This is an optimization exercise on Yosys and OpenROAD, whose aim is small area and a short achievable clock period, not a production implementation.
Where RTL was checked, it was by simulation tests only, not by an equivalence proof against the original.
Not every run is shown, and edits may drop behaviour that the tests do not exercise.
No functional check of the RTL was part of runs 5 and 6.
Power is estimated from default activity; no workload was simulated.

`flow/run.sh`:
```
#!/bin/bash
# synth_recipe.tcl (not shown) runs the flow's synth.tcl, then flattens the netlist and writes it again
# the make line also repeats each setting of config.mk as NAME=value (left out here)
make -C /OpenROAD-flow-scripts/flow DESIGN_CONFIG=/design/flow/config.mk WORK_HOME=/design/flow/orfs CLKGATE_MAP_FILE= SYNTH_SCRIPT=/design/flow/synth_recipe.tcl finish
```
`flow/constraint.sdc`:
```
create_clock -name core_clock -period 12.0 [get_ports {clk}]
set_input_delay 2.4000 -clock core_clock [delete_from_list [all_inputs] [get_ports {clk}]]
set_output_delay 2.4000 -clock core_clock [all_outputs]
set_load 0.01 [all_outputs]
```
`flow/design.v`:
```
module riscv_core_ref (
input clk,
input rstn,
output [31:0] instr_mem_addr,
input  [31:0] instr_mem_rdata,
output [31:0] data_mem_addr,
output        data_mem_write,
output [31:0] data_mem_wdata,
input  [31:0] data_mem_rdata
);
localparam BEQ   = 6'h00;
localparam BNE   = 6'h01;
localparam BLT   = 6'h02;
localparam BGE   = 6'h03;
localparam BLTU  = 6'h04;
localparam BGEU  = 6'h05;
localparam JALR  = 6'h06;
localparam JAL   = 6'h07;
localparam LUI   = 6'h08;
localparam AUIPC = 6'h09;
localparam ADDI  = 6'h0A;
localparam SLTI  = 6'h0B;
localparam SLTIU = 6'h0C;
localparam XORI  = 6'h0D;
localparam ORI   = 6'h0E;
localparam ANDI  = 6'h0F;
localparam SLLI  = 6'h10;
localparam SRLI  = 6'h11;
localparam SRAI  = 6'h12;
localparam ADD   = 6'h13;
localparam SUB   = 6'h14;
localparam OR    = 6'h15;
localparam XOR   = 6'h16;
localparam AND   = 6'h17;
localparam SLT   = 6'h18;
localparam SLTU  = 6'h19;
localparam SLL   = 6'h1A;
localparam SRL   = 6'h1B;
localparam SRA   = 6'h1C;
localparam LB    = 6'h1D;
localparam LH    = 6'h1E;
localparam LW    = 6'h1F;
localparam LBU   = 6'h20;
localparam LHU   = 6'h21;
localparam SB    = 6'h22;
localparam SH    = 6'h23;
localparam SW    = 6'h24;
localparam ILLEGAL = 6'h3F;
reg [31:0] rf [0:31];
reg [31:0] pc_ff;
reg [31:0] data_mem_wdata_l;
wire [31:0] instr_raw;
reg  [5:0] instr_e;
reg        illegal_instr;
wire [31:0] i_im;
wire [31:0] s_im;
wire [31:0] b_im;
wire [31:0] u_im;
wire [31:0] j_im;
wire        sign;
wire [4:0]  rsj_sel;
wire [4:0]  rsk_sel;
wire [4:0]  rsd_sel;
wire [31:0] rsj; 
wire [31:0] rsk;
reg  [31:0] pc_nxt;
reg  [31:0] rf_wdata;
reg  [31:0] d_addr;
reg  [31:0] d_wdata;
reg  [3:0]  d_wmask;
reg         d_write;
reg         take_branch;
reg         alu_op;
reg         load_op;
wire [31:0] ld_wsh;
wire [7:0]  ld_byte;
wire [15:0] ld_half;
assign rsd_sel = instr_raw[11:7];
assign rsj_sel = instr_raw[19:15];
assign rsk_sel = instr_raw[24:20];
assign sign    = instr_raw[31];
assign i_im = {{21{sign}}, instr_raw[30:20]};
assign s_im = {{21{sign}}, instr_raw[30:25], instr_raw[11:7]};
assign b_im = {{20{sign}}, instr_raw[7], instr_raw[30:25], instr_raw[11:8], 1'b0};
assign u_im = {sign, instr_raw[30:12], 12'b0};
assign j_im = {{12{sign}}, instr_raw[19:12], instr_raw[20], instr_raw[30:21], 1'b0};
assign rsj = (rsj_sel == 5'd0) ? 32'b0 : rf[rsj_sel];
assign rsk = (rsk_sel == 5'd0) ? 32'b0 : rf[rsk_sel];
assign instr_mem_addr = pc_ff;
assign instr_raw = instr_mem_rdata;
always @ (*) begin
    illegal_instr = 1'b0;
    instr_e = ILLEGAL;
    casez (instr_raw) 
        32'b?????????????????000?????1100011: instr_e = BEQ;
        32'b?????????????????001?????1100011: instr_e = BNE;
        32'b?????????????????100?????1100011: instr_e = BLT;
        32'b?????????????????101?????1100011: instr_e = BGE;
        32'b?????????????????110?????1100011: instr_e = BLTU;
        32'b?????????????????111?????1100011: instr_e = BGEU;
        32'b?????????????????000?????1100111: instr_e = JALR;
        32'b?????????????????????????1101111: instr_e = JAL;
        32'b?????????????????????????0110111: instr_e = LUI;
        32'b?????????????????????????0010111: instr_e = AUIPC;
        32'b?????????????????000?????0010011: instr_e = ADDI;
        32'b?????????????????010?????0010011: instr_e = SLTI;
        32'b?????????????????011?????0010011: instr_e = SLTIU;
        32'b?????????????????100?????0010011: instr_e = XORI;
        32'b?????????????????110?????0010011: instr_e = ORI;
        32'b?????????????????111?????0010011: instr_e = ANDI;
        32'b000000???????????001?????0010011: instr_e = SLLI;
        32'b000000???????????101?????0010011: instr_e = SRLI;
        32'b010000???????????101?????0010011: instr_e = SRAI;
        32'b0000000??????????000?????0110011: instr_e = ADD;
        32'b0100000??????????000?????0110011: instr_e = SUB;
        32'b0000000??????????110?????0110011: instr_e = OR;
        32'b0000000??????????100?????0110011: instr_e = XOR;
        32'b0000000??????????111?????0110011: instr_e = AND;
        32'b0000000??????????010?????0110011: instr_e = SLT;
        32'b0000000??????????011?????0110011: instr_e = SLTU;
        32'b0000000??????????001?????0110011: instr_e = SLL;
        32'b0000000??????????101?????0110011: instr_e = SRL;
        32'b0100000??????????101?????0110011: instr_e = SRA;
        32'b?????????????????000?????0000011: instr_e = LB;
        32'b?????????????????001?????0000011: instr_e = LH;
        32'b?????????????????010?????0000011: instr_e = LW;
        32'b?????????????????100?????0000011: instr_e = LBU;
        32'b?????????????????101?????0000011: instr_e = LHU;
        32'b?????????????????000?????0100011: instr_e = SB;
        32'b?????????????????001?????0100011: instr_e = SH;
        32'b?????????????????010?????0100011: instr_e = SW;
        default                               illegal_instr = 1'b1;
    endcase
end
always @ (*) begin
    case (instr_e) 
        BEQ:     take_branch = (rsj == rsk) ? 1'b1 : 1'b0;
        BNE:     take_branch = (rsj != rsk) ? 1'b1 : 1'b0;
        BLT:     take_branch = ($signed(rsj) < $signed(rsk)) ? 1'b1 : 1'b0;
        BGE:     take_branch = ($signed(rsj) >= $signed(rsk)) ? 1'b1 : 1'b0;
        BLTU:    take_branch = (rsj < rsk) ? 1'b1 : 1'b0;
        BGEU:    take_branch = (rsj >= rsk) ? 1'b1 : 1'b0;
        JALR,    
        JAL:     take_branch = 1'b1;
        default  take_branch = 1'b0;
    endcase 
end
always @ (*) begin
    if (take_branch) begin
        case (instr_e) 
            BEQ,
            BNE,
            BLT,
            BGE,
            BLTU,
            BGEU:    pc_nxt = pc_ff + b_im;
            JALR:    pc_nxt = (rsj + i_im) & 32'hFFFFFFFE;
            JAL:     pc_nxt = pc_ff + j_im;
            default  pc_nxt = pc_ff + 4;
        endcase
    end
    else begin
        pc_nxt = pc_ff + 4;
    end
end
always @ (*) begin
    alu_op = 1'b1;
    load_op = 1'b0;
    rf_wdata = 32'b0;
    case (instr_e) 
        JALR,    
        JAL:   rf_wdata = pc_ff + 4;
        LUI:   rf_wdata = {u_im[31:12], 12'b0};
        AUIPC: rf_wdata = pc_ff + u_im;
        ADDI:  rf_wdata = rsj + i_im;
        SLTI:  rf_wdata = ($signed(rsj) < $signed(i_im)) ? 1 : 0;
        SLTIU: rf_wdata = (rsj < i_im) ? 1 : 0;
        XORI:  rf_wdata = rsj ^ i_im;
        ORI:   rf_wdata = rsj | i_im;
        ANDI:  rf_wdata = rsj & i_im;
        SLLI:  rf_wdata = rsj << (i_im & 'h1F);
        SRLI:  rf_wdata = rsj >> (i_im & 'h1F);
        SRAI:  rf_wdata = $signed(rsj) >>> (i_im & 'h1F);
        ADD:   rf_wdata = rsj + rsk;
        SUB:   rf_wdata = rsj - rsk;
        OR:    rf_wdata = rsj | rsk;
        XOR:   rf_wdata = rsj ^ rsk;
        AND:   rf_wdata = rsj & rsk;
        SLT:   rf_wdata = ($signed(rsj) < $signed(rsk)) ? 1 : 0;
        SLTU:  rf_wdata = (rsj < rsk) ? 1 : 0;
        SLL:   rf_wdata = rsj << (rsk & 'h1F);
        SRL:   rf_wdata = rsj >> (rsk & 'h1F);
        SRA:   rf_wdata = $signed(rsj) >>> (rsk & 'h1F);
        LBU : begin alu_op = 1'b0; load_op = 1'b1; rf_wdata = {24'b0, ld_byte}; end
        LHU : begin alu_op = 1'b0; load_op = 1'b1; rf_wdata = {16'b0, ld_half}; end
        LW  : begin alu_op = 1'b0; load_op = 1'b1; rf_wdata = data_mem_rdata; end
        LB  : begin alu_op = 1'b0; load_op = 1'b1; rf_wdata = {{24{ld_byte[7]}},  ld_byte}; end
        LH  : begin alu_op = 1'b0; load_op = 1'b1; rf_wdata = {{16{ld_half[15]}}, ld_half}; end
        default alu_op = 1'b0;
    endcase
end
assign data_mem_addr = {d_addr[31:2], 2'b00};
assign data_mem_wdata = data_mem_wdata_l;
assign data_mem_write = d_write;
always @ (*) begin
    d_write = 1;
    d_wdata = 0;
    d_wmask = 0;
    d_addr = i_im + rsj;
    case (instr_e) 
        SB: begin
            d_addr  = s_im + rsj;
            d_wdata = {4{rsk[7:0]}};
            d_wmask = 4'h1 << d_addr[1:0];
        end
        SH: begin
            d_addr  = s_im + rsj;
            d_wdata = {2{rsk[15:0]}};
            d_wmask = (d_addr[1]) ? 4'hC : 4'h3;
        end
        SW: begin
            d_addr  = s_im + rsj;
            d_wdata = rsk;
            d_wmask = 4'hF;
        end
        default d_write = 0;
    endcase
end
always @ (*) begin
    begin
      data_mem_wdata_l[7:0]   = (d_wmask[0]) ? d_wdata[7:0]   : data_mem_rdata[7:0]; 
      data_mem_wdata_l[15:8]  = (d_wmask[1]) ? d_wdata[15:8]  : data_mem_rdata[15:8];
      data_mem_wdata_l[23:16] = (d_wmask[2]) ? d_wdata[23:16] : data_mem_rdata[23:16];
      data_mem_wdata_l[31:24] = (d_wmask[3]) ? d_wdata[31:24] : data_mem_rdata[31:24];
    end
end
assign ld_wsh   = data_mem_rdata >> {d_addr[1:0], 3'b000};
assign ld_byte = ld_wsh[7:0];
assign ld_half = (d_addr[1]) ? data_mem_rdata[31:16] : data_mem_rdata[15:0];
integer i;
always @ (posedge clk, negedge rstn) begin
    if (~rstn) begin
        for (i = 0 ; i < 32; i = i + 1) begin
            rf[i] <= 0;
        end
        pc_ff <= 0;
    end
    else begin
        pc_ff <= pc_nxt;
        if ((alu_op || load_op) && (rsd_sel != 5'd0)) begin
            rf[rsd_sel] <= rf_wdata;
        end
    end
end
endmodule
```
`flow/config.mk`:
```
export PLATFORM = sky130hd
export DESIGN_NAME = riscv_core_ref
export DESIGN_NICKNAME = riscv_core_ref
export VERILOG_FILES = /design/flow/design.v
export SDC_FILE = /design/flow/constraint.sdc
export NUM_CORES = 4
export LEC_CHECK = 0
export CAP_MARGIN = 20
export CORE_MARGIN = 2
export CORE_UTILIZATION = 30
export PLACE_DENSITY = 0.45
export SLEW_MARGIN = 20
```
==> tab_implementation.tex, run 1 <==
\begin{tabular}{lr}
\hline
Metric & Value \\
\hline
\multicolumn{2}{l}{\textbf{Place}} \\
Placed Instances & 12270 \\
Post-DP HPWL & 442000 um \\
Final GP Congestion & 1.07 \\
Worst setup slack after placement & 337 ps \\
Placed cell areas & 0.0825 mm2 \\
IO buf count & 159 \\
\multicolumn{2}{l}{\textbf{Global routing}} \\
Met3 track utilization from global routing & 15.0\% \\
GR met2 Demand/Resource & 71.5\% \\
Met1 global-route usage & 52.6\% \\
Busiest layer in global routing & met2 \\
Largest net degree at the start of global routing & 157 \\
Wire length of the first global-routing pass & 788000 um \\
Via count of the first global-routing pass & 80921 \\
Initial antenna violation count & 75 \\
Total global routing overflow & 0 \\
\multicolumn{2}{l}{\textbf{STA}} \\
Final WS setup & 238 ps \\
Final worst path period need & 11760 ps \\
WHS & 522 ps \\
Hold Vio Cnt, Final & 0 \\
Number of pins with negative max-slew slack in the final report & 0 \\
Total Neg Setup Slack & 0 ps \\
Worst clock skew & 73.9 ps \\
Transition time at the pin with the least slew margin & 1410 ps \\
Worst rel slew slack & 5.15\% \\
Setup Viol. Count Final & 0 \\
Timing-limited maximum frequency & 85.0 MHz \\
Unrepaired setup endpoints after global routing & false \\
Period utilization & 98.0\% \\
\multicolumn{2}{l}{\textbf{Floorplanning}} \\
Core region area & 0.240 mm2 \\
Die Y & 495 um \\
Die Area & 0.245 mm2 \\
Die width & 495 um \\
Floorplan row count & 180 \\
Starting utilization of the core area & 30.1\% \\
Ports placed on the boundary & 163 \\
\multicolumn{2}{l}{\textbf{Route}} \\
Final routed DRC violation total & 0 \\
Post-DRT Antenna Nets & 0 \\
WL/cell & 48.0 um \\
Via density per instance & 6.91 \\
Initial DRC count & 13278 \\
Wirelength, routed & 603000 um \\
Amount of wire on met3 after detailed routing & 62000 um \\
Length of routed met2 wiring & 257000 um \\
First-pass detailed-route iteration total & 7 \\
Number of vias after detailed routing & 86717 \\
\multicolumn{2}{l}{\textbf{Final layout}} \\
Fraction of final layout cells sized beyond drive strength 1 & 14.2\% \\
Layout net count & 9468 \\
Layout Cells excl Fill & 12549 \\
Filler Cells Inserted & 24986 \\
Sequential cell area & 0.0256 mm2 \\
Most used cells in the layout excluding fill and tap cells & a21oi\_1, nor2\_1, dfrtp\_1 \\
Leading cell type in the layout, fill and taps excluded & a21oi\_1 \\
Final design utilization & 36.2\% \\
Area growth from synthesis to layout & 20.0\% \\
Area of combinational cells with multiple inputs & 0.0441 mm2 \\
Design Area, Final & 0.0869 mm2 \\
\multicolumn{2}{l}{\textbf{Synthesis}} \\
Sequential area share after synthesis & 35.3\% \\
Largest area contributor in the synthesized netlist & dfrtp\_1 \\
Mux cell area share after synthesis & 3.74\% \\
Count of flip-flops with a built-in enable after synthesis & 0 \\
Most numerous cell types in the synthesized netlist & a21oi\_1, nor2\_1, dfrtp\_1 \\
Top flip-flop cell by instance count after synthesis & dfrtp\_1 \\
Unique cell type count in the Yosys netlist & 117 \\
Post-Synth Adder-Cell Area & 3.34\% \\
XOR/XNOR Fraction of Synth Area & 1.96\% \\
Number of warning messages in the yosys log & 2 \\
Netlist area before placement & 0.0724 mm2 \\
Dominant combinational cell family by area after synthesis & compound AO/OA/AOI/OAI gates \\
Synthesized area per cell & 8.04 um2 \\
Cells after synthesis & 9006 \\
Complex-gate fraction of the synthesized area & 28.3\% \\
Post-Synth Simple-Gate Area & 21.7\% \\
Share of the synthesized area in the top cell type & 35.3\% \\
Synth async-reset ratio & 100\% \\
Most used standard cell by instance count after synthesis & a21oi\_1 \\
Number of synthesized register bits & 1023 \\
Top cells by area in the synthesized netlist & dfrtp\_1, a21oi\_1, nor2\_1 \\
\multicolumn{2}{l}{\textbf{Critical path}} \\
Reg-to-reg setup timing slack & 3820 ps \\
Most repeated library cell on the critical path & a21oi\_1 \\
CP Data Required Time & 9600 ps \\
Maximum fanout along the worst path & 22 \\
Buffers plus inverters on the worst setup path & 7 \\
Critical Path AT & 9360 ps \\
Critical setup path kind & input pin to output pin \\
Critical path launch point type & input pin \\
Slowest-stage cell, CP & a21oi\_1 \\
Worst path max stage delay & 830 ps \\
Delay-heaviest family, CP & compound AO/OA/AOI/OAI gates \\
Kind of end point of the critical path & output pin \\
\multicolumn{2}{l}{\textbf{Clock tree}} \\
Post-cts sizing count & 0 \\
Clock-pin slew on the worst setup and hold paths & 60 ps \\
Total clock buffers created by CTS & 120 \\
Level count of the clock H-tree & 3 \\
Deepest clock path buffer count & 3 \\
Clock root buffer master & clkbuf\_16 \\
Later-pin clock latency in the skew report & 840 ps \\
Clock tree from TritonCTS & done \\
Setup fix buffers added after clock tree synthesis & 0 \\
Post-CTS Hold Fix Bufs & 0 \\
Clock net sink count & 1023 \\
\multicolumn{2}{l}{\textbf{Power and ir drop}} \\
Power share of the sequential group & 35.5\% \\
Switching power summed over all nets & 4.47 mW \\
IR drop worst, VDD & 0.135 mV \\
Proportion of total power due to net switching & 39.0\% \\
Internal power of the cells & 6.99 mW \\
Clk network pwr share & 34.9\% \\
Total Power Consumption & 11.5 mW \\
Combinational Power Share & 29.5\% \\
Power density relative to cell area & 132 mW/mm2 \\
Leakage power total & 37.7 nW \\
\multicolumn{2}{l}{\textbf{Worst hold path}} \\
Worst min path class & register to register \\
\multicolumn{2}{l}{\textbf{Status}} \\
Run status & finished clean \\
\multicolumn{2}{l}{\textbf{Job}} \\
Maxcap violations & 0 \\
\hline
\end{tabular}
-- run 1: final timing paths --
path,start,to,cells after the start
worst max-delay path,instr_mem_rdata[16],data_mem_addr[28],26
worst max register to register,rf[13][7],rf[27][20],23
max in group asynchronous,rstn,rf[15][17],3
worst min register to register,rf[20][10],rf[20][10],2
worst min-delay path,rf[20][10],rf[20][10],2
min in group asynchronous,rstn,rf[23][6],1
-- run 1: layout make-up --
type / instances / area share, %
well taps: 3185 / 4.58
clock inverters: 49 / 0.833
inverters: 162 / 0.699
flip-flops and latches: 1023 / 29.4
diodes: 52 / 0.150
clock buffers: 173 / 4.01
repair buffers: 895 / 9.58
multi-input cells: 7010 / 50.7
-- run 1: sequential cells by signal, summed over array words and instances (netlist names) --
name	count
pc_ff	31
rf	992
-- run 1: power groups by stage --
stage	logic (mW)	registers, mW	clock network, mW
after floorplan	1.48	3.94	0
after global routing	3.44	4.07	4.15
after CTS	3.23	4.04	4.02
after detailed placement	3.22	4.10	0
after global placement	3.21	4.11	0
final	3.39	4.07	4.00
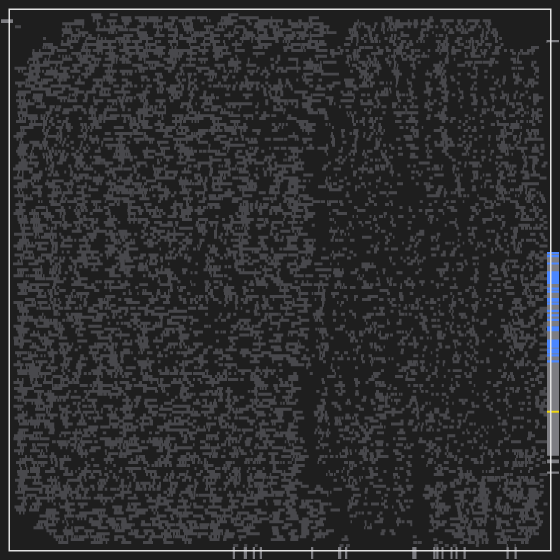
run_1/io_placement.png
Pins as bars across the die edge, other pins in gray.
yellow -> data_mem_write  # pins 1, direction output, edge east
blue -> data_mem_rdata  # pins 32, direction input, edge east

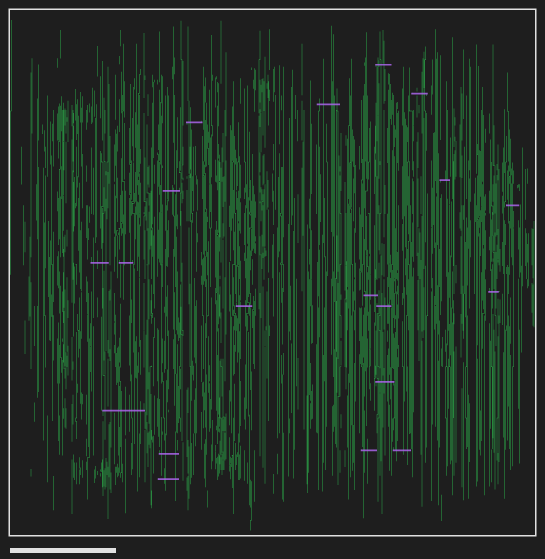
run_1/wires.png
The bar under the picture is 100 um long. Only two layers are drawn.
green -> metal 4  # wire length 73.8 mm
purple -> metal 5  # wire length 291 um

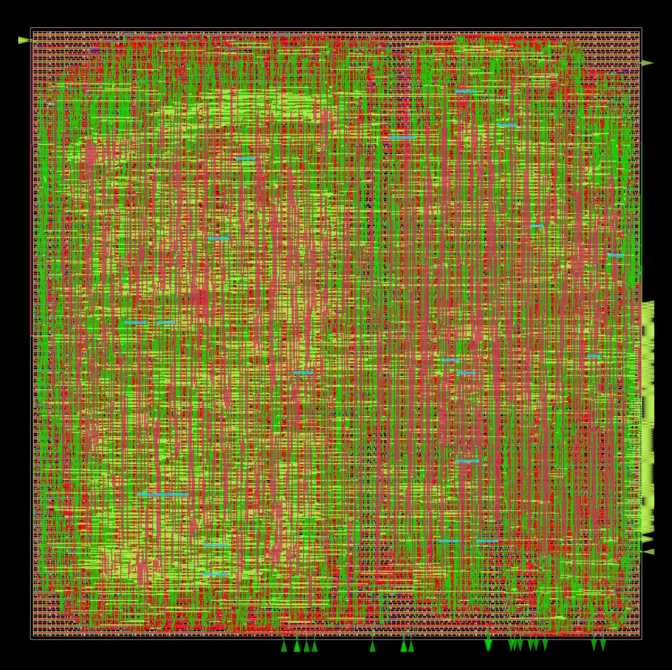
run_1/routing.png
all-layer global routing usage: 47.7%
highest metal used: met5
WL met1: 210000 um

run_1/io_fan.png
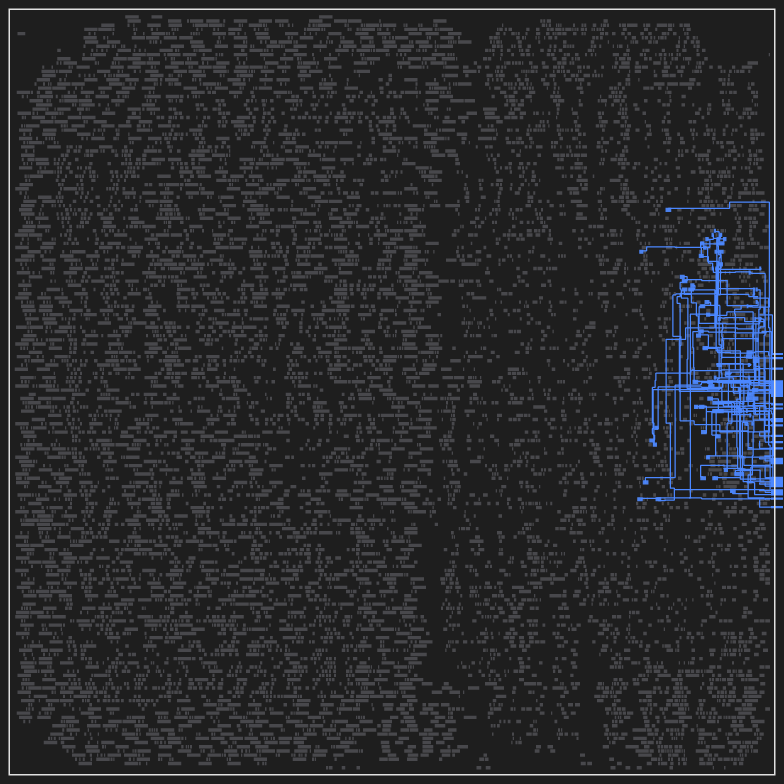

==> run 2: a larger rewrite; changed files in full <==
==> flow/design.v <==
module riscv_core_ref (
input clk,
input rstn,
output [31:0] instr_mem_addr,
input  [31:0] instr_mem_rdata,
output [31:0] data_mem_addr,
output        data_mem_write,
output [31:0] data_mem_wdata,
input  [31:0] data_mem_rdata
);
wire [31:0] ins = instr_mem_rdata;
wire [6:0]  op  = ins[6:0];
wire [2:0]  f3  = ins[14:12];
wire [4:0]  rd  = ins[11:7];
wire [4:0]  ra  = ins[19:15];
wire [4:0]  rb  = ins[24:20];
wire        sg  = ins[31];
wire op_lui   = (op == 7'b0110111);
wire op_auipc = (op == 7'b0010111);
wire op_jal   = (op == 7'b1101111);
wire op_jalr  = (op == 7'b1100111) & (f3 == 3'b000);
wire op_br    = (op == 7'b1100011) & (f3[2:1] != 2'b01);
wire op_imm   = (op == 7'b0010011) &
                ((f3 == 3'b001) ? (ins[31:26] == 6'b000000) :
                 (f3 == 3'b101) ? ((ins[31:26] == 6'b000000) | (ins[31:26] == 6'b010000)) :
                 1'b1);
wire op_reg   = (op == 7'b0110011) &
                ((ins[31:25] == 7'b0000000) |
                 ((ins[31:25] == 7'b0100000) & ((f3 == 3'b000) | (f3 == 3'b101))));
wire op_load  = (op == 7'b0000011) & (f3 != 3'b011) & (f3[2:1] != 2'b11);
wire op_store = (op == 7'b0100011) & (f3[2] == 1'b0) & (f3[1:0] != 2'b11);
wire op_link  = op_jal | op_jalr;
wire rf_we    = (op_lui | op_auipc | op_link | op_imm | op_reg | op_load) & (rd != 5'd0);
wire [31:0] i_im = {{21{sg}}, ins[30:20]};
wire [31:0] s_im = {{21{sg}}, ins[30:25], ins[11:7]};
wire [31:0] b_im = {{20{sg}}, ins[7], ins[30:25], ins[11:8], 1'b0};
wire [31:0] u_im = {ins[31:12], 12'b0};
wire [31:0] j_im = {{12{sg}}, ins[19:12], ins[20], ins[30:21], 1'b0};
reg  [31:0] rf [1:31];
reg  [31:1] vld;
wire [31:0] wd;
wire [31:0] sel_a, sel_b;
assign sel_a[0] = 1'b0;
assign sel_b[0] = 1'b0;
genvar gi;
generate
for (gi = 1; gi < 32; gi = gi + 1) begin : g_rf
    assign sel_a[gi] = vld[gi] & (ra == gi);
    assign sel_b[gi] = vld[gi] & (rb == gi);
    always @(posedge clk) begin
        if (rf_we && rd == gi) rf[gi] <= wd;
    end
end
endgenerate
always @(posedge clk or negedge rstn) begin
    if (!rstn) vld <= 31'b0;
    else if (rf_we) vld[rd] <= 1'b1;
end
reg [31:0] rsa, rsb;
integer k;
always @(*) begin
    rsa = 32'b0;
    rsb = 32'b0;
    for (k = 1; k < 32; k = k + 1) begin
        rsa = rsa | ({32{sel_a[k]}} & rf[k]);
        rsb = rsb | ({32{sel_b[k]}} & rf[k]);
    end
end
reg  [31:1] pc;
wire [31:0] pc_w   = {pc, 1'b0};
wire [31:0] pc4    = pc_w + 32'd4;
wire [31:0] pc_imm = ins[3] ? j_im : (ins[2] ? u_im : b_im);
wire [31:0] pc_sum = pc_w + pc_imm;
wire [31:0] ag_im = op_store ? s_im : i_im;
wire [31:0] ag    = rsa + ag_im;
wire        use_imm = ~ins[5];                   
wire [31:0] opb     = use_imm ? i_im : rsb;
wire        do_sub  = ins[6] | (f3[2:1] == 2'b01) | (ins[5] & ins[30] & (f3 == 3'b000));
wire [32:0] diff    = {1'b0, rsa} + {1'b0, opb ^ {32{do_sub}}} + {32'b0, do_sub};
wire [31:0] sum     = diff[31:0];
wire        ltu     = ~diff[32];
wire        lt      = (rsa[31] ^ opb[31]) ? rsa[31] : sum[31];
wire        eq      = (rsa == rsb);
wire [4:0]  shamt   = opb[4:0];
wire        sh_left = ~f3[2];
wire        sh_fill = ins[30] & rsa[31];
reg  [31:0] sh_in;
integer m;
always @(*) for (m = 0; m < 32; m = m + 1) sh_in[m] = sh_left ? rsa[31-m] : rsa[m];
wire [31:0] sh_r    = $signed({sh_fill & ~sh_left, sh_in}) >>> shamt;
reg  [31:0] sh_out;
always @(*) for (m = 0; m < 32; m = m + 1) sh_out[m] = sh_left ? sh_r[31-m] : sh_r[m];
reg [31:0] alu;
always @(*) begin
    case (f3)
        3'b000: alu = sum;
        3'b001: alu = sh_out;
        3'b010: alu = {31'b0, lt};
        3'b011: alu = {31'b0, ltu};
        3'b100: alu = rsa ^ opb;
        3'b101: alu = sh_out;
        3'b110: alu = rsa | opb;
        default: alu = rsa & opb;
    endcase
end
wire br_c  = f3[2] ? (f3[1] ? ltu : lt) : eq;
wire taken = op_jal | (op_br & (br_c ^ f3[0]));
wire [31:1] pc_nxt = op_jalr ? ag[31:1] : taken ? pc_sum[31:1] : pc4[31:1];
always @(posedge clk or negedge rstn) begin
    if (!rstn) pc <= 31'b0;
    else       pc <= pc_nxt;
end
wire [1:0]  ab  = ag[1:0];
wire [15:0] ldh = ab[1] ? data_mem_rdata[31:16] : data_mem_rdata[15:0];
wire [7:0]  ldb = ab[0] ? ldh[15:8] : ldh[7:0];
reg  [31:0] ld;
always @(*) begin
    case (f3[1:0])
        2'b00:   ld = {{24{ldb[7] & ~f3[2]}}, ldb};
        2'b01:   ld = {{16{ldh[15] & ~f3[2]}}, ldh};
        default: ld = data_mem_rdata;
    endcase
end
assign wd = op_load  ? ld :
            op_lui   ? u_im :
            op_auipc ? pc_sum :
            op_link  ? pc4 :
                       alu;
reg [3:0] wm;
always @(*) begin
    wm = 4'b0000;
    if (op_store) begin
        case (f3[1:0])
            2'b00:   wm = 4'b0001 << ab;
            2'b01:   wm = ab[1] ? 4'b1100 : 4'b0011;
            default: wm = 4'b1111;
        endcase
    end
end
wire [31:0] st = f3[1] ? rsb : f3[0] ? {2{rsb[15:0]}} : {4{rsb[7:0]}};
assign data_mem_wdata[7:0]   = wm[0] ? st[7:0]   : data_mem_rdata[7:0];
assign data_mem_wdata[15:8]  = wm[1] ? st[15:8]  : data_mem_rdata[15:8];
assign data_mem_wdata[23:16] = wm[2] ? st[23:16] : data_mem_rdata[23:16];
assign data_mem_wdata[31:24] = wm[3] ? st[31:24] : data_mem_rdata[31:24];
assign data_mem_write = op_store;
assign data_mem_addr  = {ag[31:2], 2'b00};
assign instr_mem_addr = pc_w;
endmodule
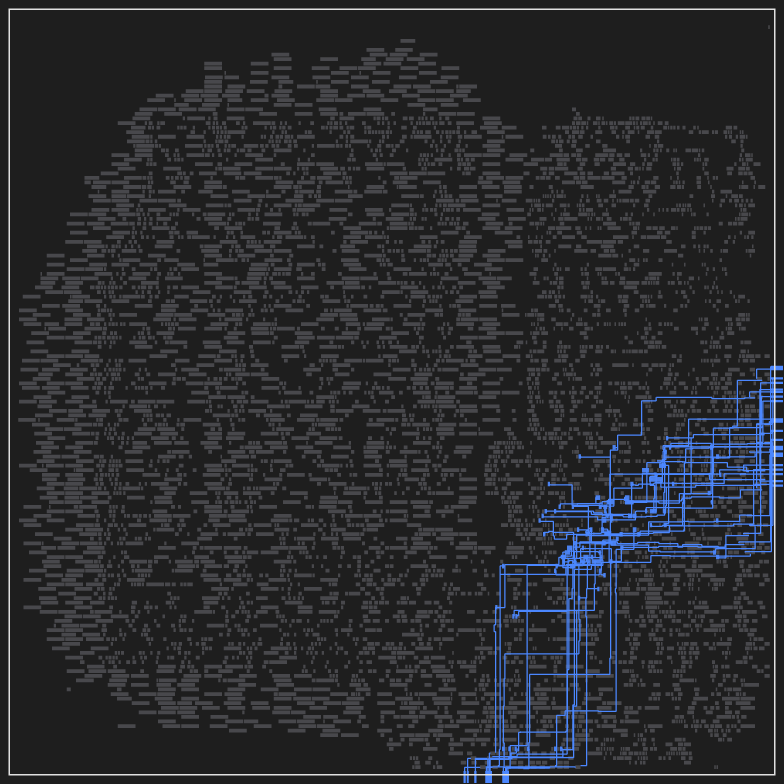
run_2/io_fan.png
blue -> data_mem_rdata  # bits 32, direction input, edge 21 east, 11 south, end cells 97, buffers 32, wire 6240 um

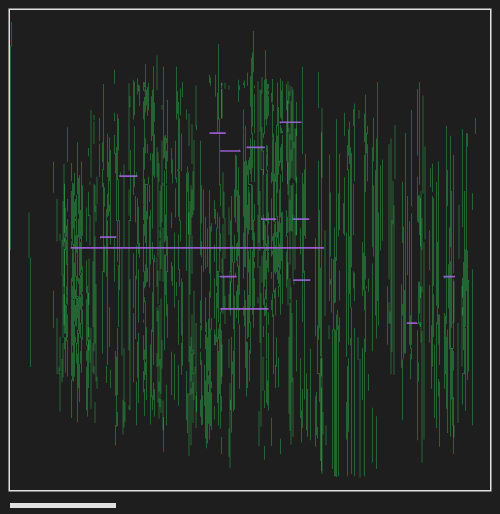
run_2/wires.png
The bar under the picture is 100 um long. Only two layers are drawn.
purple -> metal 5  # wire length 451 um
green -> metal 4  # wire length 38.8 mm

==> run 2 against run 1 <==
  * Clock-buffer cell count down 33
  * Hold slack improved by 43 ps
  * Sequential power grew 5.4%
  * Die area down 16%
  * Combinational power fell by 41%
  * Largest power group unchanged
  * Maximum frequency fell by 0.72%
==> tab_implementation.tex, run 2 <==
\begin{tabular}{lr}
\hline
Metric & Value \\
\hline
\multicolumn{2}{l}{\textbf{Global routing}} \\
Met3 track utilization from global routing & 13.6\% \\
Initial antenna violation count & 26 \\
Via count of the first global-routing pass & 57838 \\
Met1 global-route usage & 48.0\% \\
GR met2 Demand/Resource & 57.2\% \\
Total global routing overflow & 0 \\
Busiest layer in global routing & met2 \\
\multicolumn{2}{l}{\textbf{Power and ir drop}} \\
Power share of the sequential group & 42.3\% \\
Combinational gate power & 2.00 mW \\
Total Power Consumption & 10.1 mW \\
Reported sequential group power & 4.29 mW \\
Internal power of the cells & 6.93 mW \\
Power drawn by the clock network & 3.85 mW \\
Leakage power total & 25.8 nW \\
Power density relative to cell area & 140 mW/mm2 \\
\multicolumn{2}{l}{\textbf{Route}} \\
WL met1 & 152000 um \\
Length of routed met2 wiring & 174000 um \\
WL/cell & 47.7 um \\
Initial DRC count & 12271 \\
Wirelength, routed & 420000 um \\
Via density per instance & 7.06 \\
Post-DRT Antenna Nets & 0 \\
First-pass detailed-route iteration total & 13 \\
Amount of wire on met3 after detailed routing & 55300 um \\
\multicolumn{2}{l}{\textbf{STA}} \\
Transition time at the pin with the least slew margin & 1330 ps \\
Hold Vio Cnt, Final & 0 \\
Total Neg Setup Slack & 0 ps \\
Final worst path period need & 11850 ps \\
Unrepaired setup endpoints after global routing & false \\
\multicolumn{2}{l}{\textbf{Final layout}} \\
Largest regs & rf: 992 flops, pc: 31 flops, vld: 31 flops \\
Fraction of final layout cells sized beyond drive strength 1 & 13.9\% \\
Most used cells in the layout excluding fill and tap cells & edfxtp\_1, nand3\_1, buf\_4 \\
Leading cell type in the layout, fill and taps excluded & edfxtp\_1 \\
Largest register FFs & 992 \\
Final design utilization & 35.8\% \\
Area growth from synthesis to layout & 18.5\% \\
Layout Cells excl Fill & 8802 \\
\multicolumn{2}{l}{\textbf{Synthesis}} \\
Synth async-reset ratio & 5.88\% \\
Unique cell type count in the Yosys netlist & 100 \\
Sequential area share after synthesis & 51.4\% \\
Count of flip-flops with a built-in enable after synthesis & 992 \\
Largest area contributor in the synthesized netlist & edfxtp\_1 \\
Netlist area before placement & 0.0610 mm2 \\
Number of synthesized register bits & 1054 \\
Synthesized area per cell & 10.6 um2 \\
Top cells by area in the synthesized netlist & edfxtp\_1, nand3\_1, a22oi\_1 \\
\multicolumn{2}{l}{\textbf{Critical path}} \\
Slowest-stage cell, CP & and2\_0 \\
Worst path max stage delay & 650 ps \\
Delay-heaviest family, CP & compound AO/OA/AOI/OAI gates \\
Crit path launch & instr\_mem\_rdata[18] \\
Buffers plus inverters on the worst setup path & 4 \\
Critical setup path kind & input pin to output pin \\
Kind of end point of the critical path & output pin \\
Maximum fanout along the worst path & 13 \\
\multicolumn{2}{l}{\textbf{Status}} \\
Run status & finished clean \\
\multicolumn{2}{l}{\textbf{Floorplanning}} \\
Ports placed on the boundary & 163 \\
Die Y & 455 um \\
Floorplan row count & 165 \\
Die width & 455 um \\
Die Area & 0.207 mm2 \\
\multicolumn{2}{l}{\textbf{Clock tree}} \\
Post-cts sizing count & 0 \\
Clock tree from TritonCTS & done \\
Clock-pin slew on the worst setup and hold paths & 60 ps \\
Level count of the clock H-tree & 3 \\
Later-pin clock latency in the skew report & 840 ps \\
Setup fix buffers added after clock tree synthesis & 0 \\
\multicolumn{2}{l}{\textbf{Place}} \\
Placed Instances & 8556 \\
IO buf count & 159 \\
Final GP Congestion & 1.01 \\
\multicolumn{2}{l}{\textbf{Job}} \\
Maxcap violations & 0 \\
\multicolumn{2}{l}{\textbf{Worst hold path}} \\
Launch point of the worst hold path & vld[5] \\
Worst min path class & register to register \\
\hline
\end{tabular}
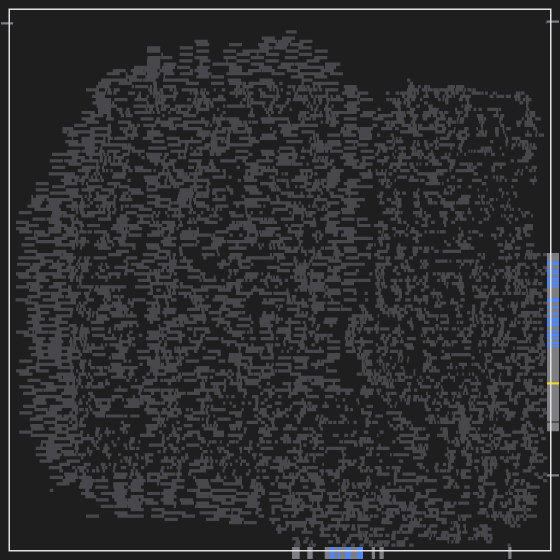
run_2/io_placement.png
Pins as bars across the die edge, other pins in gray.
blue -> data_mem_rdata  # pins 32, direction input, edge 21 east, 11 south
yellow -> data_mem_write  # pins 1, direction output, edge east

run 2: per-stage QoR:
step | setup slack, ps | cell area (um2)
floorplan | 2270 | 61000
global placement | 441 | 68000
detailed placement | 561 | 68200
CTS | 533 | 72200
global route | 43.4 | 72200
finish | 153 | 72300
run 2: logic make-up (layout without fill, tap and decap cells):
kind of cell    after synthesis  after routing  synth area share (%)
buf+inv                     571            903                  3.81
fa+ha+maj                   172            172                  3.57
compound gates             1305           1305                  15.3
flops                      1054           1054                  51.4
mux                         145            145                  3.12
simple gates               2347           2347                  20.3
xor+xnor                    179            179                  2.57
other cells                   1             25               0.00615
run 2: path summary, 6_finish.rpt:
path                            cells past startpoint           endpoint  slack, ps
worst max-delay path                               21  data_mem_addr[30]        150
worst min-delay path                                1             vld[5]        570
worst max register to register                     27             pc[26]       2680
worst min register to register                      1             vld[5]        570
max in group asynchronous                           2            vld[31]       9570
min in group asynchronous                           2             pc[28]       1820
run 2: layout make-up:
type,count,area (um2)
Timing Repair Buffer,581,5140
Fill cell,20056,130000
Clock buffer,140,3140
Tap cell,2672,3340
Inverter,99,374
Clock inverter,83,881
Sequential cell,1054,31300
Multi-Input combinational cell,4151,28000
Antenna cell,22,55.1
run_2/routing.png
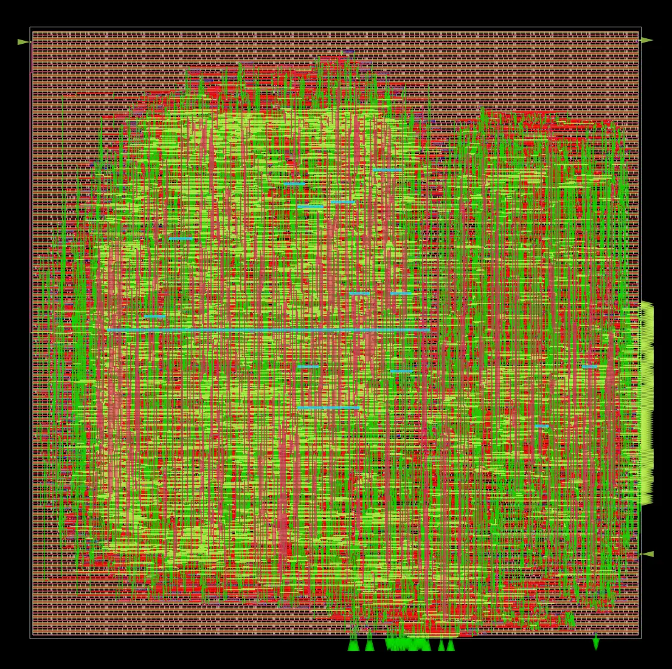

## Run 3: files that changed since run 2, shown whole
==> flow/design.v <==
module riscv_core_ref (
input clk,
input rstn,
output [31:0] instr_mem_addr,
input  [31:0] instr_mem_rdata,
output [31:0] data_mem_addr,
output        data_mem_write,
output [31:0] data_mem_wdata,
input  [31:0] data_mem_rdata
);
wire [31:0] ins = instr_mem_rdata;
wire [6:0]  op  = ins[6:0];
wire [2:0]  f3  = ins[14:12];
wire [4:0]  rd  = ins[11:7];
wire [4:0]  ra  = ins[19:15];
wire [4:0]  rb  = ins[24:20];
wire        sg  = ins[31];
wire op_lui   = (op == 7'b0110111);
wire op_auipc = (op == 7'b0010111);
wire op_jal   = (op == 7'b1101111);
wire op_jalr  = (op == 7'b1100111) & (f3 == 3'b000);
wire op_br    = (op == 7'b1100011) & (f3[2:1] != 2'b01);
wire op_imm   = (op == 7'b0010011) &
                ((f3 == 3'b001) ? (ins[31:26] == 6'b000000) :
                 (f3 == 3'b101) ? ((ins[31:26] == 6'b000000) | (ins[31:26] == 6'b010000)) :
                 1'b1);
wire op_reg   = (op == 7'b0110011) &
                ((ins[31:25] == 7'b0000000) |
                 ((ins[31:25] == 7'b0100000) & ((f3 == 3'b000) | (f3 == 3'b101))));
wire op_load  = (op == 7'b0000011) & (f3 != 3'b011) & (f3[2:1] != 2'b11);
wire op_store = (op == 7'b0100011) & (f3[2] == 1'b0) & (f3[1:0] != 2'b11);
wire op_link  = op_jal | op_jalr;
wire rf_we    = (op_lui | op_auipc | op_link | op_imm | op_reg | op_load) & (rd != 5'd0);
wire [31:0] i_im = {{21{sg}}, ins[30:20]};
wire [31:0] s_im = {{21{sg}}, ins[30:25], ins[11:7]};
wire [31:0] b_im = {{20{sg}}, ins[7], ins[30:25], ins[11:8], 1'b0};
wire [31:0] u_im = {ins[31:12], 12'b0};
wire [31:0] j_im = {{12{sg}}, ins[19:12], ins[20], ins[30:21], 1'b0};
reg  [31:0] rf [1:31];
reg  [31:1] vld;
wire [31:0] wd;
wire [31:0] wdn = ~wd;
wire [3:0] pa_lo, pb_lo;
wire [7:0] pa_hi, pb_hi;
genvar gi, gj;
generate
for (gi = 0; gi < 4; gi = gi + 1) begin : g_plo
    assign pa_lo[gi] = (ra[1:0] == gi);
    assign pb_lo[gi] = (rb[1:0] == gi);
end
for (gi = 0; gi < 8; gi = gi + 1) begin : g_phi
    assign pa_hi[gi] = (ra[4:2] == gi);
    assign pb_hi[gi] = (rb[4:2] == gi);
end
endgenerate
wire [31:1] sna, snb;
generate
for (gi = 1; gi < 32; gi = gi + 1) begin : g_rf
    c_nand3 u_sa (.a(vld[gi]), .b(pa_lo[gi % 4]), .c(pa_hi[gi / 4]), .y(sna[gi]));
    c_nand3 u_sb (.a(vld[gi]), .b(pb_lo[gi % 4]), .c(pb_hi[gi / 4]), .y(snb[gi]));
    always @(posedge clk) begin
        if (rf_we && rd == gi) rf[gi] <= wdn;
    end
end
endgenerate
always @(posedge clk or negedge rstn) begin
    if (!rstn) vld <= 31'b0;
    else if (rf_we) vld[rd] <= 1'b1;
end
wire [31:0] rsa_n, rsb_n;
generate
for (gj = 0; gj < 32; gj = gj + 1) begin : g_rd
    wire [31:1] qn;
    for (gi = 1; gi < 32; gi = gi + 1) begin : g_q
        assign qn[gi] = rf[gi][gj];
    end
    rf_rd_bit u_a (.qn(qn), .sn(sna), .yn(rsa_n[gj]));
    rf_rd_bit u_b (.qn(qn), .sn(snb), .yn(rsb_n[gj]));
end
endgenerate
wire [31:0] rsa = ~rsa_n;
wire [31:0] rsb = ~rsb_n;
reg  [31:1] pc;
wire [31:0] pc_w   = {pc, 1'b0};
wire [31:0] pc4    = pc_w + 32'd4;
wire [31:0] pc_imm = ins[3] ? j_im : (ins[2] ? u_im : b_im);
wire [31:0] pc_sum = pc_w + pc_imm;
wire [31:0] ag_im = op_store ? s_im : i_im;
wire [31:0] ag;
agu_add u_agu (.an(rsa_n), .bn(~ag_im), .s(ag));
wire        use_imm = ~ins[5];                   
wire [31:0] opb     = use_imm ? i_im : rsb;
wire        do_sub  = ins[6] | (f3[2:1] == 2'b01) | (ins[5] & ins[30] & (f3 == 3'b000));
wire [32:0] diff    = {1'b0, rsa} + {1'b0, opb ^ {32{do_sub}}} + {32'b0, do_sub};
wire [31:0] sum     = diff[31:0];
wire        ltu     = ~diff[32];
wire        lt      = (rsa[31] ^ opb[31]) ? rsa[31] : sum[31];
wire        eq      = (rsa == rsb);
wire [4:0]  shamt   = opb[4:0];
wire        sh_left = ~f3[2];
wire        sh_fill = ins[30] & rsa[31];
reg  [31:0] sh_in;
integer m;
always @(*) for (m = 0; m < 32; m = m + 1) sh_in[m] = sh_left ? rsa[31-m] : rsa[m];
wire [31:0] sh_r    = $signed({sh_fill & ~sh_left, sh_in}) >>> shamt;
reg  [31:0] sh_out;
always @(*) for (m = 0; m < 32; m = m + 1) sh_out[m] = sh_left ? sh_r[31-m] : sh_r[m];
reg [31:0] alu;
always @(*) begin
    case (f3)
        3'b000: alu = sum;
        3'b001: alu = sh_out;
        3'b010: alu = {31'b0, lt};
        3'b011: alu = {31'b0, ltu};
        3'b100: alu = rsa ^ opb;
        3'b101: alu = sh_out;
        3'b110: alu = rsa | opb;
        default: alu = rsa & opb;
    endcase
end
wire br_c  = f3[2] ? (f3[1] ? ltu : lt) : eq;
wire taken = op_jal | (op_br & (br_c ^ f3[0]));
wire [31:1] pc_nxt = op_jalr ? ag[31:1] : taken ? pc_sum[31:1] : pc4[31:1];
always @(posedge clk or negedge rstn) begin
    if (!rstn) pc <= 31'b0;
    else       pc <= pc_nxt;
end
wire [1:0]  ab  = ag[1:0];
wire [15:0] ldh = ab[1] ? data_mem_rdata[31:16] : data_mem_rdata[15:0];
wire [7:0]  ldb = ab[0] ? ldh[15:8] : ldh[7:0];
reg  [31:0] ld;
always @(*) begin
    case (f3[1:0])
        2'b00:   ld = {{24{ldb[7] & ~f3[2]}}, ldb};
        2'b01:   ld = {{16{ldh[15] & ~f3[2]}}, ldh};
        default: ld = data_mem_rdata;
    endcase
end
assign wd = op_load  ? ld :
            op_lui   ? u_im :
            op_auipc ? pc_sum :
            op_link  ? pc4 :
                       alu;
reg [3:0] wm_tt [0:3];
integer v, kk;
reg [1:0] abv;
always @(*) begin
    for (kk = 0; kk < 4; kk = kk + 1) begin
        for (v = 0; v < 4; v = v + 1) begin
            abv = v[1:0] + s_im[1:0];
            wm_tt[kk][v] = op_store & (f3[1] | (f3[0] ? (abv[1] == kk[1]) : (abv == kk[1:0])));
        end
    end
end
wire [3:0] wm;
genvar gk;
generate
for (gk = 0; gk < 4; gk = gk + 1) begin : g_wm
    c_mux4 u_wm (.d0(wm_tt[gk][3]), .d1(wm_tt[gk][2]), .d2(wm_tt[gk][1]), .d3(wm_tt[gk][0]),
                 .s0(rsa_n[0]), .s1(rsa_n[1]), .y(wm[gk]));
end
endgenerate
wire [31:0] st = f3[1] ? rsb : f3[0] ? {2{rsb[15:0]}} : {4{rsb[7:0]}};
assign data_mem_wdata[7:0]   = wm[0] ? st[7:0]   : data_mem_rdata[7:0];
assign data_mem_wdata[15:8]  = wm[1] ? st[15:8]  : data_mem_rdata[15:8];
assign data_mem_wdata[23:16] = wm[2] ? st[23:16] : data_mem_rdata[23:16];
assign data_mem_wdata[31:24] = wm[3] ? st[31:24] : data_mem_rdata[31:24];
assign data_mem_write = op_store;
assign data_mem_addr  = {ag[31:2], 2'b00};
assign instr_mem_addr = pc_w;
endmodule
module rf_rd_bit (input [31:1] qn, input [31:1] sn, output yn);
wire [15:0] p;
wire [7:0]  q;
wire [1:0]  r;
c_nor2 u_p0 (.a(qn[1]), .b(sn[1]), .y(p[0]));
genvar i;
generate
for (i = 1; i < 16; i = i + 1) begin : g_p
    c_o22ai u_p (.a1(qn[2*i]), .a2(sn[2*i]), .b1(qn[2*i+1]), .b2(sn[2*i+1]), .y(p[i]));
end
for (i = 0; i < 8; i = i + 1) begin : g_q
    c_nor2 u_q (.a(p[2*i]), .b(p[2*i+1]), .y(q[i]));
end
for (i = 0; i < 2; i = i + 1) begin : g_r
    c_nand4 u_r (.a(q[4*i]), .b(q[4*i+1]), .c(q[4*i+2]), .d(q[4*i+3]), .y(r[i]));
end
endgenerate
c_nor2 u_y (.a(r[0]), .b(r[1]), .y(yn));
endmodule
module agu_add (input [31:0] an, input [31:0] bn, output [31:0] s);
wire n1;
wire n2;
wire n3;
wire n4;
wire n5;
wire n6;
wire n7;
wire n8;
wire n9;
wire n10;
wire n11;
wire n12;
wire n13;
wire n14;
wire n15;
wire n16;
wire n17;
wire n18;
wire n19;
wire n20;
wire n21;
wire n22;
wire n23;
wire n24;
wire n25;
wire n26;
wire n27;
wire n28;
wire n29;
wire n30;
wire n31;
wire n32;
wire n33;
wire n34;
wire n35;
wire n36;
wire n37;
wire n38;
wire n39;
wire n40;
wire n41;
wire n42;
wire n43;
wire n44;
wire n45;
wire n46;
wire n47;
wire n48;
wire n49;
wire n50;
wire n51;
wire n52;
wire n53;
wire n54;
wire n55;
wire n56;
wire n57;
wire n58;
wire n59;
wire n60;
wire n61;
wire n62;
wire n63;
wire n64;
wire n65;
wire n66;
wire n67;
wire n68;
wire n69;
wire n70;
wire n71;
wire n72;
wire n73;
wire n74;
wire n75;
wire n76;
wire n77;
wire n78;
wire n79;
wire n80;
wire n81;
wire n82;
wire n83;
wire n84;
wire n85;
wire n86;
wire n87;
wire n88;
wire n89;
wire n90;
wire n91;
wire n92;
wire n93;
wire n94;
wire n95;
wire n96;
wire n97;
wire n98;
wire n99;
wire n100;
wire n101;
wire n102;
wire n103;
wire n104;
wire n105;
wire n106;
wire n107;
wire n108;
wire n109;
wire n110;
wire n111;
wire n112;
wire n113;
wire n114;
wire n115;
wire n116;
wire n117;
wire n118;
wire n119;
wire n120;
wire n121;
wire n122;
wire n123;
wire n124;
wire n125;
wire n126;
wire n127;
wire n128;
wire n129;
wire n130;
wire n131;
wire n132;
wire n133;
wire n134;
wire n135;
wire n136;
wire n137;
wire n138;
wire n139;
wire n140;
wire n141;
wire n142;
wire n143;
wire n144;
wire n145;
wire n146;
wire n147;
wire n148;
wire n149;
wire n150;
wire n151;
wire n152;
wire n153;
wire n154;
wire n155;
wire n156;
wire n157;
wire n158;
wire n159;
wire n160;
wire n161;
wire n162;
wire n163;
wire n164;
wire n165;
wire n166;
wire n167;
wire n168;
wire n169;
wire n170;
wire n171;
wire n172;
wire n173;
wire n174;
wire n175;
wire n176;
wire n177;
wire n178;
wire n179;
wire n180;
wire n181;
wire n182;
wire n183;
wire n184;
wire n185;
wire n186;
wire n187;
wire n188;
wire n189;
wire n190;
wire n191;
wire n192;
wire n193;
wire n194;
wire n195;
wire n196;
wire n197;
wire n198;
wire n199;
wire n200;
wire n201;
wire n202;
wire n203;
wire n204;
wire n205;
wire n206;
wire n207;
wire n208;
wire n209;
wire n210;
wire n211;
wire n212;
wire n213;
wire n214;
wire n215;
wire n216;
wire n217;
wire n218;
wire n219;
wire n220;
wire n221;
wire n222;
wire n223;
wire n224;
wire n225;
wire n226;
wire n227;
wire n228;
wire n229;
wire n230;
wire n231;
wire n232;
wire n233;
wire n234;
wire n235;
wire n236;
wire n237;
wire n238;
wire n239;
wire n240;
wire n241;
wire n242;
wire n243;
wire n244;
wire n245;
wire n246;
wire n247;
wire n248;
wire n249;
wire n250;
wire n251;
wire n252;
wire n253;
wire n254;
wire n255;
wire n256;
wire n257;
wire n258;
wire n259;
wire n260;
wire n261;
wire n262;
wire n263;
wire n264;
wire n265;
wire n266;
wire n267;
wire n268;
wire n269;
wire n270;
wire n271;
wire n272;
wire n273;
wire n274;
wire n275;
wire n276;
wire n277;
wire n278;
wire n279;
wire n280;
wire n281;
wire n282;
wire n283;
wire n284;
wire n285;
wire n286;
wire n287;
wire n288;
wire n289;
wire n290;
wire n291;
wire n292;
wire n293;
wire n294;
wire n295;
wire n296;
wire n297;
wire n298;
wire n299;
wire n300;
wire n301;
wire n302;
wire n303;
wire n304;
wire n305;
wire n306;
wire n307;
wire n308;
wire n309;
wire n310;
wire n311;
wire n312;
wire n313;
wire n314;
wire n315;
wire n316;
wire n317;
wire n318;
wire n319;
wire n320;
wire n321;
wire n322;
wire n323;
wire n324;
wire n325;
wire n326;
wire n327;
wire n328;
wire n329;
wire n330;
wire s331;
wire s332;
wire s333;
wire s334;
wire s335;
wire s336;
wire s337;
wire s338;
wire s339;
wire s340;
wire s341;
wire s342;
wire s343;
wire s344;
wire s345;
wire s346;
wire s347;
wire s348;
wire s349;
wire s350;
wire s351;
wire s352;
wire s353;
wire s354;
wire s355;
wire s356;
wire s357;
wire s358;
wire s359;
wire s360;
wire s361;
c_nor2 u0 (.a(an[0]), .b(bn[0]), .y(n1));
c_xor2 u1 (.a(an[0]), .b(bn[0]), .y(n2));
c_nor2 u2 (.a(an[1]), .b(bn[1]), .y(n3));
c_nand2 u3 (.a(an[1]), .b(bn[1]), .y(n4));
c_xor2 u4 (.a(an[1]), .b(bn[1]), .y(n5));
c_nor2 u5 (.a(an[2]), .b(bn[2]), .y(n6));
c_nand2 u6 (.a(an[2]), .b(bn[2]), .y(n7));
c_xor2 u7 (.a(an[2]), .b(bn[2]), .y(n8));
c_nor2 u8 (.a(an[3]), .b(bn[3]), .y(n9));
c_nand2 u9 (.a(an[3]), .b(bn[3]), .y(n10));
c_xor2 u10 (.a(an[3]), .b(bn[3]), .y(n11));
c_nor2 u11 (.a(an[4]), .b(bn[4]), .y(n12));
c_nand2 u12 (.a(an[4]), .b(bn[4]), .y(n13));
c_xor2 u13 (.a(an[4]), .b(bn[4]), .y(n14));
c_nor2 u14 (.a(an[5]), .b(bn[5]), .y(n15));
c_nand2 u15 (.a(an[5]), .b(bn[5]), .y(n16));
c_xor2 u16 (.a(an[5]), .b(bn[5]), .y(n17));
c_nor2 u17 (.a(an[6]), .b(bn[6]), .y(n18));
c_nand2 u18 (.a(an[6]), .b(bn[6]), .y(n19));
c_xor2 u19 (.a(an[6]), .b(bn[6]), .y(n20));
c_nor2 u20 (.a(an[7]), .b(bn[7]), .y(n21));
c_nand2 u21 (.a(an[7]), .b(bn[7]), .y(n22));
c_xor2 u22 (.a(an[7]), .b(bn[7]), .y(n23));
c_nor2 u23 (.a(an[8]), .b(bn[8]), .y(n24));
c_nand2 u24 (.a(an[8]), .b(bn[8]), .y(n25));
c_xor2 u25 (.a(an[8]), .b(bn[8]), .y(n26));
c_nor2 u26 (.a(an[9]), .b(bn[9]), .y(n27));
c_nand2 u27 (.a(an[9]), .b(bn[9]), .y(n28));
c_xor2 u28 (.a(an[9]), .b(bn[9]), .y(n29));
c_nor2 u29 (.a(an[10]), .b(bn[10]), .y(n30));
c_nand2 u30 (.a(an[10]), .b(bn[10]), .y(n31));
c_xor2 u31 (.a(an[10]), .b(bn[10]), .y(n32));
c_nor2 u32 (.a(an[11]), .b(bn[11]), .y(n33));
c_nand2 u33 (.a(an[11]), .b(bn[11]), .y(n34));
c_xor2 u34 (.a(an[11]), .b(bn[11]), .y(n35));
c_nor2 u35 (.a(an[12]), .b(bn[12]), .y(n36));
c_nand2 u36 (.a(an[12]), .b(bn[12]), .y(n37));
c_xor2 u37 (.a(an[12]), .b(bn[12]), .y(n38));
c_nor2 u38 (.a(an[13]), .b(bn[13]), .y(n39));
c_nand2 u39 (.a(an[13]), .b(bn[13]), .y(n40));
c_xor2 u40 (.a(an[13]), .b(bn[13]), .y(n41));
c_nor2 u41 (.a(an[14]), .b(bn[14]), .y(n42));
c_nand2 u42 (.a(an[14]), .b(bn[14]), .y(n43));
c_xor2 u43 (.a(an[14]), .b(bn[14]), .y(n44));
c_nor2 u44 (.a(an[15]), .b(bn[15]), .y(n45));
c_nand2 u45 (.a(an[15]), .b(bn[15]), .y(n46));
c_xor2 u46 (.a(an[15]), .b(bn[15]), .y(n47));
c_nor2 u47 (.a(an[16]), .b(bn[16]), .y(n48));
c_nand2 u48 (.a(an[16]), .b(bn[16]), .y(n49));
c_xor2 u49 (.a(an[16]), .b(bn[16]), .y(n50));
c_nor2 u50 (.a(an[17]), .b(bn[17]), .y(n51));
c_nand2 u51 (.a(an[17]), .b(bn[17]), .y(n52));
c_xor2 u52 (.a(an[17]), .b(bn[17]), .y(n53));
c_nor2 u53 (.a(an[18]), .b(bn[18]), .y(n54));
c_nand2 u54 (.a(an[18]), .b(bn[18]), .y(n55));
c_xor2 u55 (.a(an[18]), .b(bn[18]), .y(n56));
c_nor2 u56 (.a(an[19]), .b(bn[19]), .y(n57));
c_nand2 u57 (.a(an[19]), .b(bn[19]), .y(n58));
c_xor2 u58 (.a(an[19]), .b(bn[19]), .y(n59));
c_nor2 u59 (.a(an[20]), .b(bn[20]), .y(n60));
c_nand2 u60 (.a(an[20]), .b(bn[20]), .y(n61));
c_xor2 u61 (.a(an[20]), .b(bn[20]), .y(n62));
c_nor2 u62 (.a(an[21]), .b(bn[21]), .y(n63));
c_nand2 u63 (.a(an[21]), .b(bn[21]), .y(n64));
c_xor2 u64 (.a(an[21]), .b(bn[21]), .y(n65));
c_nor2 u65 (.a(an[22]), .b(bn[22]), .y(n66));
c_nand2 u66 (.a(an[22]), .b(bn[22]), .y(n67));
c_xor2 u67 (.a(an[22]), .b(bn[22]), .y(n68));
c_nor2 u68 (.a(an[23]), .b(bn[23]), .y(n69));
c_nand2 u69 (.a(an[23]), .b(bn[23]), .y(n70));
c_xor2 u70 (.a(an[23]), .b(bn[23]), .y(n71));
c_nor2 u71 (.a(an[24]), .b(bn[24]), .y(n72));
c_nand2 u72 (.a(an[24]), .b(bn[24]), .y(n73));
c_xor2 u73 (.a(an[24]), .b(bn[24]), .y(n74));
c_nor2 u74 (.a(an[25]), .b(bn[25]), .y(n75));
c_nand2 u75 (.a(an[25]), .b(bn[25]), .y(n76));
c_xor2 u76 (.a(an[25]), .b(bn[25]), .y(n77));
c_nor2 u77 (.a(an[26]), .b(bn[26]), .y(n78));
c_nand2 u78 (.a(an[26]), .b(bn[26]), .y(n79));
c_xor2 u79 (.a(an[26]), .b(bn[26]), .y(n80));
c_nor2 u80 (.a(an[27]), .b(bn[27]), .y(n81));
c_nand2 u81 (.a(an[27]), .b(bn[27]), .y(n82));
c_xor2 u82 (.a(an[27]), .b(bn[27]), .y(n83));
c_nor2 u83 (.a(an[28]), .b(bn[28]), .y(n84));
c_nand2 u84 (.a(an[28]), .b(bn[28]), .y(n85));
c_xor2 u85 (.a(an[28]), .b(bn[28]), .y(n86));
c_nor2 u86 (.a(an[29]), .b(bn[29]), .y(n87));
c_nand2 u87 (.a(an[29]), .b(bn[29]), .y(n88));
c_xor2 u88 (.a(an[29]), .b(bn[29]), .y(n89));
c_nor2 u89 (.a(an[30]), .b(bn[30]), .y(n90));
c_nand2 u90 (.a(an[30]), .b(bn[30]), .y(n91));
c_xor2 u91 (.a(an[30]), .b(bn[30]), .y(n92));
c_nor2 u92 (.a(an[31]), .b(bn[31]), .y(n93));
c_nand2 u93 (.a(an[31]), .b(bn[31]), .y(n94));
c_xor2 u94 (.a(an[31]), .b(bn[31]), .y(n95));
c_a21oi u95 (.a1(n4), .a2(n1), .b1(n3), .y(n96));
c_a21oi u96 (.a1(n7), .a2(n3), .b1(n6), .y(n97));
c_nand2 u97 (.a(n7), .b(n4), .y(n98));
c_a21oi u98 (.a1(n10), .a2(n6), .b1(n9), .y(n99));
c_nand2 u99 (.a(n10), .b(n7), .y(n100));
c_a21oi u100 (.a1(n13), .a2(n9), .b1(n12), .y(n101));
c_nand2 u101 (.a(n13), .b(n10), .y(n102));
c_a21oi u102 (.a1(n16), .a2(n12), .b1(n15), .y(n103));
c_nand2 u103 (.a(n16), .b(n13), .y(n104));
c_a21oi u104 (.a1(n19), .a2(n15), .b1(n18), .y(n105));
c_nand2 u105 (.a(n19), .b(n16), .y(n106));
c_a21oi u106 (.a1(n22), .a2(n18), .b1(n21), .y(n107));
c_nand2 u107 (.a(n22), .b(n19), .y(n108));
c_a21oi u108 (.a1(n25), .a2(n21), .b1(n24), .y(n109));
c_nand2 u109 (.a(n25), .b(n22), .y(n110));
c_a21oi u110 (.a1(n28), .a2(n24), .b1(n27), .y(n111));
c_nand2 u111 (.a(n28), .b(n25), .y(n112));
c_a21oi u112 (.a1(n31), .a2(n27), .b1(n30), .y(n113));
c_nand2 u113 (.a(n31), .b(n28), .y(n114));
c_a21oi u114 (.a1(n34), .a2(n30), .b1(n33), .y(n115));
c_nand2 u115 (.a(n34), .b(n31), .y(n116));
c_a21oi u116 (.a1(n37), .a2(n33), .b1(n36), .y(n117));
c_nand2 u117 (.a(n37), .b(n34), .y(n118));
c_a21oi u118 (.a1(n40), .a2(n36), .b1(n39), .y(n119));
c_nand2 u119 (.a(n40), .b(n37), .y(n120));
c_a21oi u120 (.a1(n43), .a2(n39), .b1(n42), .y(n121));
c_nand2 u121 (.a(n43), .b(n40), .y(n122));
c_a21oi u122 (.a1(n46), .a2(n42), .b1(n45), .y(n123));
c_nand2 u123 (.a(n46), .b(n43), .y(n124));
c_a21oi u124 (.a1(n49), .a2(n45), .b1(n48), .y(n125));
c_nand2 u125 (.a(n49), .b(n46), .y(n126));
c_a21oi u126 (.a1(n52), .a2(n48), .b1(n51), .y(n127));
c_nand2 u127 (.a(n52), .b(n49), .y(n128));
c_a21oi u128 (.a1(n55), .a2(n51), .b1(n54), .y(n129));
c_nand2 u129 (.a(n55), .b(n52), .y(n130));
c_a21oi u130 (.a1(n58), .a2(n54), .b1(n57), .y(n131));
c_nand2 u131 (.a(n58), .b(n55), .y(n132));
c_a21oi u132 (.a1(n61), .a2(n57), .b1(n60), .y(n133));
c_nand2 u133 (.a(n61), .b(n58), .y(n134));
c_a21oi u134 (.a1(n64), .a2(n60), .b1(n63), .y(n135));
c_nand2 u135 (.a(n64), .b(n61), .y(n136));
c_a21oi u136 (.a1(n67), .a2(n63), .b1(n66), .y(n137));
c_nand2 u137 (.a(n67), .b(n64), .y(n138));
c_a21oi u138 (.a1(n70), .a2(n66), .b1(n69), .y(n139));
c_nand2 u139 (.a(n70), .b(n67), .y(n140));
c_a21oi u140 (.a1(n73), .a2(n69), .b1(n72), .y(n141));
c_nand2 u141 (.a(n73), .b(n70), .y(n142));
c_a21oi u142 (.a1(n76), .a2(n72), .b1(n75), .y(n143));
c_nand2 u143 (.a(n76), .b(n73), .y(n144));
c_a21oi u144 (.a1(n79), .a2(n75), .b1(n78), .y(n145));
c_nand2 u145 (.a(n79), .b(n76), .y(n146));
c_a21oi u146 (.a1(n82), .a2(n78), .b1(n81), .y(n147));
c_nand2 u147 (.a(n82), .b(n79), .y(n148));
c_a21oi u148 (.a1(n85), .a2(n81), .b1(n84), .y(n149));
c_nand2 u149 (.a(n85), .b(n82), .y(n150));
c_a21oi u150 (.a1(n88), .a2(n84), .b1(n87), .y(n151));
c_nand2 u151 (.a(n88), .b(n85), .y(n152));
c_a21oi u152 (.a1(n91), .a2(n87), .b1(n90), .y(n153));
c_nand2 u153 (.a(n91), .b(n88), .y(n154));
c_a21oi u154 (.a1(n94), .a2(n90), .b1(n93), .y(n155));
c_nand2 u155 (.a(n94), .b(n91), .y(n156));
c_inv u156 (.a(n1), .y(n157));
c_o21ai u157 (.a1(n98), .a2(n157), .b1(n97), .y(n158));
c_o21ai u158 (.a1(n100), .a2(n96), .b1(n99), .y(n159));
c_o21ai u159 (.a1(n102), .a2(n97), .b1(n101), .y(n160));
c_nor2 u160 (.a(n102), .b(n98), .y(n161));
c_o21ai u161 (.a1(n104), .a2(n99), .b1(n103), .y(n162));
c_nor2 u162 (.a(n104), .b(n100), .y(n163));
c_o21ai u163 (.a1(n106), .a2(n101), .b1(n105), .y(n164));
c_nor2 u164 (.a(n106), .b(n102), .y(n165));
c_o21ai u165 (.a1(n108), .a2(n103), .b1(n107), .y(n166));
c_nor2 u166 (.a(n108), .b(n104), .y(n167));
c_o21ai u167 (.a1(n110), .a2(n105), .b1(n109), .y(n168));
c_nor2 u168 (.a(n110), .b(n106), .y(n169));
c_o21ai u169 (.a1(n112), .a2(n107), .b1(n111), .y(n170));
c_nor2 u170 (.a(n112), .b(n108), .y(n171));
c_o21ai u171 (.a1(n114), .a2(n109), .b1(n113), .y(n172));
c_nor2 u172 (.a(n114), .b(n110), .y(n173));
c_o21ai u173 (.a1(n116), .a2(n111), .b1(n115), .y(n174));
c_nor2 u174 (.a(n116), .b(n112), .y(n175));
c_o21ai u175 (.a1(n118), .a2(n113), .b1(n117), .y(n176));
c_nor2 u176 (.a(n118), .b(n114), .y(n177));
c_o21ai u177 (.a1(n120), .a2(n115), .b1(n119), .y(n178));
c_nor2 u178 (.a(n120), .b(n116), .y(n179));
c_o21ai u179 (.a1(n122), .a2(n117), .b1(n121), .y(n180));
c_nor2 u180 (.a(n122), .b(n118), .y(n181));
c_o21ai u181 (.a1(n124), .a2(n119), .b1(n123), .y(n182));
c_nor2 u182 (.a(n124), .b(n120), .y(n183));
c_o21ai u183 (.a1(n126), .a2(n121), .b1(n125), .y(n184));
c_nor2 u184 (.a(n126), .b(n122), .y(n185));
c_o21ai u185 (.a1(n128), .a2(n123), .b1(n127), .y(n186));
c_nor2 u186 (.a(n128), .b(n124), .y(n187));
c_o21ai u187 (.a1(n130), .a2(n125), .b1(n129), .y(n188));
c_nor2 u188 (.a(n130), .b(n126), .y(n189));
c_o21ai u189 (.a1(n132), .a2(n127), .b1(n131), .y(n190));
c_nor2 u190 (.a(n132), .b(n128), .y(n191));
c_o21ai u191 (.a1(n134), .a2(n129), .b1(n133), .y(n192));
c_nor2 u192 (.a(n134), .b(n130), .y(n193));
c_o21ai u193 (.a1(n136), .a2(n131), .b1(n135), .y(n194));
c_nor2 u194 (.a(n136), .b(n132), .y(n195));
c_o21ai u195 (.a1(n138), .a2(n133), .b1(n137), .y(n196));
c_nor2 u196 (.a(n138), .b(n134), .y(n197));
c_o21ai u197 (.a1(n140), .a2(n135), .b1(n139), .y(n198));
c_nor2 u198 (.a(n140), .b(n136), .y(n199));
c_o21ai u199 (.a1(n142), .a2(n137), .b1(n141), .y(n200));
c_nor2 u200 (.a(n142), .b(n138), .y(n201));
c_o21ai u201 (.a1(n144), .a2(n139), .b1(n143), .y(n202));
c_nor2 u202 (.a(n144), .b(n140), .y(n203));
c_o21ai u203 (.a1(n146), .a2(n141), .b1(n145), .y(n204));
c_nor2 u204 (.a(n146), .b(n142), .y(n205));
c_o21ai u205 (.a1(n148), .a2(n143), .b1(n147), .y(n206));
c_nor2 u206 (.a(n148), .b(n144), .y(n207));
c_o21ai u207 (.a1(n150), .a2(n145), .b1(n149), .y(n208));
c_nor2 u208 (.a(n150), .b(n146), .y(n209));
c_o21ai u209 (.a1(n152), .a2(n147), .b1(n151), .y(n210));
c_nor2 u210 (.a(n152), .b(n148), .y(n211));
c_o21ai u211 (.a1(n154), .a2(n149), .b1(n153), .y(n212));
c_nor2 u212 (.a(n154), .b(n150), .y(n213));
c_o21ai u213 (.a1(n156), .a2(n151), .b1(n155), .y(n214));
c_nor2 u214 (.a(n156), .b(n152), .y(n215));
c_a21oi u215 (.a1(n161), .a2(n1), .b1(n160), .y(n216));
c_inv u216 (.a(n96), .y(n217));
c_a21oi u217 (.a1(n163), .a2(n217), .b1(n162), .y(n218));
c_a21oi u218 (.a1(n165), .a2(n158), .b1(n164), .y(n219));
c_a21oi u219 (.a1(n167), .a2(n159), .b1(n166), .y(n220));
c_a21oi u220 (.a1(n169), .a2(n160), .b1(n168), .y(n221));
c_nand2 u221 (.a(n169), .b(n161), .y(n222));
c_a21oi u222 (.a1(n171), .a2(n162), .b1(n170), .y(n223));
c_nand2 u223 (.a(n171), .b(n163), .y(n224));
c_a21oi u224 (.a1(n173), .a2(n164), .b1(n172), .y(n225));
c_nand2 u225 (.a(n173), .b(n165), .y(n226));
c_a21oi u226 (.a1(n175), .a2(n166), .b1(n174), .y(n227));
c_nand2 u227 (.a(n175), .b(n167), .y(n228));
c_a21oi u228 (.a1(n177), .a2(n168), .b1(n176), .y(n229));
c_nand2 u229 (.a(n177), .b(n169), .y(n230));
c_a21oi u230 (.a1(n179), .a2(n170), .b1(n178), .y(n231));
c_nand2 u231 (.a(n179), .b(n171), .y(n232));
c_a21oi u232 (.a1(n181), .a2(n172), .b1(n180), .y(n233));
c_nand2 u233 (.a(n181), .b(n173), .y(n234));
c_a21oi u234 (.a1(n183), .a2(n174), .b1(n182), .y(n235));
c_nand2 u235 (.a(n183), .b(n175), .y(n236));
c_a21oi u236 (.a1(n185), .a2(n176), .b1(n184), .y(n237));
c_nand2 u237 (.a(n185), .b(n177), .y(n238));
c_a21oi u238 (.a1(n187), .a2(n178), .b1(n186), .y(n239));
c_nand2 u239 (.a(n187), .b(n179), .y(n240));
c_a21oi u240 (.a1(n189), .a2(n180), .b1(n188), .y(n241));
c_nand2 u241 (.a(n189), .b(n181), .y(n242));
c_a21oi u242 (.a1(n191), .a2(n182), .b1(n190), .y(n243));
c_nand2 u243 (.a(n191), .b(n183), .y(n244));
c_a21oi u244 (.a1(n193), .a2(n184), .b1(n192), .y(n245));
c_nand2 u245 (.a(n193), .b(n185), .y(n246));
c_a21oi u246 (.a1(n195), .a2(n186), .b1(n194), .y(n247));
c_nand2 u247 (.a(n195), .b(n187), .y(n248));
c_a21oi u248 (.a1(n197), .a2(n188), .b1(n196), .y(n249));
c_nand2 u249 (.a(n197), .b(n189), .y(n250));
c_a21oi u250 (.a1(n199), .a2(n190), .b1(n198), .y(n251));
c_nand2 u251 (.a(n199), .b(n191), .y(n252));
c_a21oi u252 (.a1(n201), .a2(n192), .b1(n200), .y(n253));
c_nand2 u253 (.a(n201), .b(n193), .y(n254));
c_a21oi u254 (.a1(n203), .a2(n194), .b1(n202), .y(n255));
c_nand2 u255 (.a(n203), .b(n195), .y(n256));
c_a21oi u256 (.a1(n205), .a2(n196), .b1(n204), .y(n257));
c_nand2 u257 (.a(n205), .b(n197), .y(n258));
c_a21oi u258 (.a1(n207), .a2(n198), .b1(n206), .y(n259));
c_nand2 u259 (.a(n207), .b(n199), .y(n260));
c_a21oi u260 (.a1(n209), .a2(n200), .b1(n208), .y(n261));
c_nand2 u261 (.a(n209), .b(n201), .y(n262));
c_a21oi u262 (.a1(n211), .a2(n202), .b1(n210), .y(n263));
c_nand2 u263 (.a(n211), .b(n203), .y(n264));
c_a21oi u264 (.a1(n213), .a2(n204), .b1(n212), .y(n265));
c_nand2 u265 (.a(n213), .b(n205), .y(n266));
c_a21oi u266 (.a1(n215), .a2(n206), .b1(n214), .y(n267));
c_nand2 u267 (.a(n215), .b(n207), .y(n268));
c_o21ai u268 (.a1(n222), .a2(n157), .b1(n221), .y(n269));
c_o21ai u269 (.a1(n224), .a2(n96), .b1(n223), .y(n270));
c_inv u270 (.a(n158), .y(n271));
c_o21ai u271 (.a1(n226), .a2(n271), .b1(n225), .y(n272));
c_inv u272 (.a(n159), .y(n273));
c_o21ai u273 (.a1(n228), .a2(n273), .b1(n227), .y(n274));
c_o21ai u274 (.a1(n230), .a2(n216), .b1(n229), .y(n275));
c_o21ai u275 (.a1(n232), .a2(n218), .b1(n231), .y(n276));
c_o21ai u276 (.a1(n234), .a2(n219), .b1(n233), .y(n277));
c_o21ai u277 (.a1(n236), .a2(n220), .b1(n235), .y(n278));
c_o21ai u278 (.a1(n238), .a2(n221), .b1(n237), .y(n279));
c_nor2 u279 (.a(n238), .b(n222), .y(n280));
c_o21ai u280 (.a1(n240), .a2(n223), .b1(n239), .y(n281));
c_nor2 u281 (.a(n240), .b(n224), .y(n282));
c_o21ai u282 (.a1(n242), .a2(n225), .b1(n241), .y(n283));
c_nor2 u283 (.a(n242), .b(n226), .y(n284));
c_o21ai u284 (.a1(n244), .a2(n227), .b1(n243), .y(n285));
c_nor2 u285 (.a(n244), .b(n228), .y(n286));
c_o21ai u286 (.a1(n246), .a2(n229), .b1(n245), .y(n287));
c_nor2 u287 (.a(n246), .b(n230), .y(n288));
c_o21ai u288 (.a1(n248), .a2(n231), .b1(n247), .y(n289));
c_nor2 u289 (.a(n248), .b(n232), .y(n290));
c_o21ai u290 (.a1(n250), .a2(n233), .b1(n249), .y(n291));
c_nor2 u291 (.a(n250), .b(n234), .y(n292));
c_o21ai u292 (.a1(n252), .a2(n235), .b1(n251), .y(n293));
c_nor2 u293 (.a(n252), .b(n236), .y(n294));
c_o21ai u294 (.a1(n254), .a2(n237), .b1(n253), .y(n295));
c_nor2 u295 (.a(n254), .b(n238), .y(n296));
c_o21ai u296 (.a1(n256), .a2(n239), .b1(n255), .y(n297));
c_nor2 u297 (.a(n256), .b(n240), .y(n298));
c_o21ai u298 (.a1(n258), .a2(n241), .b1(n257), .y(n299));
c_nor2 u299 (.a(n258), .b(n242), .y(n300));
c_o21ai u300 (.a1(n260), .a2(n243), .b1(n259), .y(n301));
c_nor2 u301 (.a(n260), .b(n244), .y(n302));
c_o21ai u302 (.a1(n262), .a2(n245), .b1(n261), .y(n303));
c_nor2 u303 (.a(n262), .b(n246), .y(n304));
c_o21ai u304 (.a1(n264), .a2(n247), .b1(n263), .y(n305));
c_nor2 u305 (.a(n264), .b(n248), .y(n306));
c_o21ai u306 (.a1(n266), .a2(n249), .b1(n265), .y(n307));
c_nor2 u307 (.a(n266), .b(n250), .y(n308));
c_o21ai u308 (.a1(n268), .a2(n251), .b1(n267), .y(n309));
c_nor2 u309 (.a(n268), .b(n252), .y(n310));
c_a21oi u310 (.a1(n280), .a2(n1), .b1(n279), .y(n311));
c_a21oi u311 (.a1(n282), .a2(n217), .b1(n281), .y(n312));
c_a21oi u312 (.a1(n284), .a2(n158), .b1(n283), .y(n313));
c_a21oi u313 (.a1(n286), .a2(n159), .b1(n285), .y(n314));
c_inv u314 (.a(n216), .y(n315));
c_a21oi u315 (.a1(n288), .a2(n315), .b1(n287), .y(n316));
c_inv u316 (.a(n218), .y(n317));
c_a21oi u317 (.a1(n290), .a2(n317), .b1(n289), .y(n318));
c_inv u318 (.a(n219), .y(n319));
c_a21oi u319 (.a1(n292), .a2(n319), .b1(n291), .y(n320));
c_inv u320 (.a(n220), .y(n321));
c_a21oi u321 (.a1(n294), .a2(n321), .b1(n293), .y(n322));
c_a21oi u322 (.a1(n296), .a2(n269), .b1(n295), .y(n323));
c_a21oi u323 (.a1(n298), .a2(n270), .b1(n297), .y(n324));
c_a21oi u324 (.a1(n300), .a2(n272), .b1(n299), .y(n325));
c_a21oi u325 (.a1(n302), .a2(n274), .b1(n301), .y(n326));
c_a21oi u326 (.a1(n304), .a2(n275), .b1(n303), .y(n327));
c_a21oi u327 (.a1(n306), .a2(n276), .b1(n305), .y(n328));
c_a21oi u328 (.a1(n308), .a2(n277), .b1(n307), .y(n329));
c_a21oi u329 (.a1(n310), .a2(n278), .b1(n309), .y(n330));
c_xor2 u330 (.a(n5), .b(n1), .y(s331));
c_xnor2 u331 (.a(n8), .b(n96), .y(s332));
c_xor2 u332 (.a(n11), .b(n158), .y(s333));
c_xor2 u333 (.a(n14), .b(n159), .y(s334));
c_xnor2 u334 (.a(n17), .b(n216), .y(s335));
c_xnor2 u335 (.a(n20), .b(n218), .y(s336));
c_xnor2 u336 (.a(n23), .b(n219), .y(s337));
c_xnor2 u337 (.a(n26), .b(n220), .y(s338));
c_xor2 u338 (.a(n29), .b(n269), .y(s339));
c_xor2 u339 (.a(n32), .b(n270), .y(s340));
c_xor2 u340 (.a(n35), .b(n272), .y(s341));
c_xor2 u341 (.a(n38), .b(n274), .y(s342));
c_xor2 u342 (.a(n41), .b(n275), .y(s343));
c_xor2 u343 (.a(n44), .b(n276), .y(s344));
c_xor2 u344 (.a(n47), .b(n277), .y(s345));
c_xor2 u345 (.a(n50), .b(n278), .y(s346));
c_xnor2 u346 (.a(n53), .b(n311), .y(s347));
c_xnor2 u347 (.a(n56), .b(n312), .y(s348));
c_xnor2 u348 (.a(n59), .b(n313), .y(s349));
c_xnor2 u349 (.a(n62), .b(n314), .y(s350));
c_xnor2 u350 (.a(n65), .b(n316), .y(s351));
c_xnor2 u351 (.a(n68), .b(n318), .y(s352));
c_xnor2 u352 (.a(n71), .b(n320), .y(s353));
c_xnor2 u353 (.a(n74), .b(n322), .y(s354));
c_xnor2 u354 (.a(n77), .b(n323), .y(s355));
c_xnor2 u355 (.a(n80), .b(n324), .y(s356));
c_xnor2 u356 (.a(n83), .b(n325), .y(s357));
c_xnor2 u357 (.a(n86), .b(n326), .y(s358));
c_xnor2 u358 (.a(n89), .b(n327), .y(s359));
c_xnor2 u359 (.a(n92), .b(n328), .y(s360));
c_xnor2 u360 (.a(n95), .b(n329), .y(s361));
assign s[0] = n2;
assign s[1] = s331;
assign s[2] = s332;
assign s[3] = s333;
assign s[4] = s334;
assign s[5] = s335;
assign s[6] = s336;
assign s[7] = s337;
assign s[8] = s338;
assign s[9] = s339;
assign s[10] = s340;
assign s[11] = s341;
assign s[12] = s342;
assign s[13] = s343;
assign s[14] = s344;
assign s[15] = s345;
assign s[16] = s346;
assign s[17] = s347;
assign s[18] = s348;
assign s[19] = s349;
assign s[20] = s350;
assign s[21] = s351;
assign s[22] = s352;
assign s[23] = s353;
assign s[24] = s354;
assign s[25] = s355;
assign s[26] = s356;
assign s[27] = s357;
assign s[28] = s358;
assign s[29] = s359;
assign s[30] = s360;
assign s[31] = s361;
endmodule
module c_inv (input a, output y);
assign y = ~a;
endmodule
module c_nand2 (input a, input b, output y);
assign y = ~(a & b);
endmodule
module c_nor2 (input a, input b, output y);
assign y = ~(a | b);
endmodule
module c_nand3 (input a, input b, input c, output y);
assign y = ~(a & b & c);
endmodule
module c_nand4 (input a, input b, input c, input d, output y);
assign y = ~(a & b & c & d);
endmodule
module c_a21oi (input a1, input a2, input b1, output y);
assign y = ~((a1 & a2) | b1);
endmodule
module c_o21ai (input a1, input a2, input b1, output y);
assign y = ~((a1 | a2) & b1);
endmodule
module c_o22ai (input a1, input a2, input b1, input b2, output y);
assign y = ~((a1 | a2) & (b1 | b2));
endmodule
module c_xor2 (input a, input b, output y);
assign y = a ^ b;
endmodule
module c_mux4 (input d0, input d1, input d2, input d3, input s0, input s1, output y);
assign y = s1 ? (s0 ? d3 : d2) : (s0 ? d1 : d0);
endmodule
module c_xnor2 (input a, input b, output y);
assign y = ~(a ^ b);
endmodule
==> flow/config.mk <==
export PLATFORM = sky130hd
export DESIGN_NAME = riscv_core_ref
export DESIGN_NICKNAME = riscv_core_ref
export VERILOG_FILES = /design/flow/design.v
export SDC_FILE = /design/flow/constraint.sdc
export NUM_CORES = 4
export LEC_CHECK = 0
export CAP_MARGIN = 20
export CORE_MARGIN = 2
export CORE_UTILIZATION = 55
export CTS_BUF_LIST = sky130_fd_sc_hd__clkbuf_8
export PLACE_DENSITY = 0.7
export SETUP_SLACK_MARGIN = 3.5
export SLEW_MARGIN = 20
export SYNTH_HIERARCHICAL = 1
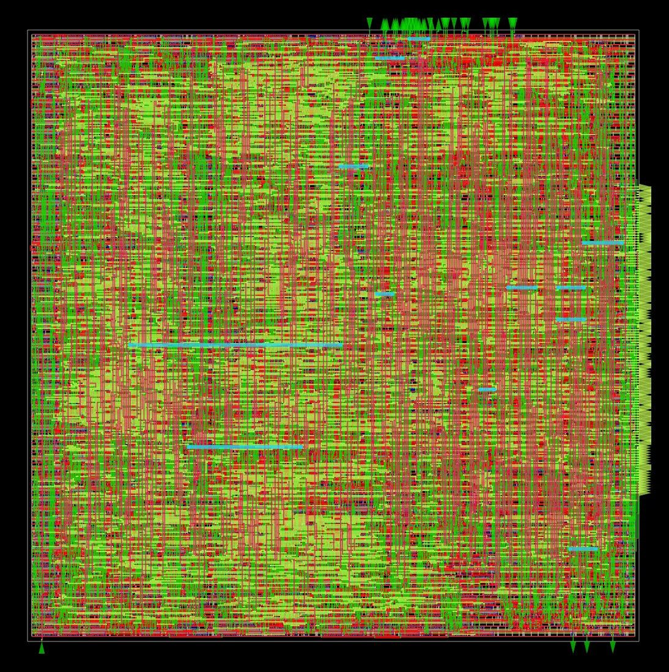
run_3/routing.png
WL met1: 88500 um
length of routed met2 wiring: 118000 um
wirelength, routed: 286000 um
WL/cell: 38.3 um

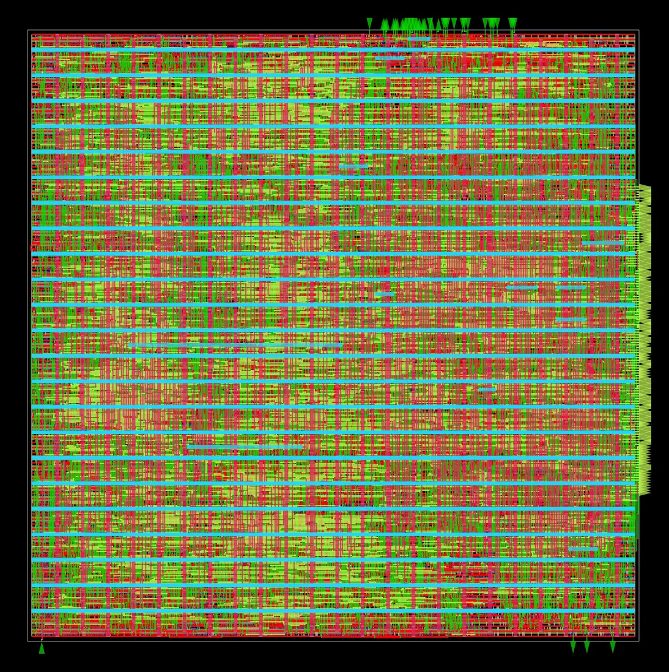
run_3/layout.png
die width: 326 um
ports placed on the boundary: 163
Layout Cells excl Fill: 7461

==> run 3 against run 2 <==
  * Still clean
  * Sequential share of layout area rose by 1.6 points
  * Non-clock buffer count is 6 higher
  * Clock power is 24% lower
  * Worst setup slack better by 3000 ps
  * Power decreased by 8.8%
  * Sequential power about the same
  * Cell area fell by 3.6%
  * Critical path type unchanged
  * Largest power group unchanged
==> tab_implementation.tex, run 3 <==
\begin{tabular}{lr}
\hline
Metric & Value \\
\hline
\multicolumn{2}{l}{\textbf{Power and ir drop}} \\
Clk network pwr share & 31.7\% \\
Largest power group & sequential cells \\
Proportion of total power due to net switching & 32.6\% \\
Combinational Power Share & 21.9\% \\
Leakage power total & 24.9 nW \\
Internal power of the cells & 6.24 mW \\
Total Power Consumption & 9.25 mW \\
Power density relative to cell area & 133 mW/mm2 \\
IR drop worst, VDD & 0.150 mV \\
Power share of the sequential group & 46.4\% \\
Reported sequential group power & 4.29 mW \\
Switching power summed over all nets & 3.02 mW \\
Combinational gate power & 2.03 mW \\
Power drawn by the clock network & 2.93 mW \\
\multicolumn{2}{l}{\textbf{Job}} \\
Maxcap violations & 0 \\
\multicolumn{2}{l}{\textbf{Route}} \\
Number of vias after detailed routing & 56035 \\
Post-DRT Antenna Nets & 0 \\
Final routed DRC violation total & 0 \\
Highest metal used & met5 \\
Initial DRC count & 10256 \\
First-pass detailed-route iteration total & 9 \\
Via density per instance & 7.51 \\
Amount of wire on met3 after detailed routing & 46600 um \\
\multicolumn{2}{l}{\textbf{STA}} \\
Timing-limited maximum frequency & 113 MHz \\
Total Neg Setup Slack & 0 ps \\
Unrepaired setup endpoints after global routing & true \\
WHS & 562 ps \\
Final WS setup & 3180 ps \\
Setup Viol. Count Final & 0 \\
Number of pins with negative max-slew slack in the final report & 0 \\
Final worst path period need & 8820 ps \\
Hold Vio Cnt, Final & 0 \\
Transition time at the pin with the least slew margin & 1460 ps \\
Worst rel slew slack & 2.63\% \\
Worst clock skew & 89.5 ps \\
Period utilization & 73.5\% \\
\multicolumn{2}{l}{\textbf{Final layout}} \\
Fraction of final layout cells sized beyond drive strength 1 & 18.5\% \\
Register containing the most flip-flops in the final layout & rf \\
Final design utilization & 67.5\% \\
Leading cell type in the layout, fill and taps excluded & edfxtp\_1 \\
Design Area, Final & 0.0697 mm2 \\
Filler Cells Inserted & 7759 \\
Largest register FFs & 992 \\
Most used cells in the layout excluding fill and tap cells & edfxtp\_1, o22ai\_1, nor2\_1 \\
Area growth from synthesis to layout & 22.1\% \\
Largest regs & rf: 992 flops, pc: 31 flops, vld: 31 flops \\
Layout net count & 6150 \\
\multicolumn{2}{l}{\textbf{Worst hold path}} \\
Launch point of the worst hold path & vld[30] \\
Worst min-delay path endpoint & vld[30] \\
Worst min path class & register to register \\
Number of instances on the worst hold path & 1 \\
\multicolumn{2}{l}{\textbf{Synthesis}} \\
Top flip-flop cell by instance count after synthesis & edfxtp\_1 \\
Top cells by area in the synthesized netlist & edfxtp\_1, o22ai\_1, nor2\_1 \\
Sequential area share after synthesis & 54.9\% \\
Number of warning messages in the yosys log & 11 \\
Most numerous cell types in the synthesized netlist & edfxtp\_1, o22ai\_1, nor2\_1 \\
Count of flip-flops with a built-in enable after synthesis & 992 \\
Unique cell type count in the Yosys netlist & 83 \\
Largest area contributor in the synthesized netlist & edfxtp\_1 \\
Synth async-reset ratio & 5.88\% \\
Cells after synthesis & 5357 \\
Synthesized area per cell & 10.7 um2 \\
Netlist area before placement & 0.0571 mm2 \\
Most used standard cell by instance count after synthesis & edfxtp\_1 \\
Share of the synthesized area in the top cell type & 52.2\% \\
Number of synthesized register bits & 1054 \\
\multicolumn{2}{l}{\textbf{Clock tree}} \\
Later-pin clock latency in the skew report & 940 ps \\
Post-CTS Hold Fix Bufs & 0 \\
Clock tree from TritonCTS & done \\
Clock net sink count & 1054 \\
Post-cts sizing count & 318 \\
Setup fix buffers added after clock tree synthesis & 82 \\
Clock-pin slew on the worst setup and hold paths & 70 ps \\
Total clock buffers created by CTS & 167 \\
Deepest clock path buffer count & 3 \\
Level count of the clock H-tree & 4 \\
Clock root buffer master & clkbuf\_8 \\
\multicolumn{2}{l}{\textbf{Critical path}} \\
Kind of end point of the critical path & output pin \\
Critical path launch point type & input pin \\
Worst path max stage delay & 630 ps \\
Ordered cell list for the critical path & clkdlybuf4s50\_1 -> buf\_4 -> nor2\_4 -> nand3\_2 -> buf\_8 -> o22ai\_1 -> nor2\_1 -> nand4\_1 -> nor2\_1 -> buf\_4 -> mux2i\_1 -> o21ai\_0 -> a21oi\_4 -> clkdlybuf4s50\_1 \\
Delay-heaviest family, CP & buffers and inverters \\
Cell depth of the worst setup path & 14 \\
Reg-to-reg setup timing slack & 4900 ps \\
R2r worst-path depth & 18 \\
Maximum fanout along the worst path & 31 \\
Critical Path AT & 6420 ps \\
RR Endpoint & rf[22][29] \\
Buffers plus inverters on the worst setup path & 5 \\
Crit path launch & instr\_mem\_rdata[21] \\
Slowest-stage cell, CP & nor2\_4 \\
CP Capture Point & data\_mem\_wdata[25] \\
RR Startpoint & vld[8] \\
Critical setup path kind & input pin to output pin \\
CP Data Required Time & 9600 ps \\
\multicolumn{2}{l}{\textbf{Global routing}} \\
Busiest layer in global routing & met2 \\
Total global routing overflow & 0 \\
GR met2 Demand/Resource & 75.0\% \\
All-layer global routing usage & 51.0\% \\
Met3 track utilization from global routing & 19.1\% \\
Wire length of the first global-routing pass & 382000 um \\
Met1 global-route usage & 59.9\% \\
Via count of the first global-routing pass & 51181 \\
Largest net degree at the start of global routing & 63 \\
Initial antenna violation count & 17 \\
\multicolumn{2}{l}{\textbf{Floorplanning}} \\
Floorplan row count & 118 \\
Die Area & 0.106 mm2 \\
Core region area & 0.103 mm2 \\
Starting utilization of the core area & 55.3\% \\
\multicolumn{2}{l}{\textbf{Status}} \\
Run status & finished clean \\
\multicolumn{2}{l}{\textbf{Place}} \\
Post-DP HPWL & 184000 um \\
Placed cell areas & 0.0622 mm2 \\
Worst setup slack after placement & 1330 ps \\
Placed Instances & 6952 \\
IO buf count & 159 \\
Final GP Congestion & 1.15 \\
\hline
\end{tabular}
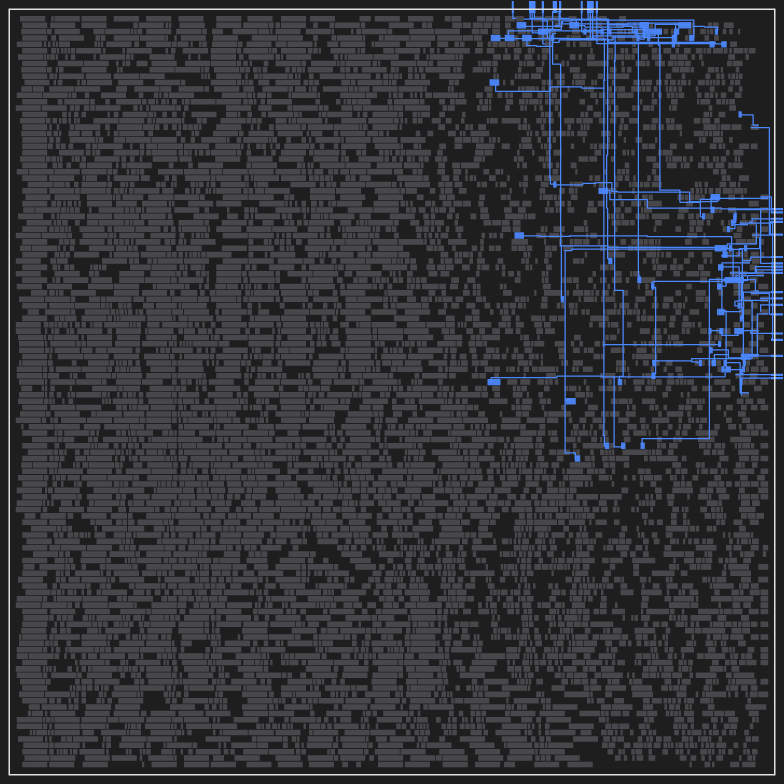
run_3/io_fan.png
blue -> data_mem_rdata  # bits 32, direction input, edge 19 east, 13 north, end cells 75, buffers 32, wire 3470 um

==> run 3: per-module statistics from Yosys (local to each module, per instance), excerpt <==
module,area [um2],flip-flops and latches
c_inv,3.75,0
c_xor2,8.76,0
c_a21oi,8.76,0
riscv_core_ref,45200,1054
c_xnor2,8.76,0
c_o22ai,6.26,0
c_nor2,3.75,0
c_nand3,5.00,0
c_nand4,6.26,0
c_nand2,3.75,0
==> run 3: logic make-up (layout without fill, tap and decap cells) <==
kind of cell               Yosys count  in the layout  synth area share (%)
AOI/OAI and AO/OA                 1823           1826                  20.3
xor gates and xnor gates           213            213                  3.27
adders and majority gates          141            141                  3.12
buffers and inverters              317           1016                  2.38
DFF                               1054           1054                  54.9
muxes                              174            175                  3.58
other                                1             12               0.00657
and+or+nand+nor                   1634           1644                  12.5
==> run 3: area by class of cell <==
cell class | count | area [um2] | share of cell area, %
tap | 1380 | 1730 | 2.48
multi-input combinational | 4002 | 26900 | 38.7
timing repair inverter | 1 | 7.51 | 0.0108
sequential | 1054 | 31300 | 45.0
clock buffer | 171 | 2350 | 3.38
clock inverter | 127 | 738 | 1.06
inverter | 130 | 502 | 0.720
antenna | 9 | 22.5 | 0.0323
timing repair buffer | 587 | 6030 | 8.65
==> run 4, diff against run 3 <==
--- a/flow/config.mk
+++ b/flow/config.mk
@@ -10,6 +10,6 @@
 export CORE_UTILIZATION = 55
 export CTS_BUF_LIST = sky130_fd_sc_hd__clkbuf_8
 export PLACE_DENSITY = 0.7
-export SETUP_SLACK_MARGIN = 3.5
+export SETUP_SLACK_MARGIN = 5
 export SLEW_MARGIN = 20
 export SYNTH_HIERARCHICAL = 1
==> run 4 against run 3 <==
  * The flow now stops in global routing (5_1_grt)
  * Synthesized cell count is the same
  * Synthesized area did not move
==> tab_implementation.tex, run 4 <==
\begin{tabular}{lr}
\hline
Metric & Value \\
\hline
\multicolumn{2}{l}{\textbf{Place}} \\
Post-DP HPWL & 181000 um \\
Placed Instances & 6881 \\
Final GP Congestion & 1.14 \\
IO buf count & 159 \\
Worst setup slack after placement & 1310 ps \\
Placed cell areas & 0.0632 mm2 \\
\multicolumn{2}{l}{\textbf{Clock tree}} \\
Post-cts sizing count & 995 \\
Deepest clock path buffer count & 3 \\
Level count of the clock H-tree & 4 \\
Total clock buffers created by CTS & 165 \\
Post-CTS Hold Fix Bufs & 0 \\
Setup fix buffers added after clock tree synthesis & 674 \\
Clock net sink count & 1054 \\
Clock root buffer master & clkbuf\_8 \\
\multicolumn{2}{l}{\textbf{Synthesis}} \\
Complex-gate fraction of the synthesized area & 20.3\% \\
Number of synthesized register bits & 1054 \\
Post-Synth Adder-Cell Area & 3.12\% \\
Top cells by area in the synthesized netlist & edfxtp\_1, o22ai\_1, nor2\_1 \\
Count of flip-flops with a built-in enable after synthesis & 992 \\
Mux cell area share after synthesis & 3.58\% \\
Sequential area share after synthesis & 54.9\% \\
Most used standard cell by instance count after synthesis & edfxtp\_1 \\
Synthesized area per cell & 10.7 um2 \\
Netlist area before placement & 0.0571 mm2 \\
Share of the synthesized area in the top cell type & 52.2\% \\
Unique cell type count in the Yosys netlist & 83 \\
Cells after synthesis & 5357 \\
Most numerous cell types in the synthesized netlist & edfxtp\_1, o22ai\_1, nor2\_1 \\
Largest area contributor in the synthesized netlist & edfxtp\_1 \\
Top flip-flop cell by instance count after synthesis & edfxtp\_1 \\
Number of warning messages in the yosys log & 11 \\
Dominant combinational cell family by area after synthesis & compound AO/OA/AOI/OAI gates \\
Synth async-reset ratio & 5.88\% \\
XOR/XNOR Fraction of Synth Area & 3.27\% \\
Post-Synth Simple-Gate Area & 12.5\% \\
\multicolumn{2}{l}{\textbf{Floorplanning}} \\
Die Y & 326 um \\
Ports placed on the boundary & 163 \\
Floorplan row count & 118 \\
Starting utilization of the core area & 55.3\% \\
Die width & 326 um \\
\multicolumn{2}{l}{\textbf{Status}} \\
Run status & did not finish \\
First error in the log & [ERROR GRT-0232] Routing congestion too high. Check the congestion heatmap in the GUI. \\
Step where the flow halted & global routing (5\_1\_grt) \\
\multicolumn{2}{l}{\textbf{Global routing}} \\
Largest net degree at the start of global routing & 63 \\
Total global routing overflow & 9 \\
All-layer global routing usage & 74.8\% \\
\hline
\end{tabular}
## run 4: routing by layer
metal / GRT overflow / track usage, %
met1: 1 / 76.2
met2: 2 / 87.4
met3: 0 / 64.2
met4: 6 / 69.0
met5: 0 / 41.9
## run 4: kinds of logic after synthesis
group	Yosys count
other	1
AND/OR/NAND/NOR	1634
XOR/XNOR	213
AO/OA/AOI/OAI	1823
flip-flops	1054
adder cells (fa/ha/maj)	141
multiplexers	174
buffers and inverters	317
## run 4: worst max-delay path by stage
stage | cells after the start | slack, ps | endpoint | startpoint
after CTS | 21 | 3810 | data_mem_addr[23] | instr_mem_rdata[19]
after detailed placement | 25 | 1310 | pc[12] | instr_mem_rdata[24]
after global placement | 25 | 1390 | pc[12] | instr_mem_rdata[24]
after floorplan | 25 | 4720 | rf[10][26] | instr_mem_rdata[22]
## run 4: modules after synthesis (local to each module, per instance), excerpt
module,cells,flip-flops and latches
c_inv,1,0
c_o21ai,1,0
c_mux4,1,0
c_o22ai,1,0
c_xnor2,1,0
riscv_core_ref,3181,1054
c_a21oi,1,0
c_nand4,1,0
c_xor2,1,0
c_nand3,1,0
agu_add,32,0
c_nor2,1,0
c_nand2,1,0
--- run 5: outline of the changes from run 4 ---
flow/design.v: 979 -> 2217 lines; modules unchanged: 13
  riscv_core_ref: edited, 171 -> 182 lines
  alu_add: new, 783 lines
  pc_add: new, 441 lines
  c_mux2: new, 3 lines
==> module c_mux2 as of run 5 <==
module c_mux2 (input d0, input d1, input s, output y);
assign y = s ? d1 : d0;
endmodule
==> flow/flow/run.sh (new file) <==
#!/bin/bash
# Own layout flow: the standard synthesis unchanged, then the standard ORFS
# layout with the I/O port buffers made from buf_4 and the delay cells kept
# out of the resizer's choices.  Each step's output goes to its own log here.
set -euo pipefail
DU="sky130_fd_sc_hd__probe_p_8 sky130_fd_sc_hd__probec_p_8 sky130_fd_sc_hd__lpflow_bleeder_1 sky130_fd_sc_hd__lpflow_clkbufkapwr_1 sky130_fd_sc_hd__lpflow_clkbufkapwr_16 sky130_fd_sc_hd__lpflow_clkbufkapwr_2 sky130_fd_sc_hd__lpflow_clkbufkapwr_4 sky130_fd_sc_hd__lpflow_clkbufkapwr_8 sky130_fd_sc_hd__lpflow_clkinvkapwr_1 sky130_fd_sc_hd__lpflow_clkinvkapwr_16 sky130_fd_sc_hd__lpflow_clkinvkapwr_2 sky130_fd_sc_hd__lpflow_clkinvkapwr_4 sky130_fd_sc_hd__lpflow_clkinvkapwr_8 sky130_fd_sc_hd__lpflow_decapkapwr_12 sky130_fd_sc_hd__lpflow_decapkapwr_3 sky130_fd_sc_hd__lpflow_decapkapwr_4 sky130_fd_sc_hd__lpflow_decapkapwr_6 sky130_fd_sc_hd__lpflow_decapkapwr_8 sky130_fd_sc_hd__lpflow_inputiso0n_1 sky130_fd_sc_hd__lpflow_inputiso0p_1 sky130_fd_sc_hd__lpflow_inputiso1n_1 sky130_fd_sc_hd__lpflow_inputiso1p_1 sky130_fd_sc_hd__lpflow_inputisolatch_1 sky130_fd_sc_hd__lpflow_isobufsrc_1 sky130_fd_sc_hd__lpflow_isobufsrc_16 sky130_fd_sc_hd__lpflow_isobufsrc_2 sky130_fd_sc_hd__lpflow_isobufsrc_4 sky130_fd_sc_hd__lpflow_isobufsrc_8 sky130_fd_sc_hd__lpflow_isobufsrckapwr_16 sky130_fd_sc_hd__lpflow_lsbuf_lh_hl_isowell_tap_1 sky130_fd_sc_hd__lpflow_lsbuf_lh_hl_isowell_tap_2 sky130_fd_sc_hd__lpflow_lsbuf_lh_hl_isowell_tap_4 sky130_fd_sc_hd__lpflow_lsbuf_lh_isowell_4 sky130_fd_sc_hd__lpflow_lsbuf_lh_isowell_tap_1 sky130_fd_sc_hd__lpflow_lsbuf_lh_isowell_tap_2 sky130_fd_sc_hd__lpflow_lsbuf_lh_isowell_tap_4"
DU="$DU sky130_fd_sc_hd__clkdlybuf4s15_1 sky130_fd_sc_hd__clkdlybuf4s15_2 sky130_fd_sc_hd__clkdlybuf4s18_1 sky130_fd_sc_hd__clkdlybuf4s18_2 sky130_fd_sc_hd__clkdlybuf4s25_1 sky130_fd_sc_hd__clkdlybuf4s25_2 sky130_fd_sc_hd__clkdlybuf4s50_1 sky130_fd_sc_hd__clkdlybuf4s50_2 sky130_fd_sc_hd__dlygate4sd1_1 sky130_fd_sc_hd__dlygate4sd2_1 sky130_fd_sc_hd__dlygate4sd3_1 sky130_fd_sc_hd__dlymetal6s2s_1 sky130_fd_sc_hd__dlymetal6s4s_1 sky130_fd_sc_hd__dlymetal6s6s_1"
bash standard.sh synth > std_synth.log 2>&1
bash standard.sh "DONT_USE_CELLS=$DU" "BUFFER_PORTS_ARGS=-buffer_cell sky130_fd_sc_hd__buf_4" finish > std_layout.log 2>&1
==> flow/standard.sh (new file) <==
#!/bin/bash
# synth_recipe.tcl (not shown) runs the flow's synth.tcl, then flattens the netlist and writes it again
# the make line also repeats each setting of config.mk as NAME=value (left out here)
make -C /OpenROAD-flow-scripts/flow DESIGN_CONFIG=/design/flow/config.mk WORK_HOME=/design/flow/orfs CLKGATE_MAP_FILE= SYNTH_SCRIPT=/design/flow/synth_recipe.tcl "${@:-finish}"
--- a/flow/config.mk
+++ b/flow/config.mk
@@ -8,8 +8,7 @@
 export CAP_MARGIN = 20
 export CORE_MARGIN = 2
-export CORE_UTILIZATION = 55
-export CTS_BUF_LIST = sky130_fd_sc_hd__clkbuf_8
-export PLACE_DENSITY = 0.7
-export SETUP_SLACK_MARGIN = 5
+export CORE_UTILIZATION = 45
+export PLACE_DENSITY = 0.6
+export SETUP_SLACK_MARGIN = 3.5
 export SLEW_MARGIN = 20
 export SYNTH_HIERARCHICAL = 1
removed: flow/run.sh
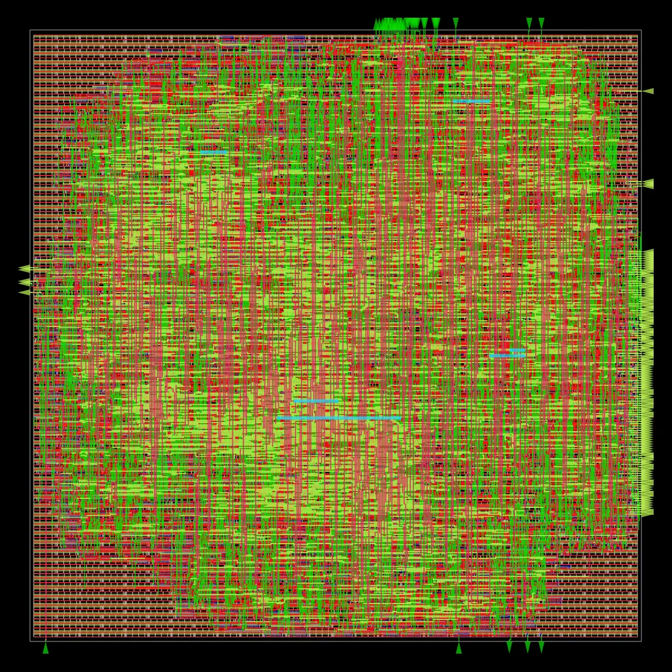
run_5/routing.png
WL/cell: 37.7 um
number of vias after detailed routing: 58185
wirelength, routed: 307000 um
all-layer global routing usage: 43.7%
length of routed met2 wiring: 123000 um

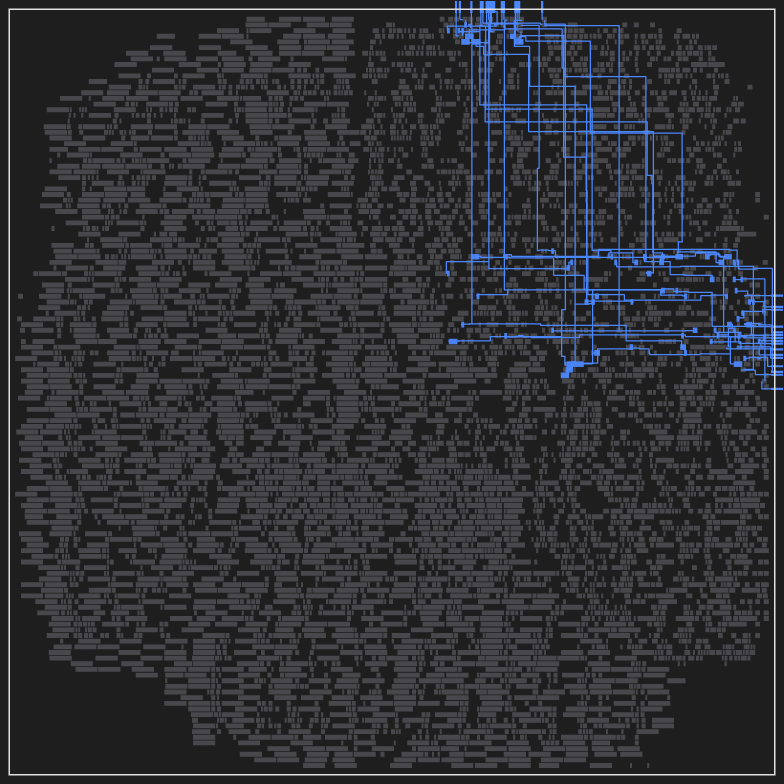
run_5/io_fan.png
blue -> data_mem_rdata  # bits 32, direction input, edge 16 east, 16 north, end cells 71, buffers 32, wire 4580 um

==> run 5 against run 4 <==
  * The run now finishes clean
  * Synthesized cell count rose by 7.4%
  * Synthesized area grew 4.3%
==> tab_implementation.tex, run 5 <==
\begin{tabular}{lr}
\hline
Metric & Value \\
\hline
\multicolumn{2}{l}{\textbf{Status}} \\
Run status & finished clean \\
\multicolumn{2}{l}{\textbf{Route}} \\
Initial DRC count & 11025 \\
Via density per instance & 7.16 \\
Final routed DRC violation total & 0 \\
Post-DRT Antenna Nets & 0 \\
First-pass detailed-route iteration total & 14 \\
\multicolumn{2}{l}{\textbf{STA}} \\
Final WS setup & 3260 ps \\
Total Neg Setup Slack & 0 ps \\
Timing-limited maximum frequency & 114 MHz \\
Worst rel slew slack & 16.6\% \\
Setup Viol. Count Final & 0 \\
Final worst path period need & 8740 ps \\
Hold Vio Cnt, Final & 0 \\
Unrepaired setup endpoints after global routing & true \\
Period utilization & 72.8\% \\
Worst clock skew & 70.1 ps \\
WHS & 590 ps \\
\multicolumn{2}{l}{\textbf{Final layout}} \\
Filler Cells Inserted & 11488 \\
Number of inserted diodes & 3 \\
Inverters & 122 \\
Fraction of area in registers & 44.5\% \\
Number of combinational gates with multiple inputs & 4349 \\
Area growth from synthesis to layout & 18.5\% \\
Fraction of final layout cells sized beyond drive strength 1 & 18.8\% \\
Area of combinational cells with multiple inputs & 0.0286 mm2 \\
Layout net count & 6428 \\
Leading cell type in the layout, fill and taps excluded & edfxtp\_1 \\
Sequential cell area & 0.0313 mm2 \\
Largest regs & rf: 992 flops, pc: 31 flops, vld: 31 flops \\
Count of flip-flops and latches & 1054 \\
Clock buf count & 130 \\
Proportion of cell area occupied by multi-input gates & 40.6\% \\
Largest register FFs & 992 \\
\multicolumn{2}{l}{\textbf{Floorplanning}} \\
\# Taps & 1755 \\
Core region area & 0.131 mm2 \\
Starting utilization of the core area & 45.3\% \\
Die Area & 0.135 mm2 \\
Ports placed on the boundary & 163 \\
\multicolumn{2}{l}{\textbf{Place}} \\
Worst setup slack after placement & 1720 ps \\
Post-DP HPWL & 203000 um \\
Placed cell areas & 0.0633 mm2 \\
IO buf count & 159 \\
Final GP Congestion & 1.10 \\
\multicolumn{2}{l}{\textbf{Synthesis}} \\
Netlist area before placement & 0.0595 mm2 \\
Share of the synthesized area in the top cell type & 50.1\% \\
Synth async-reset ratio & 5.88\% \\
Largest area contributor in the synthesized netlist & edfxtp\_1 \\
Number of warning messages in the yosys log & 11 \\
Synthesized area per cell & 10.3 um2 \\
Sequential area share after synthesis & 52.7\% \\
Cells after synthesis & 5752 \\
\multicolumn{2}{l}{\textbf{Power and ir drop}} \\
Internal power of the cells & 6.69 mW \\
Clk network pwr share & 34.6\% \\
Total Power Consumption & 9.84 mW \\
Switching power summed over all nets & 3.15 mW \\
Power density relative to cell area & 140 mW/mm2 \\
Leakage power total & 24.6 nW \\
IR drop worst, VDD & 0.125 mV \\
Largest power group & sequential cells \\
Combinational Power Share & 21.5\% \\
Reported sequential group power & 4.32 mW \\
Power drawn by the clock network & 3.40 mW \\
Power share of the sequential group & 43.9\% \\
\multicolumn{2}{l}{\textbf{Global routing}} \\
Via count of the first global-routing pass & 52462 \\
Largest net degree at the start of global routing & 68 \\
Initial antenna violation count & 12 \\
Wire length of the first global-routing pass & 414000 um \\
Total global routing overflow & 0 \\
\multicolumn{2}{l}{\textbf{Clock tree}} \\
Clock tree from TritonCTS & done \\
Post-CTS Hold Fix Bufs & 0 \\
Clock-pin slew on the worst setup and hold paths & 70 ps \\
Later-pin clock latency in the skew report & 790 ps \\
Clock root buffer master & clkbuf\_16 \\
Total clock buffers created by CTS & 109 \\
Deepest clock path buffer count & 3 \\
Setup fix buffers added after clock tree synthesis & 124 \\
Post-cts sizing count & 224 \\
\multicolumn{2}{l}{\textbf{Critical path}} \\
CP Data Required Time & 9600 ps \\
Ordered cell list for the critical path & buf\_4 -> and3\_1 -> nand3\_2 -> buf\_2 -> o22ai\_1 -> nor2\_1 -> nand4\_1 -> nor2\_1 -> buf\_1 -> mux2i\_1 -> o21ai\_0 -> a21oi\_4 -> buf\_4 \\
Kind of end point of the critical path & output pin \\
Buffers plus inverters on the worst setup path & 4 \\
Delay-heaviest family, CP & simple AND/OR/NAND/NOR gates \\
\multicolumn{2}{l}{\textbf{Job}} \\
Maxcap violations & 0 \\
\multicolumn{2}{l}{\textbf{Worst hold path}} \\
Worst min path class & register to register \\
\hline
\end{tabular}
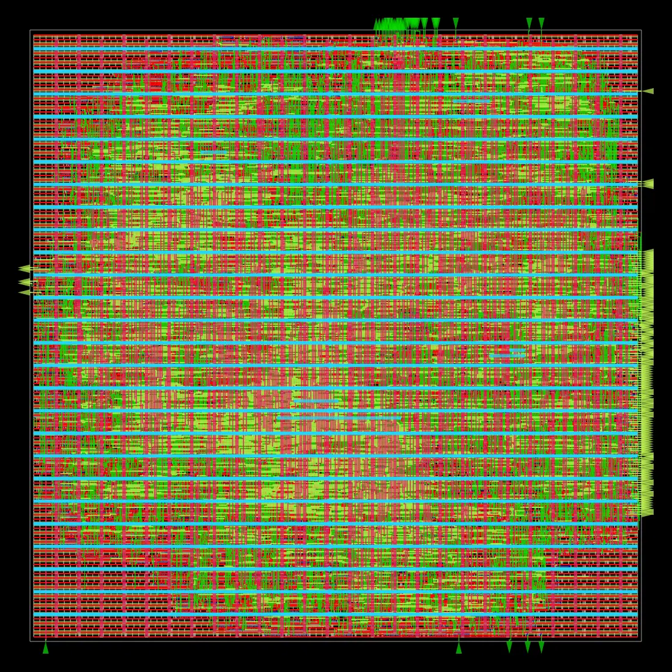
run_5/layout.png
floorplan row count: 133
die width: 368 um
Design Area, Final: 0.0705 mm2
final design utilization: 53.7%
Layout Cells excl Fill: 8131

## run 5: worst paths after layout
kind,start,slack (ps),endpoint,cells after the start
setup / recovery,instr_mem_rdata[23],3260,data_mem_wdata[29],13
hold / removal,vld[25],590,vld[25],1
setup reg to reg,vld[26],4910,rf[9][13],20
hold reg to reg,vld[25],590,vld[25],1
max in group asynchronous,rstn,9550,vld[9],1
min in group asynchronous,rstn,1770,pc[29],1
## run 5: routing by layer
| layer | vias up | GRT usage [%] | wire [um] |
|---|---|---|---|
| met3 | 1375 | 15.8 | 47600 |
| met5 | - | 0 | 158 |
| met1 | 28011 | 53.7 | 104000 |
| met4 | 12 | 35.1 | 32200 |
| li1 | 23421 | - | - |
| met2 | 5366 | 61.6 | 123000 |
## run 5: kinds of logic after synthesis
family | after synthesis | synth area share, %
simple gates | 1873 | 13.8
flops | 1054 | 52.7
fa+ha+maj | 79 | 1.66
other cells | 1 | 0.00630
compound gates | 1946 | 21.4
xor+xnor | 297 | 4.39
buf+inv | 377 | 3.22
mux | 125 | 2.87
## run 5: worst reg2reg max path, delay by kind of cell (launching register included)
family          cells  cell delay, ps
simple gates        6            1630
buf+inv             7            2340
flops               1             530
compound gates      7            2320
run_5/wires.png
The bar under the picture is 100 um long. Only two layers are drawn.
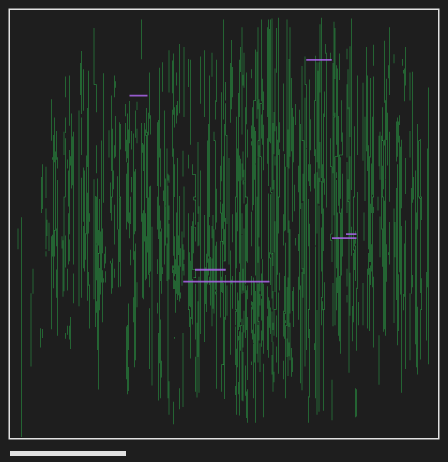

## Run 6: large edit since run 5, in outline
flow/design.v: 2217 -> 2318 lines; modules unchanged: 13
  riscv_core_ref: edited, 182 -> 185 lines
  rf_rd_bit: edited, 19 -> 18 lines
  agu_add: edited, 756 -> 756 lines
  alu_add: edited, 783 -> 879 lines
  c_nor3: new, 3 lines
==> module rf_rd_bit as of run 6 <==
module rf_rd_bit (input [31:1] qn, input [31:1] sn, output yn, output [1:0] r);
wire [15:0] p;
wire [7:0]  q;
c_nor2 u_p0 (.a(qn[1]), .b(sn[1]), .y(p[0]));
genvar i;
generate
for (i = 1; i < 16; i = i + 1) begin : g_p
    c_o22ai u_p (.a1(qn[2*i]), .a2(sn[2*i]), .b1(qn[2*i+1]), .b2(sn[2*i+1]), .y(p[i]));
end
for (i = 0; i < 8; i = i + 1) begin : g_q
    c_nor2 u_q (.a(p[2*i]), .b(p[2*i+1]), .y(q[i]));
end
for (i = 0; i < 2; i = i + 1) begin : g_r
    c_nand4 u_r (.a(q[4*i]), .b(q[4*i+1]), .c(q[4*i+2]), .d(q[4*i+3]), .y(r[i]));
end
endgenerate
c_nor2 u_y (.a(r[0]), .b(r[1]), .y(yn));
endmodule
==> module c_nor3 as of run 6 <==
module c_nor3 (input a, input b, input c, output y);
assign y = ~(a | b | c);
endmodule
--- a/flow/config.mk
+++ b/flow/config.mk
@@ -9,4 +9,6 @@
 export CORE_MARGIN = 2
 export CORE_UTILIZATION = 45
+export CTS_CLUSTER_DIAMETER = 80
+export CTS_CLUSTER_SIZE = 20
 export PLACE_DENSITY = 0.6
 export SETUP_SLACK_MARGIN = 3.5
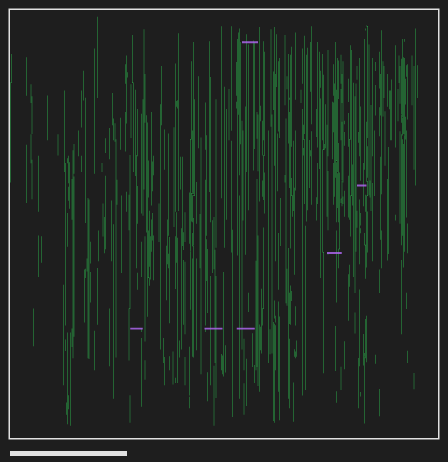
run_6/wires.png
The bar under the picture is 100 um long. Only two layers are drawn.
green -> metal 4  # wire length 23.8 mm
purple -> metal 5  # wire length 66.5 um

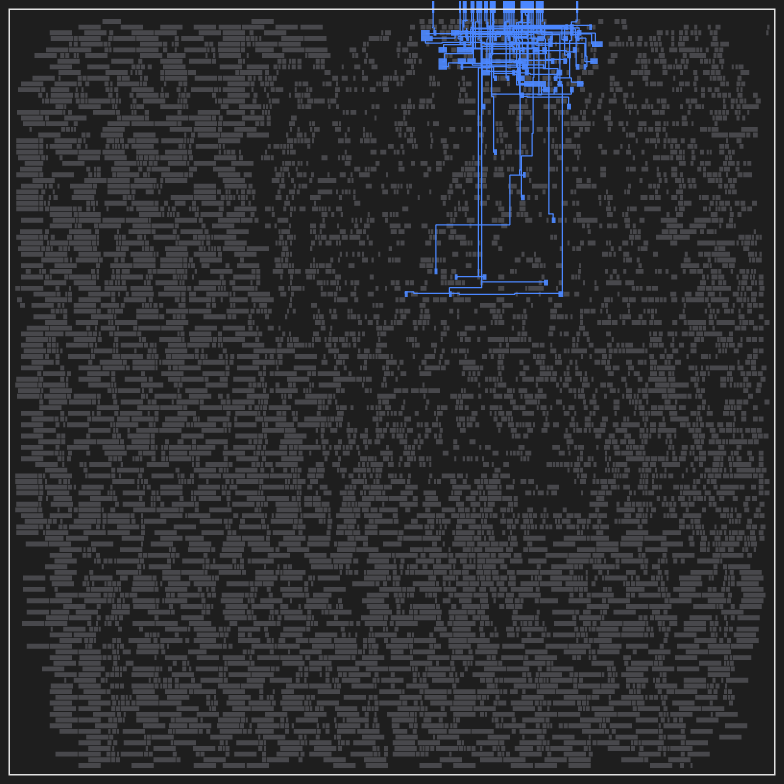
run_6/io_fan.png
IO buf count: 159

==> run 6 against run 5 <==
  * Hold slack got worse by 43 ps
  * Still clean on timing, DRC and antenna
  * Highest routed layer unchanged
  * Largest power group unchanged
  * Combinational power decreased by about 10%
  * Critical path depth stayed put
  * Sequential power about the same
  * Critical endpoint is now data_mem_addr[4]
  * Synthesized area shrank 0.94%
  * Clock-buffer cell count fell by 41
  * Die area fell by 0.93%
==> tab_implementation.tex, run 6 <==
\begin{tabular}{lr}
\hline
Metric & Value \\
\hline
\multicolumn{2}{l}{\textbf{STA}} \\
Unrepaired setup endpoints after global routing & true \\
Total Neg Setup Slack & 0 ps \\
Transition time at the pin with the least slew margin & 1230 ps \\
Worst rel slew slack & 16.9\% \\
Hold Vio Cnt, Final & 0 \\
Final WS setup & 3350 ps \\
Timing-limited maximum frequency & 116 MHz \\
Worst clock skew & 57.0 ps \\
Period utilization & 72.1\% \\
Final worst path period need & 8650 ps \\
WHS & 547 ps \\
Setup Viol. Count Final & 0 \\
Number of pins with negative max-slew slack in the final report & 0 \\
\multicolumn{2}{l}{\textbf{Final layout}} \\
Design Area, Final & 0.0666 mm2 \\
Largest regs & rf: 992 flops, pc: 31 flops, vld: 31 flops \\
Leading cell type in the layout, fill and taps excluded & edfxtp\_1 \\
Layout Cells excl Fill & 7771 \\
Most used cells in the layout excluding fill and tap cells & edfxtp\_1, o22ai\_1, nor2\_1 \\
Layout net count & 6065 \\
Register containing the most flip-flops in the final layout & rf \\
Area of combinational cells with multiple inputs & 0.0272 mm2 \\
Filler Cells Inserted & 11748 \\
Largest register FFs & 992 \\
Area growth from synthesis to layout & 13.1\% \\
Final design utilization & 51.3\% \\
Fraction of final layout cells sized beyond drive strength 1 & 17.7\% \\
Sequential cell area & 0.0313 mm2 \\
\multicolumn{2}{l}{\textbf{Synthesis}} \\
Top cells by area in the synthesized netlist & edfxtp\_1, o22ai\_1, nor2\_1 \\
Largest area contributor in the synthesized netlist & edfxtp\_1 \\
Count of flip-flops with a built-in enable after synthesis & 992 \\
Post-Synth Simple-Gate Area & 14.4\% \\
Dominant combinational cell family by area after synthesis & compound AO/OA/AOI/OAI gates \\
Complex-gate fraction of the synthesized area & 20.9\% \\
Cells after synthesis & 5717 \\
Most numerous cell types in the synthesized netlist & nor2\_1, edfxtp\_1, o22ai\_1 \\
Mux cell area share after synthesis & 3.29\% \\
Netlist area before placement & 0.0589 mm2 \\
Synth async-reset ratio & 5.88\% \\
Sequential area share after synthesis & 53.2\% \\
Number of synthesized register bits & 1054 \\
Unique cell type count in the Yosys netlist & 96 \\
Post-Synth Adder-Cell Area & 0.318\% \\
Number of warning messages in the yosys log & 11 \\
Top flip-flop cell by instance count after synthesis & edfxtp\_1 \\
Share of the synthesized area in the top cell type & 50.5\% \\
Most used standard cell by instance count after synthesis & nor2\_1 \\
Synthesized area per cell & 10.3 um2 \\
XOR/XNOR Fraction of Synth Area & 3.92\% \\
\multicolumn{2}{l}{\textbf{Critical path}} \\
Cell depth of the worst setup path & 13 \\
Buffers plus inverters on the worst setup path & 5 \\
Kind of end point of the critical path & output pin \\
RR Endpoint & rf[12][28] \\
Crit path launch & instr\_mem\_rdata[18] \\
Critical path launch point type & input pin \\
Critical setup path kind & input pin to output pin \\
RR Startpoint & vld[15] \\
Delay-heaviest family, CP & simple AND/OR/NAND/NOR gates \\
R2r worst-path depth & 21 \\
Slowest-stage cell, CP & nor2\_1 \\
Reg-to-reg setup timing slack & 5100 ps \\
Worst path max stage delay & 610 ps \\
Ordered cell list for the critical path & buf\_4 -> and3b\_2 -> nand3\_2 -> clkbuf\_8 -> o22ai\_1 -> nor2\_1 -> nand4\_1 -> buf\_6 -> nor2\_1 -> buf\_2 -> xor2\_1 -> xnor2\_1 -> buf\_4 \\
Maximum fanout along the worst path & 32 \\
Critical Path AT & 6250 ps \\
CP Data Required Time & 9600 ps \\
CP Capture Point & data\_mem\_addr[4] \\
\multicolumn{2}{l}{\textbf{Power and ir drop}} \\
Clk network pwr share & 28.0\% \\
Switching power summed over all nets & 2.80 mW \\
Internal power of the cells & 5.83 mW \\
Power density relative to cell area & 130 mW/mm2 \\
Total Power Consumption & 8.63 mW \\
Leakage power total & 22.7 nW \\
Combinational Power Share & 22.0\% \\
Power share of the sequential group & 49.9\% \\
Proportion of total power due to net switching & 32.4\% \\
IR drop worst, VDD & 0.138 mV \\
\multicolumn{2}{l}{\textbf{Status}} \\
Run status & finished clean \\
\multicolumn{2}{l}{\textbf{Global routing}} \\
Initial antenna violation count & 13 \\
All-layer global routing usage & 43.2\% \\
GR met2 Demand/Resource & 61.0\% \\
Met3 track utilization from global routing & 11.9\% \\
Total global routing overflow & 0 \\
Met1 global-route usage & 58.7\% \\
Largest net degree at the start of global routing & 70 \\
Busiest layer in global routing & met2 \\
Wire length of the first global-routing pass & 407000 um \\
Via count of the first global-routing pass & 49916 \\
\multicolumn{2}{l}{\textbf{Clock tree}} \\
Later-pin clock latency in the skew report & 720 ps \\
Post-cts sizing count & 154 \\
Clock-pin slew on the worst setup and hold paths & 80 ps \\
Clock net sink count & 1054 \\
Total clock buffers created by CTS & 67 \\
Setup fix buffers added after clock tree synthesis & 89 \\
Clock root buffer master & clkbuf\_16 \\
Post-CTS Hold Fix Bufs & 0 \\
Deepest clock path buffer count & 3 \\
Level count of the clock H-tree & 3 \\
Clock tree from TritonCTS & done \\
\multicolumn{2}{l}{\textbf{Floorplanning}} \\
Starting utilization of the core area & 45.4\% \\
Ports placed on the boundary & 163 \\
Die Y & 366 um \\
Floorplan row count & 132 \\
Core region area & 0.130 mm2 \\
Die width & 366 um \\
Die Area & 0.134 mm2 \\
\multicolumn{2}{l}{\textbf{Place}} \\
Post-DP HPWL & 213000 um \\
Placed cell areas & 0.0621 mm2 \\
Final GP Congestion & 1.10 \\
Placed Instances & 7488 \\
Worst setup slack after placement & 1900 ps \\
\multicolumn{2}{l}{\textbf{Worst hold path}} \\
Worst min path class & register to register \\
Worst min-delay path endpoint & vld[14] \\
Launch point of the worst hold path & vld[14] \\
Number of instances on the worst hold path & 1 \\
\multicolumn{2}{l}{\textbf{Route}} \\
Via density per instance & 7.14 \\
Post-DRT Antenna Nets & 0 \\
Final routed DRC violation total & 0 \\
Number of vias after detailed routing & 55495 \\
Initial DRC count & 9792 \\
First-pass detailed-route iteration total & 10 \\
Highest metal used & met5 \\
\multicolumn{2}{l}{\textbf{Job}} \\
Maxcap violations & 0 \\
\hline
\end{tabular}
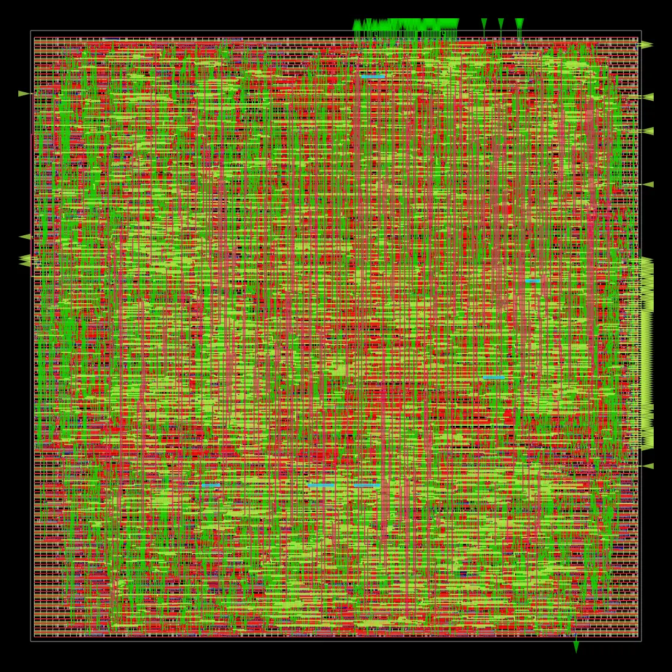
run_6/routing.png
WL/cell: 38.7 um
amount of wire on met3 after detailed routing: 41200 um
wirelength, routed: 301000 um
WL met1: 114000 um
length of routed met2 wiring: 122000 um

run 6: Yosys stat by module (local to each module, per instance), excerpt:
| module | cells | flops+latches | copies in the design |
|---|---|---|---|
| alu_add | 128 | 0 | 1 |
| c_o21ai | 1 | 0 | 195 |
| c_xnor2 | 1 | 0 | 43 |
| c_nand4 | 1 | 0 | 128 |
| c_inv | 1 | 0 | 24 |
| c_nand3 | 1 | 0 | 62 |
| pc_add | 31 | 0 | 1 |
| c_nor2 | 1 | 0 | 815 |
| c_mux2 | 1 | 0 | 32 |
run 6: power groups by stage:
stage,clock network (mW),registers [mW],logic (mW)
6_report,2.42,4.31,1.90
3_3_place_gp,0,4.37,1.74
3_5_place_dp,0,4.37,1.74
4_1_cts,2.43,4.30,1.79
5_1_grt,2.56,4.31,1.93
2_1_floorplan,0,4.36,1.14
run 6: final cells by class:
type,instances,area share [%]
inverters,55,0.312
clock buffers,89,2.82
flip-flops and latches,1054,47.0
clock inverters,17,0.272
multi-input cells,4277,40.8
diodes,8,0.0300
well taps,1742,3.27
repair buffers,529,5.49

==> screenshots <==
Top view of the die.
(a)
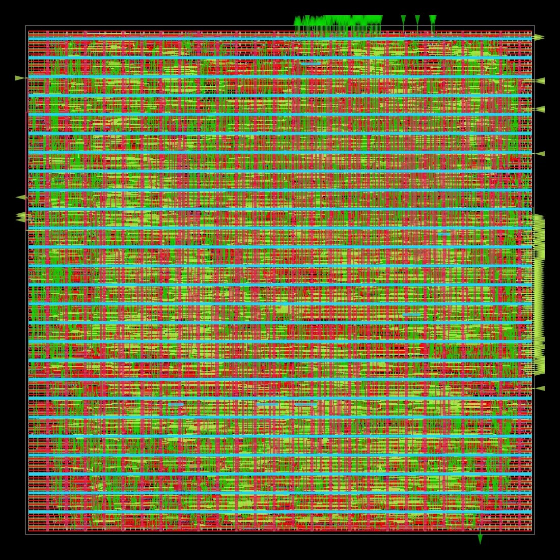
(b)
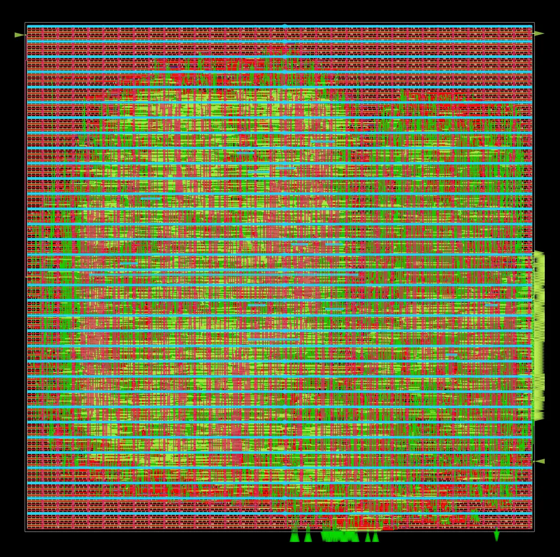
(c)
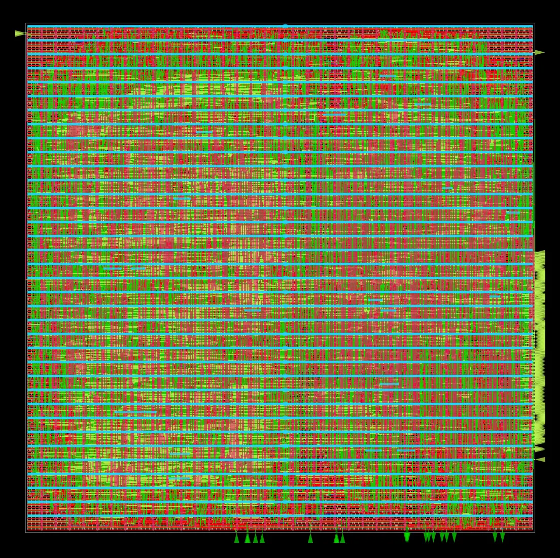
Of these, highest utilization: (a)
Of these, most cells: (c)
Run 6 is (a).
Run 1 is (c).
Run 2 is (b).


==> notes/layouts.md <==
Pictures saved along the way, in no particular order.

I/O pins on the die edge.
Pins as bars across the die edge, other pins in gray.
image #1
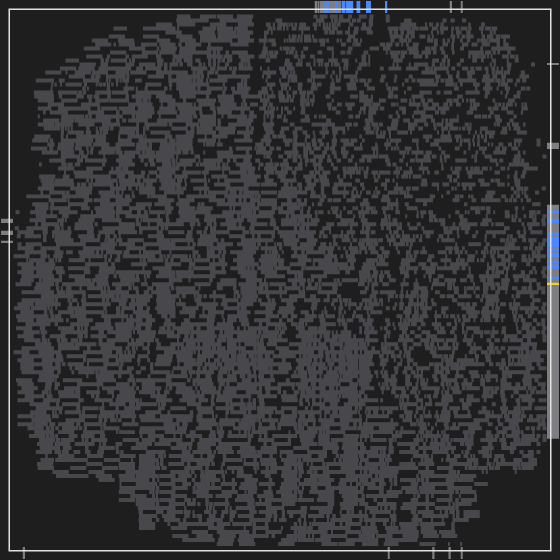
image #2
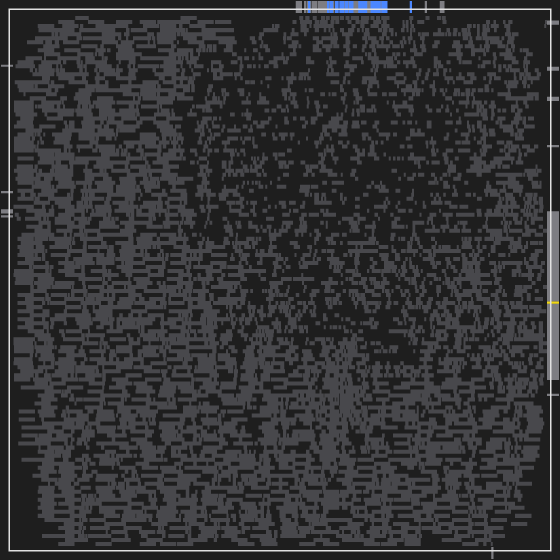
image #3
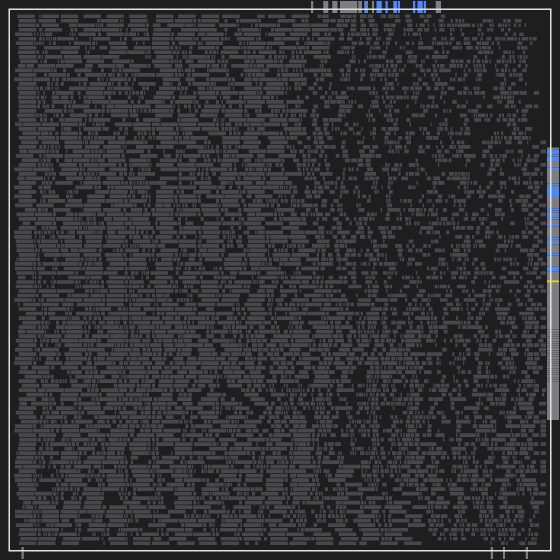
| picture | from |
|---|---|
| image #3 | run 3 |
| image #1 | run 5 |
| image #2 | run 6 |

Key to image #2:
blue -> data_mem_rdata  # pins 32, direction input, edge north
yellow -> data_mem_write  # pins 1, direction output, edge east

-- re-timing with driven ports --
In the flow no input, the clock included, has a driving cell. The finished layouts below were timed again as built, in two steps. Step 1 sets driving cells, clkbuf_16 on the clock port and buf_2 on the other inputs (assumed; they add their load-dependent delay and slew). Step 2 times the ports against the registers' clock, not the clock port: input delays grow and output delays shrink by t, the midpoint of the rising clock arrivals with the driver on. a / b / c = no drivers / after step 1 / after step 2; a / b = the first two.
run	t, ns	slack for setup (ns)	worst setup path at the end
run 1	0.901	0.238 / 0.215 / 0.215	input to output
run 2	0.896	0.153 / 0.133 / 0.133	input to output
run 3	0.970	3.183 / 3.160 / 2.441	input to register
run 5	0.844	3.258 / 3.180 / 2.439	input to register
run 6	0.766	3.345 / 3.318 / 2.707	input to register
After both steps setup and hold are still met in every run listed. For run 5, which loses most, drivers alone change the setup slack by -0.078 ns; drivers and shift together by -0.819 ns.
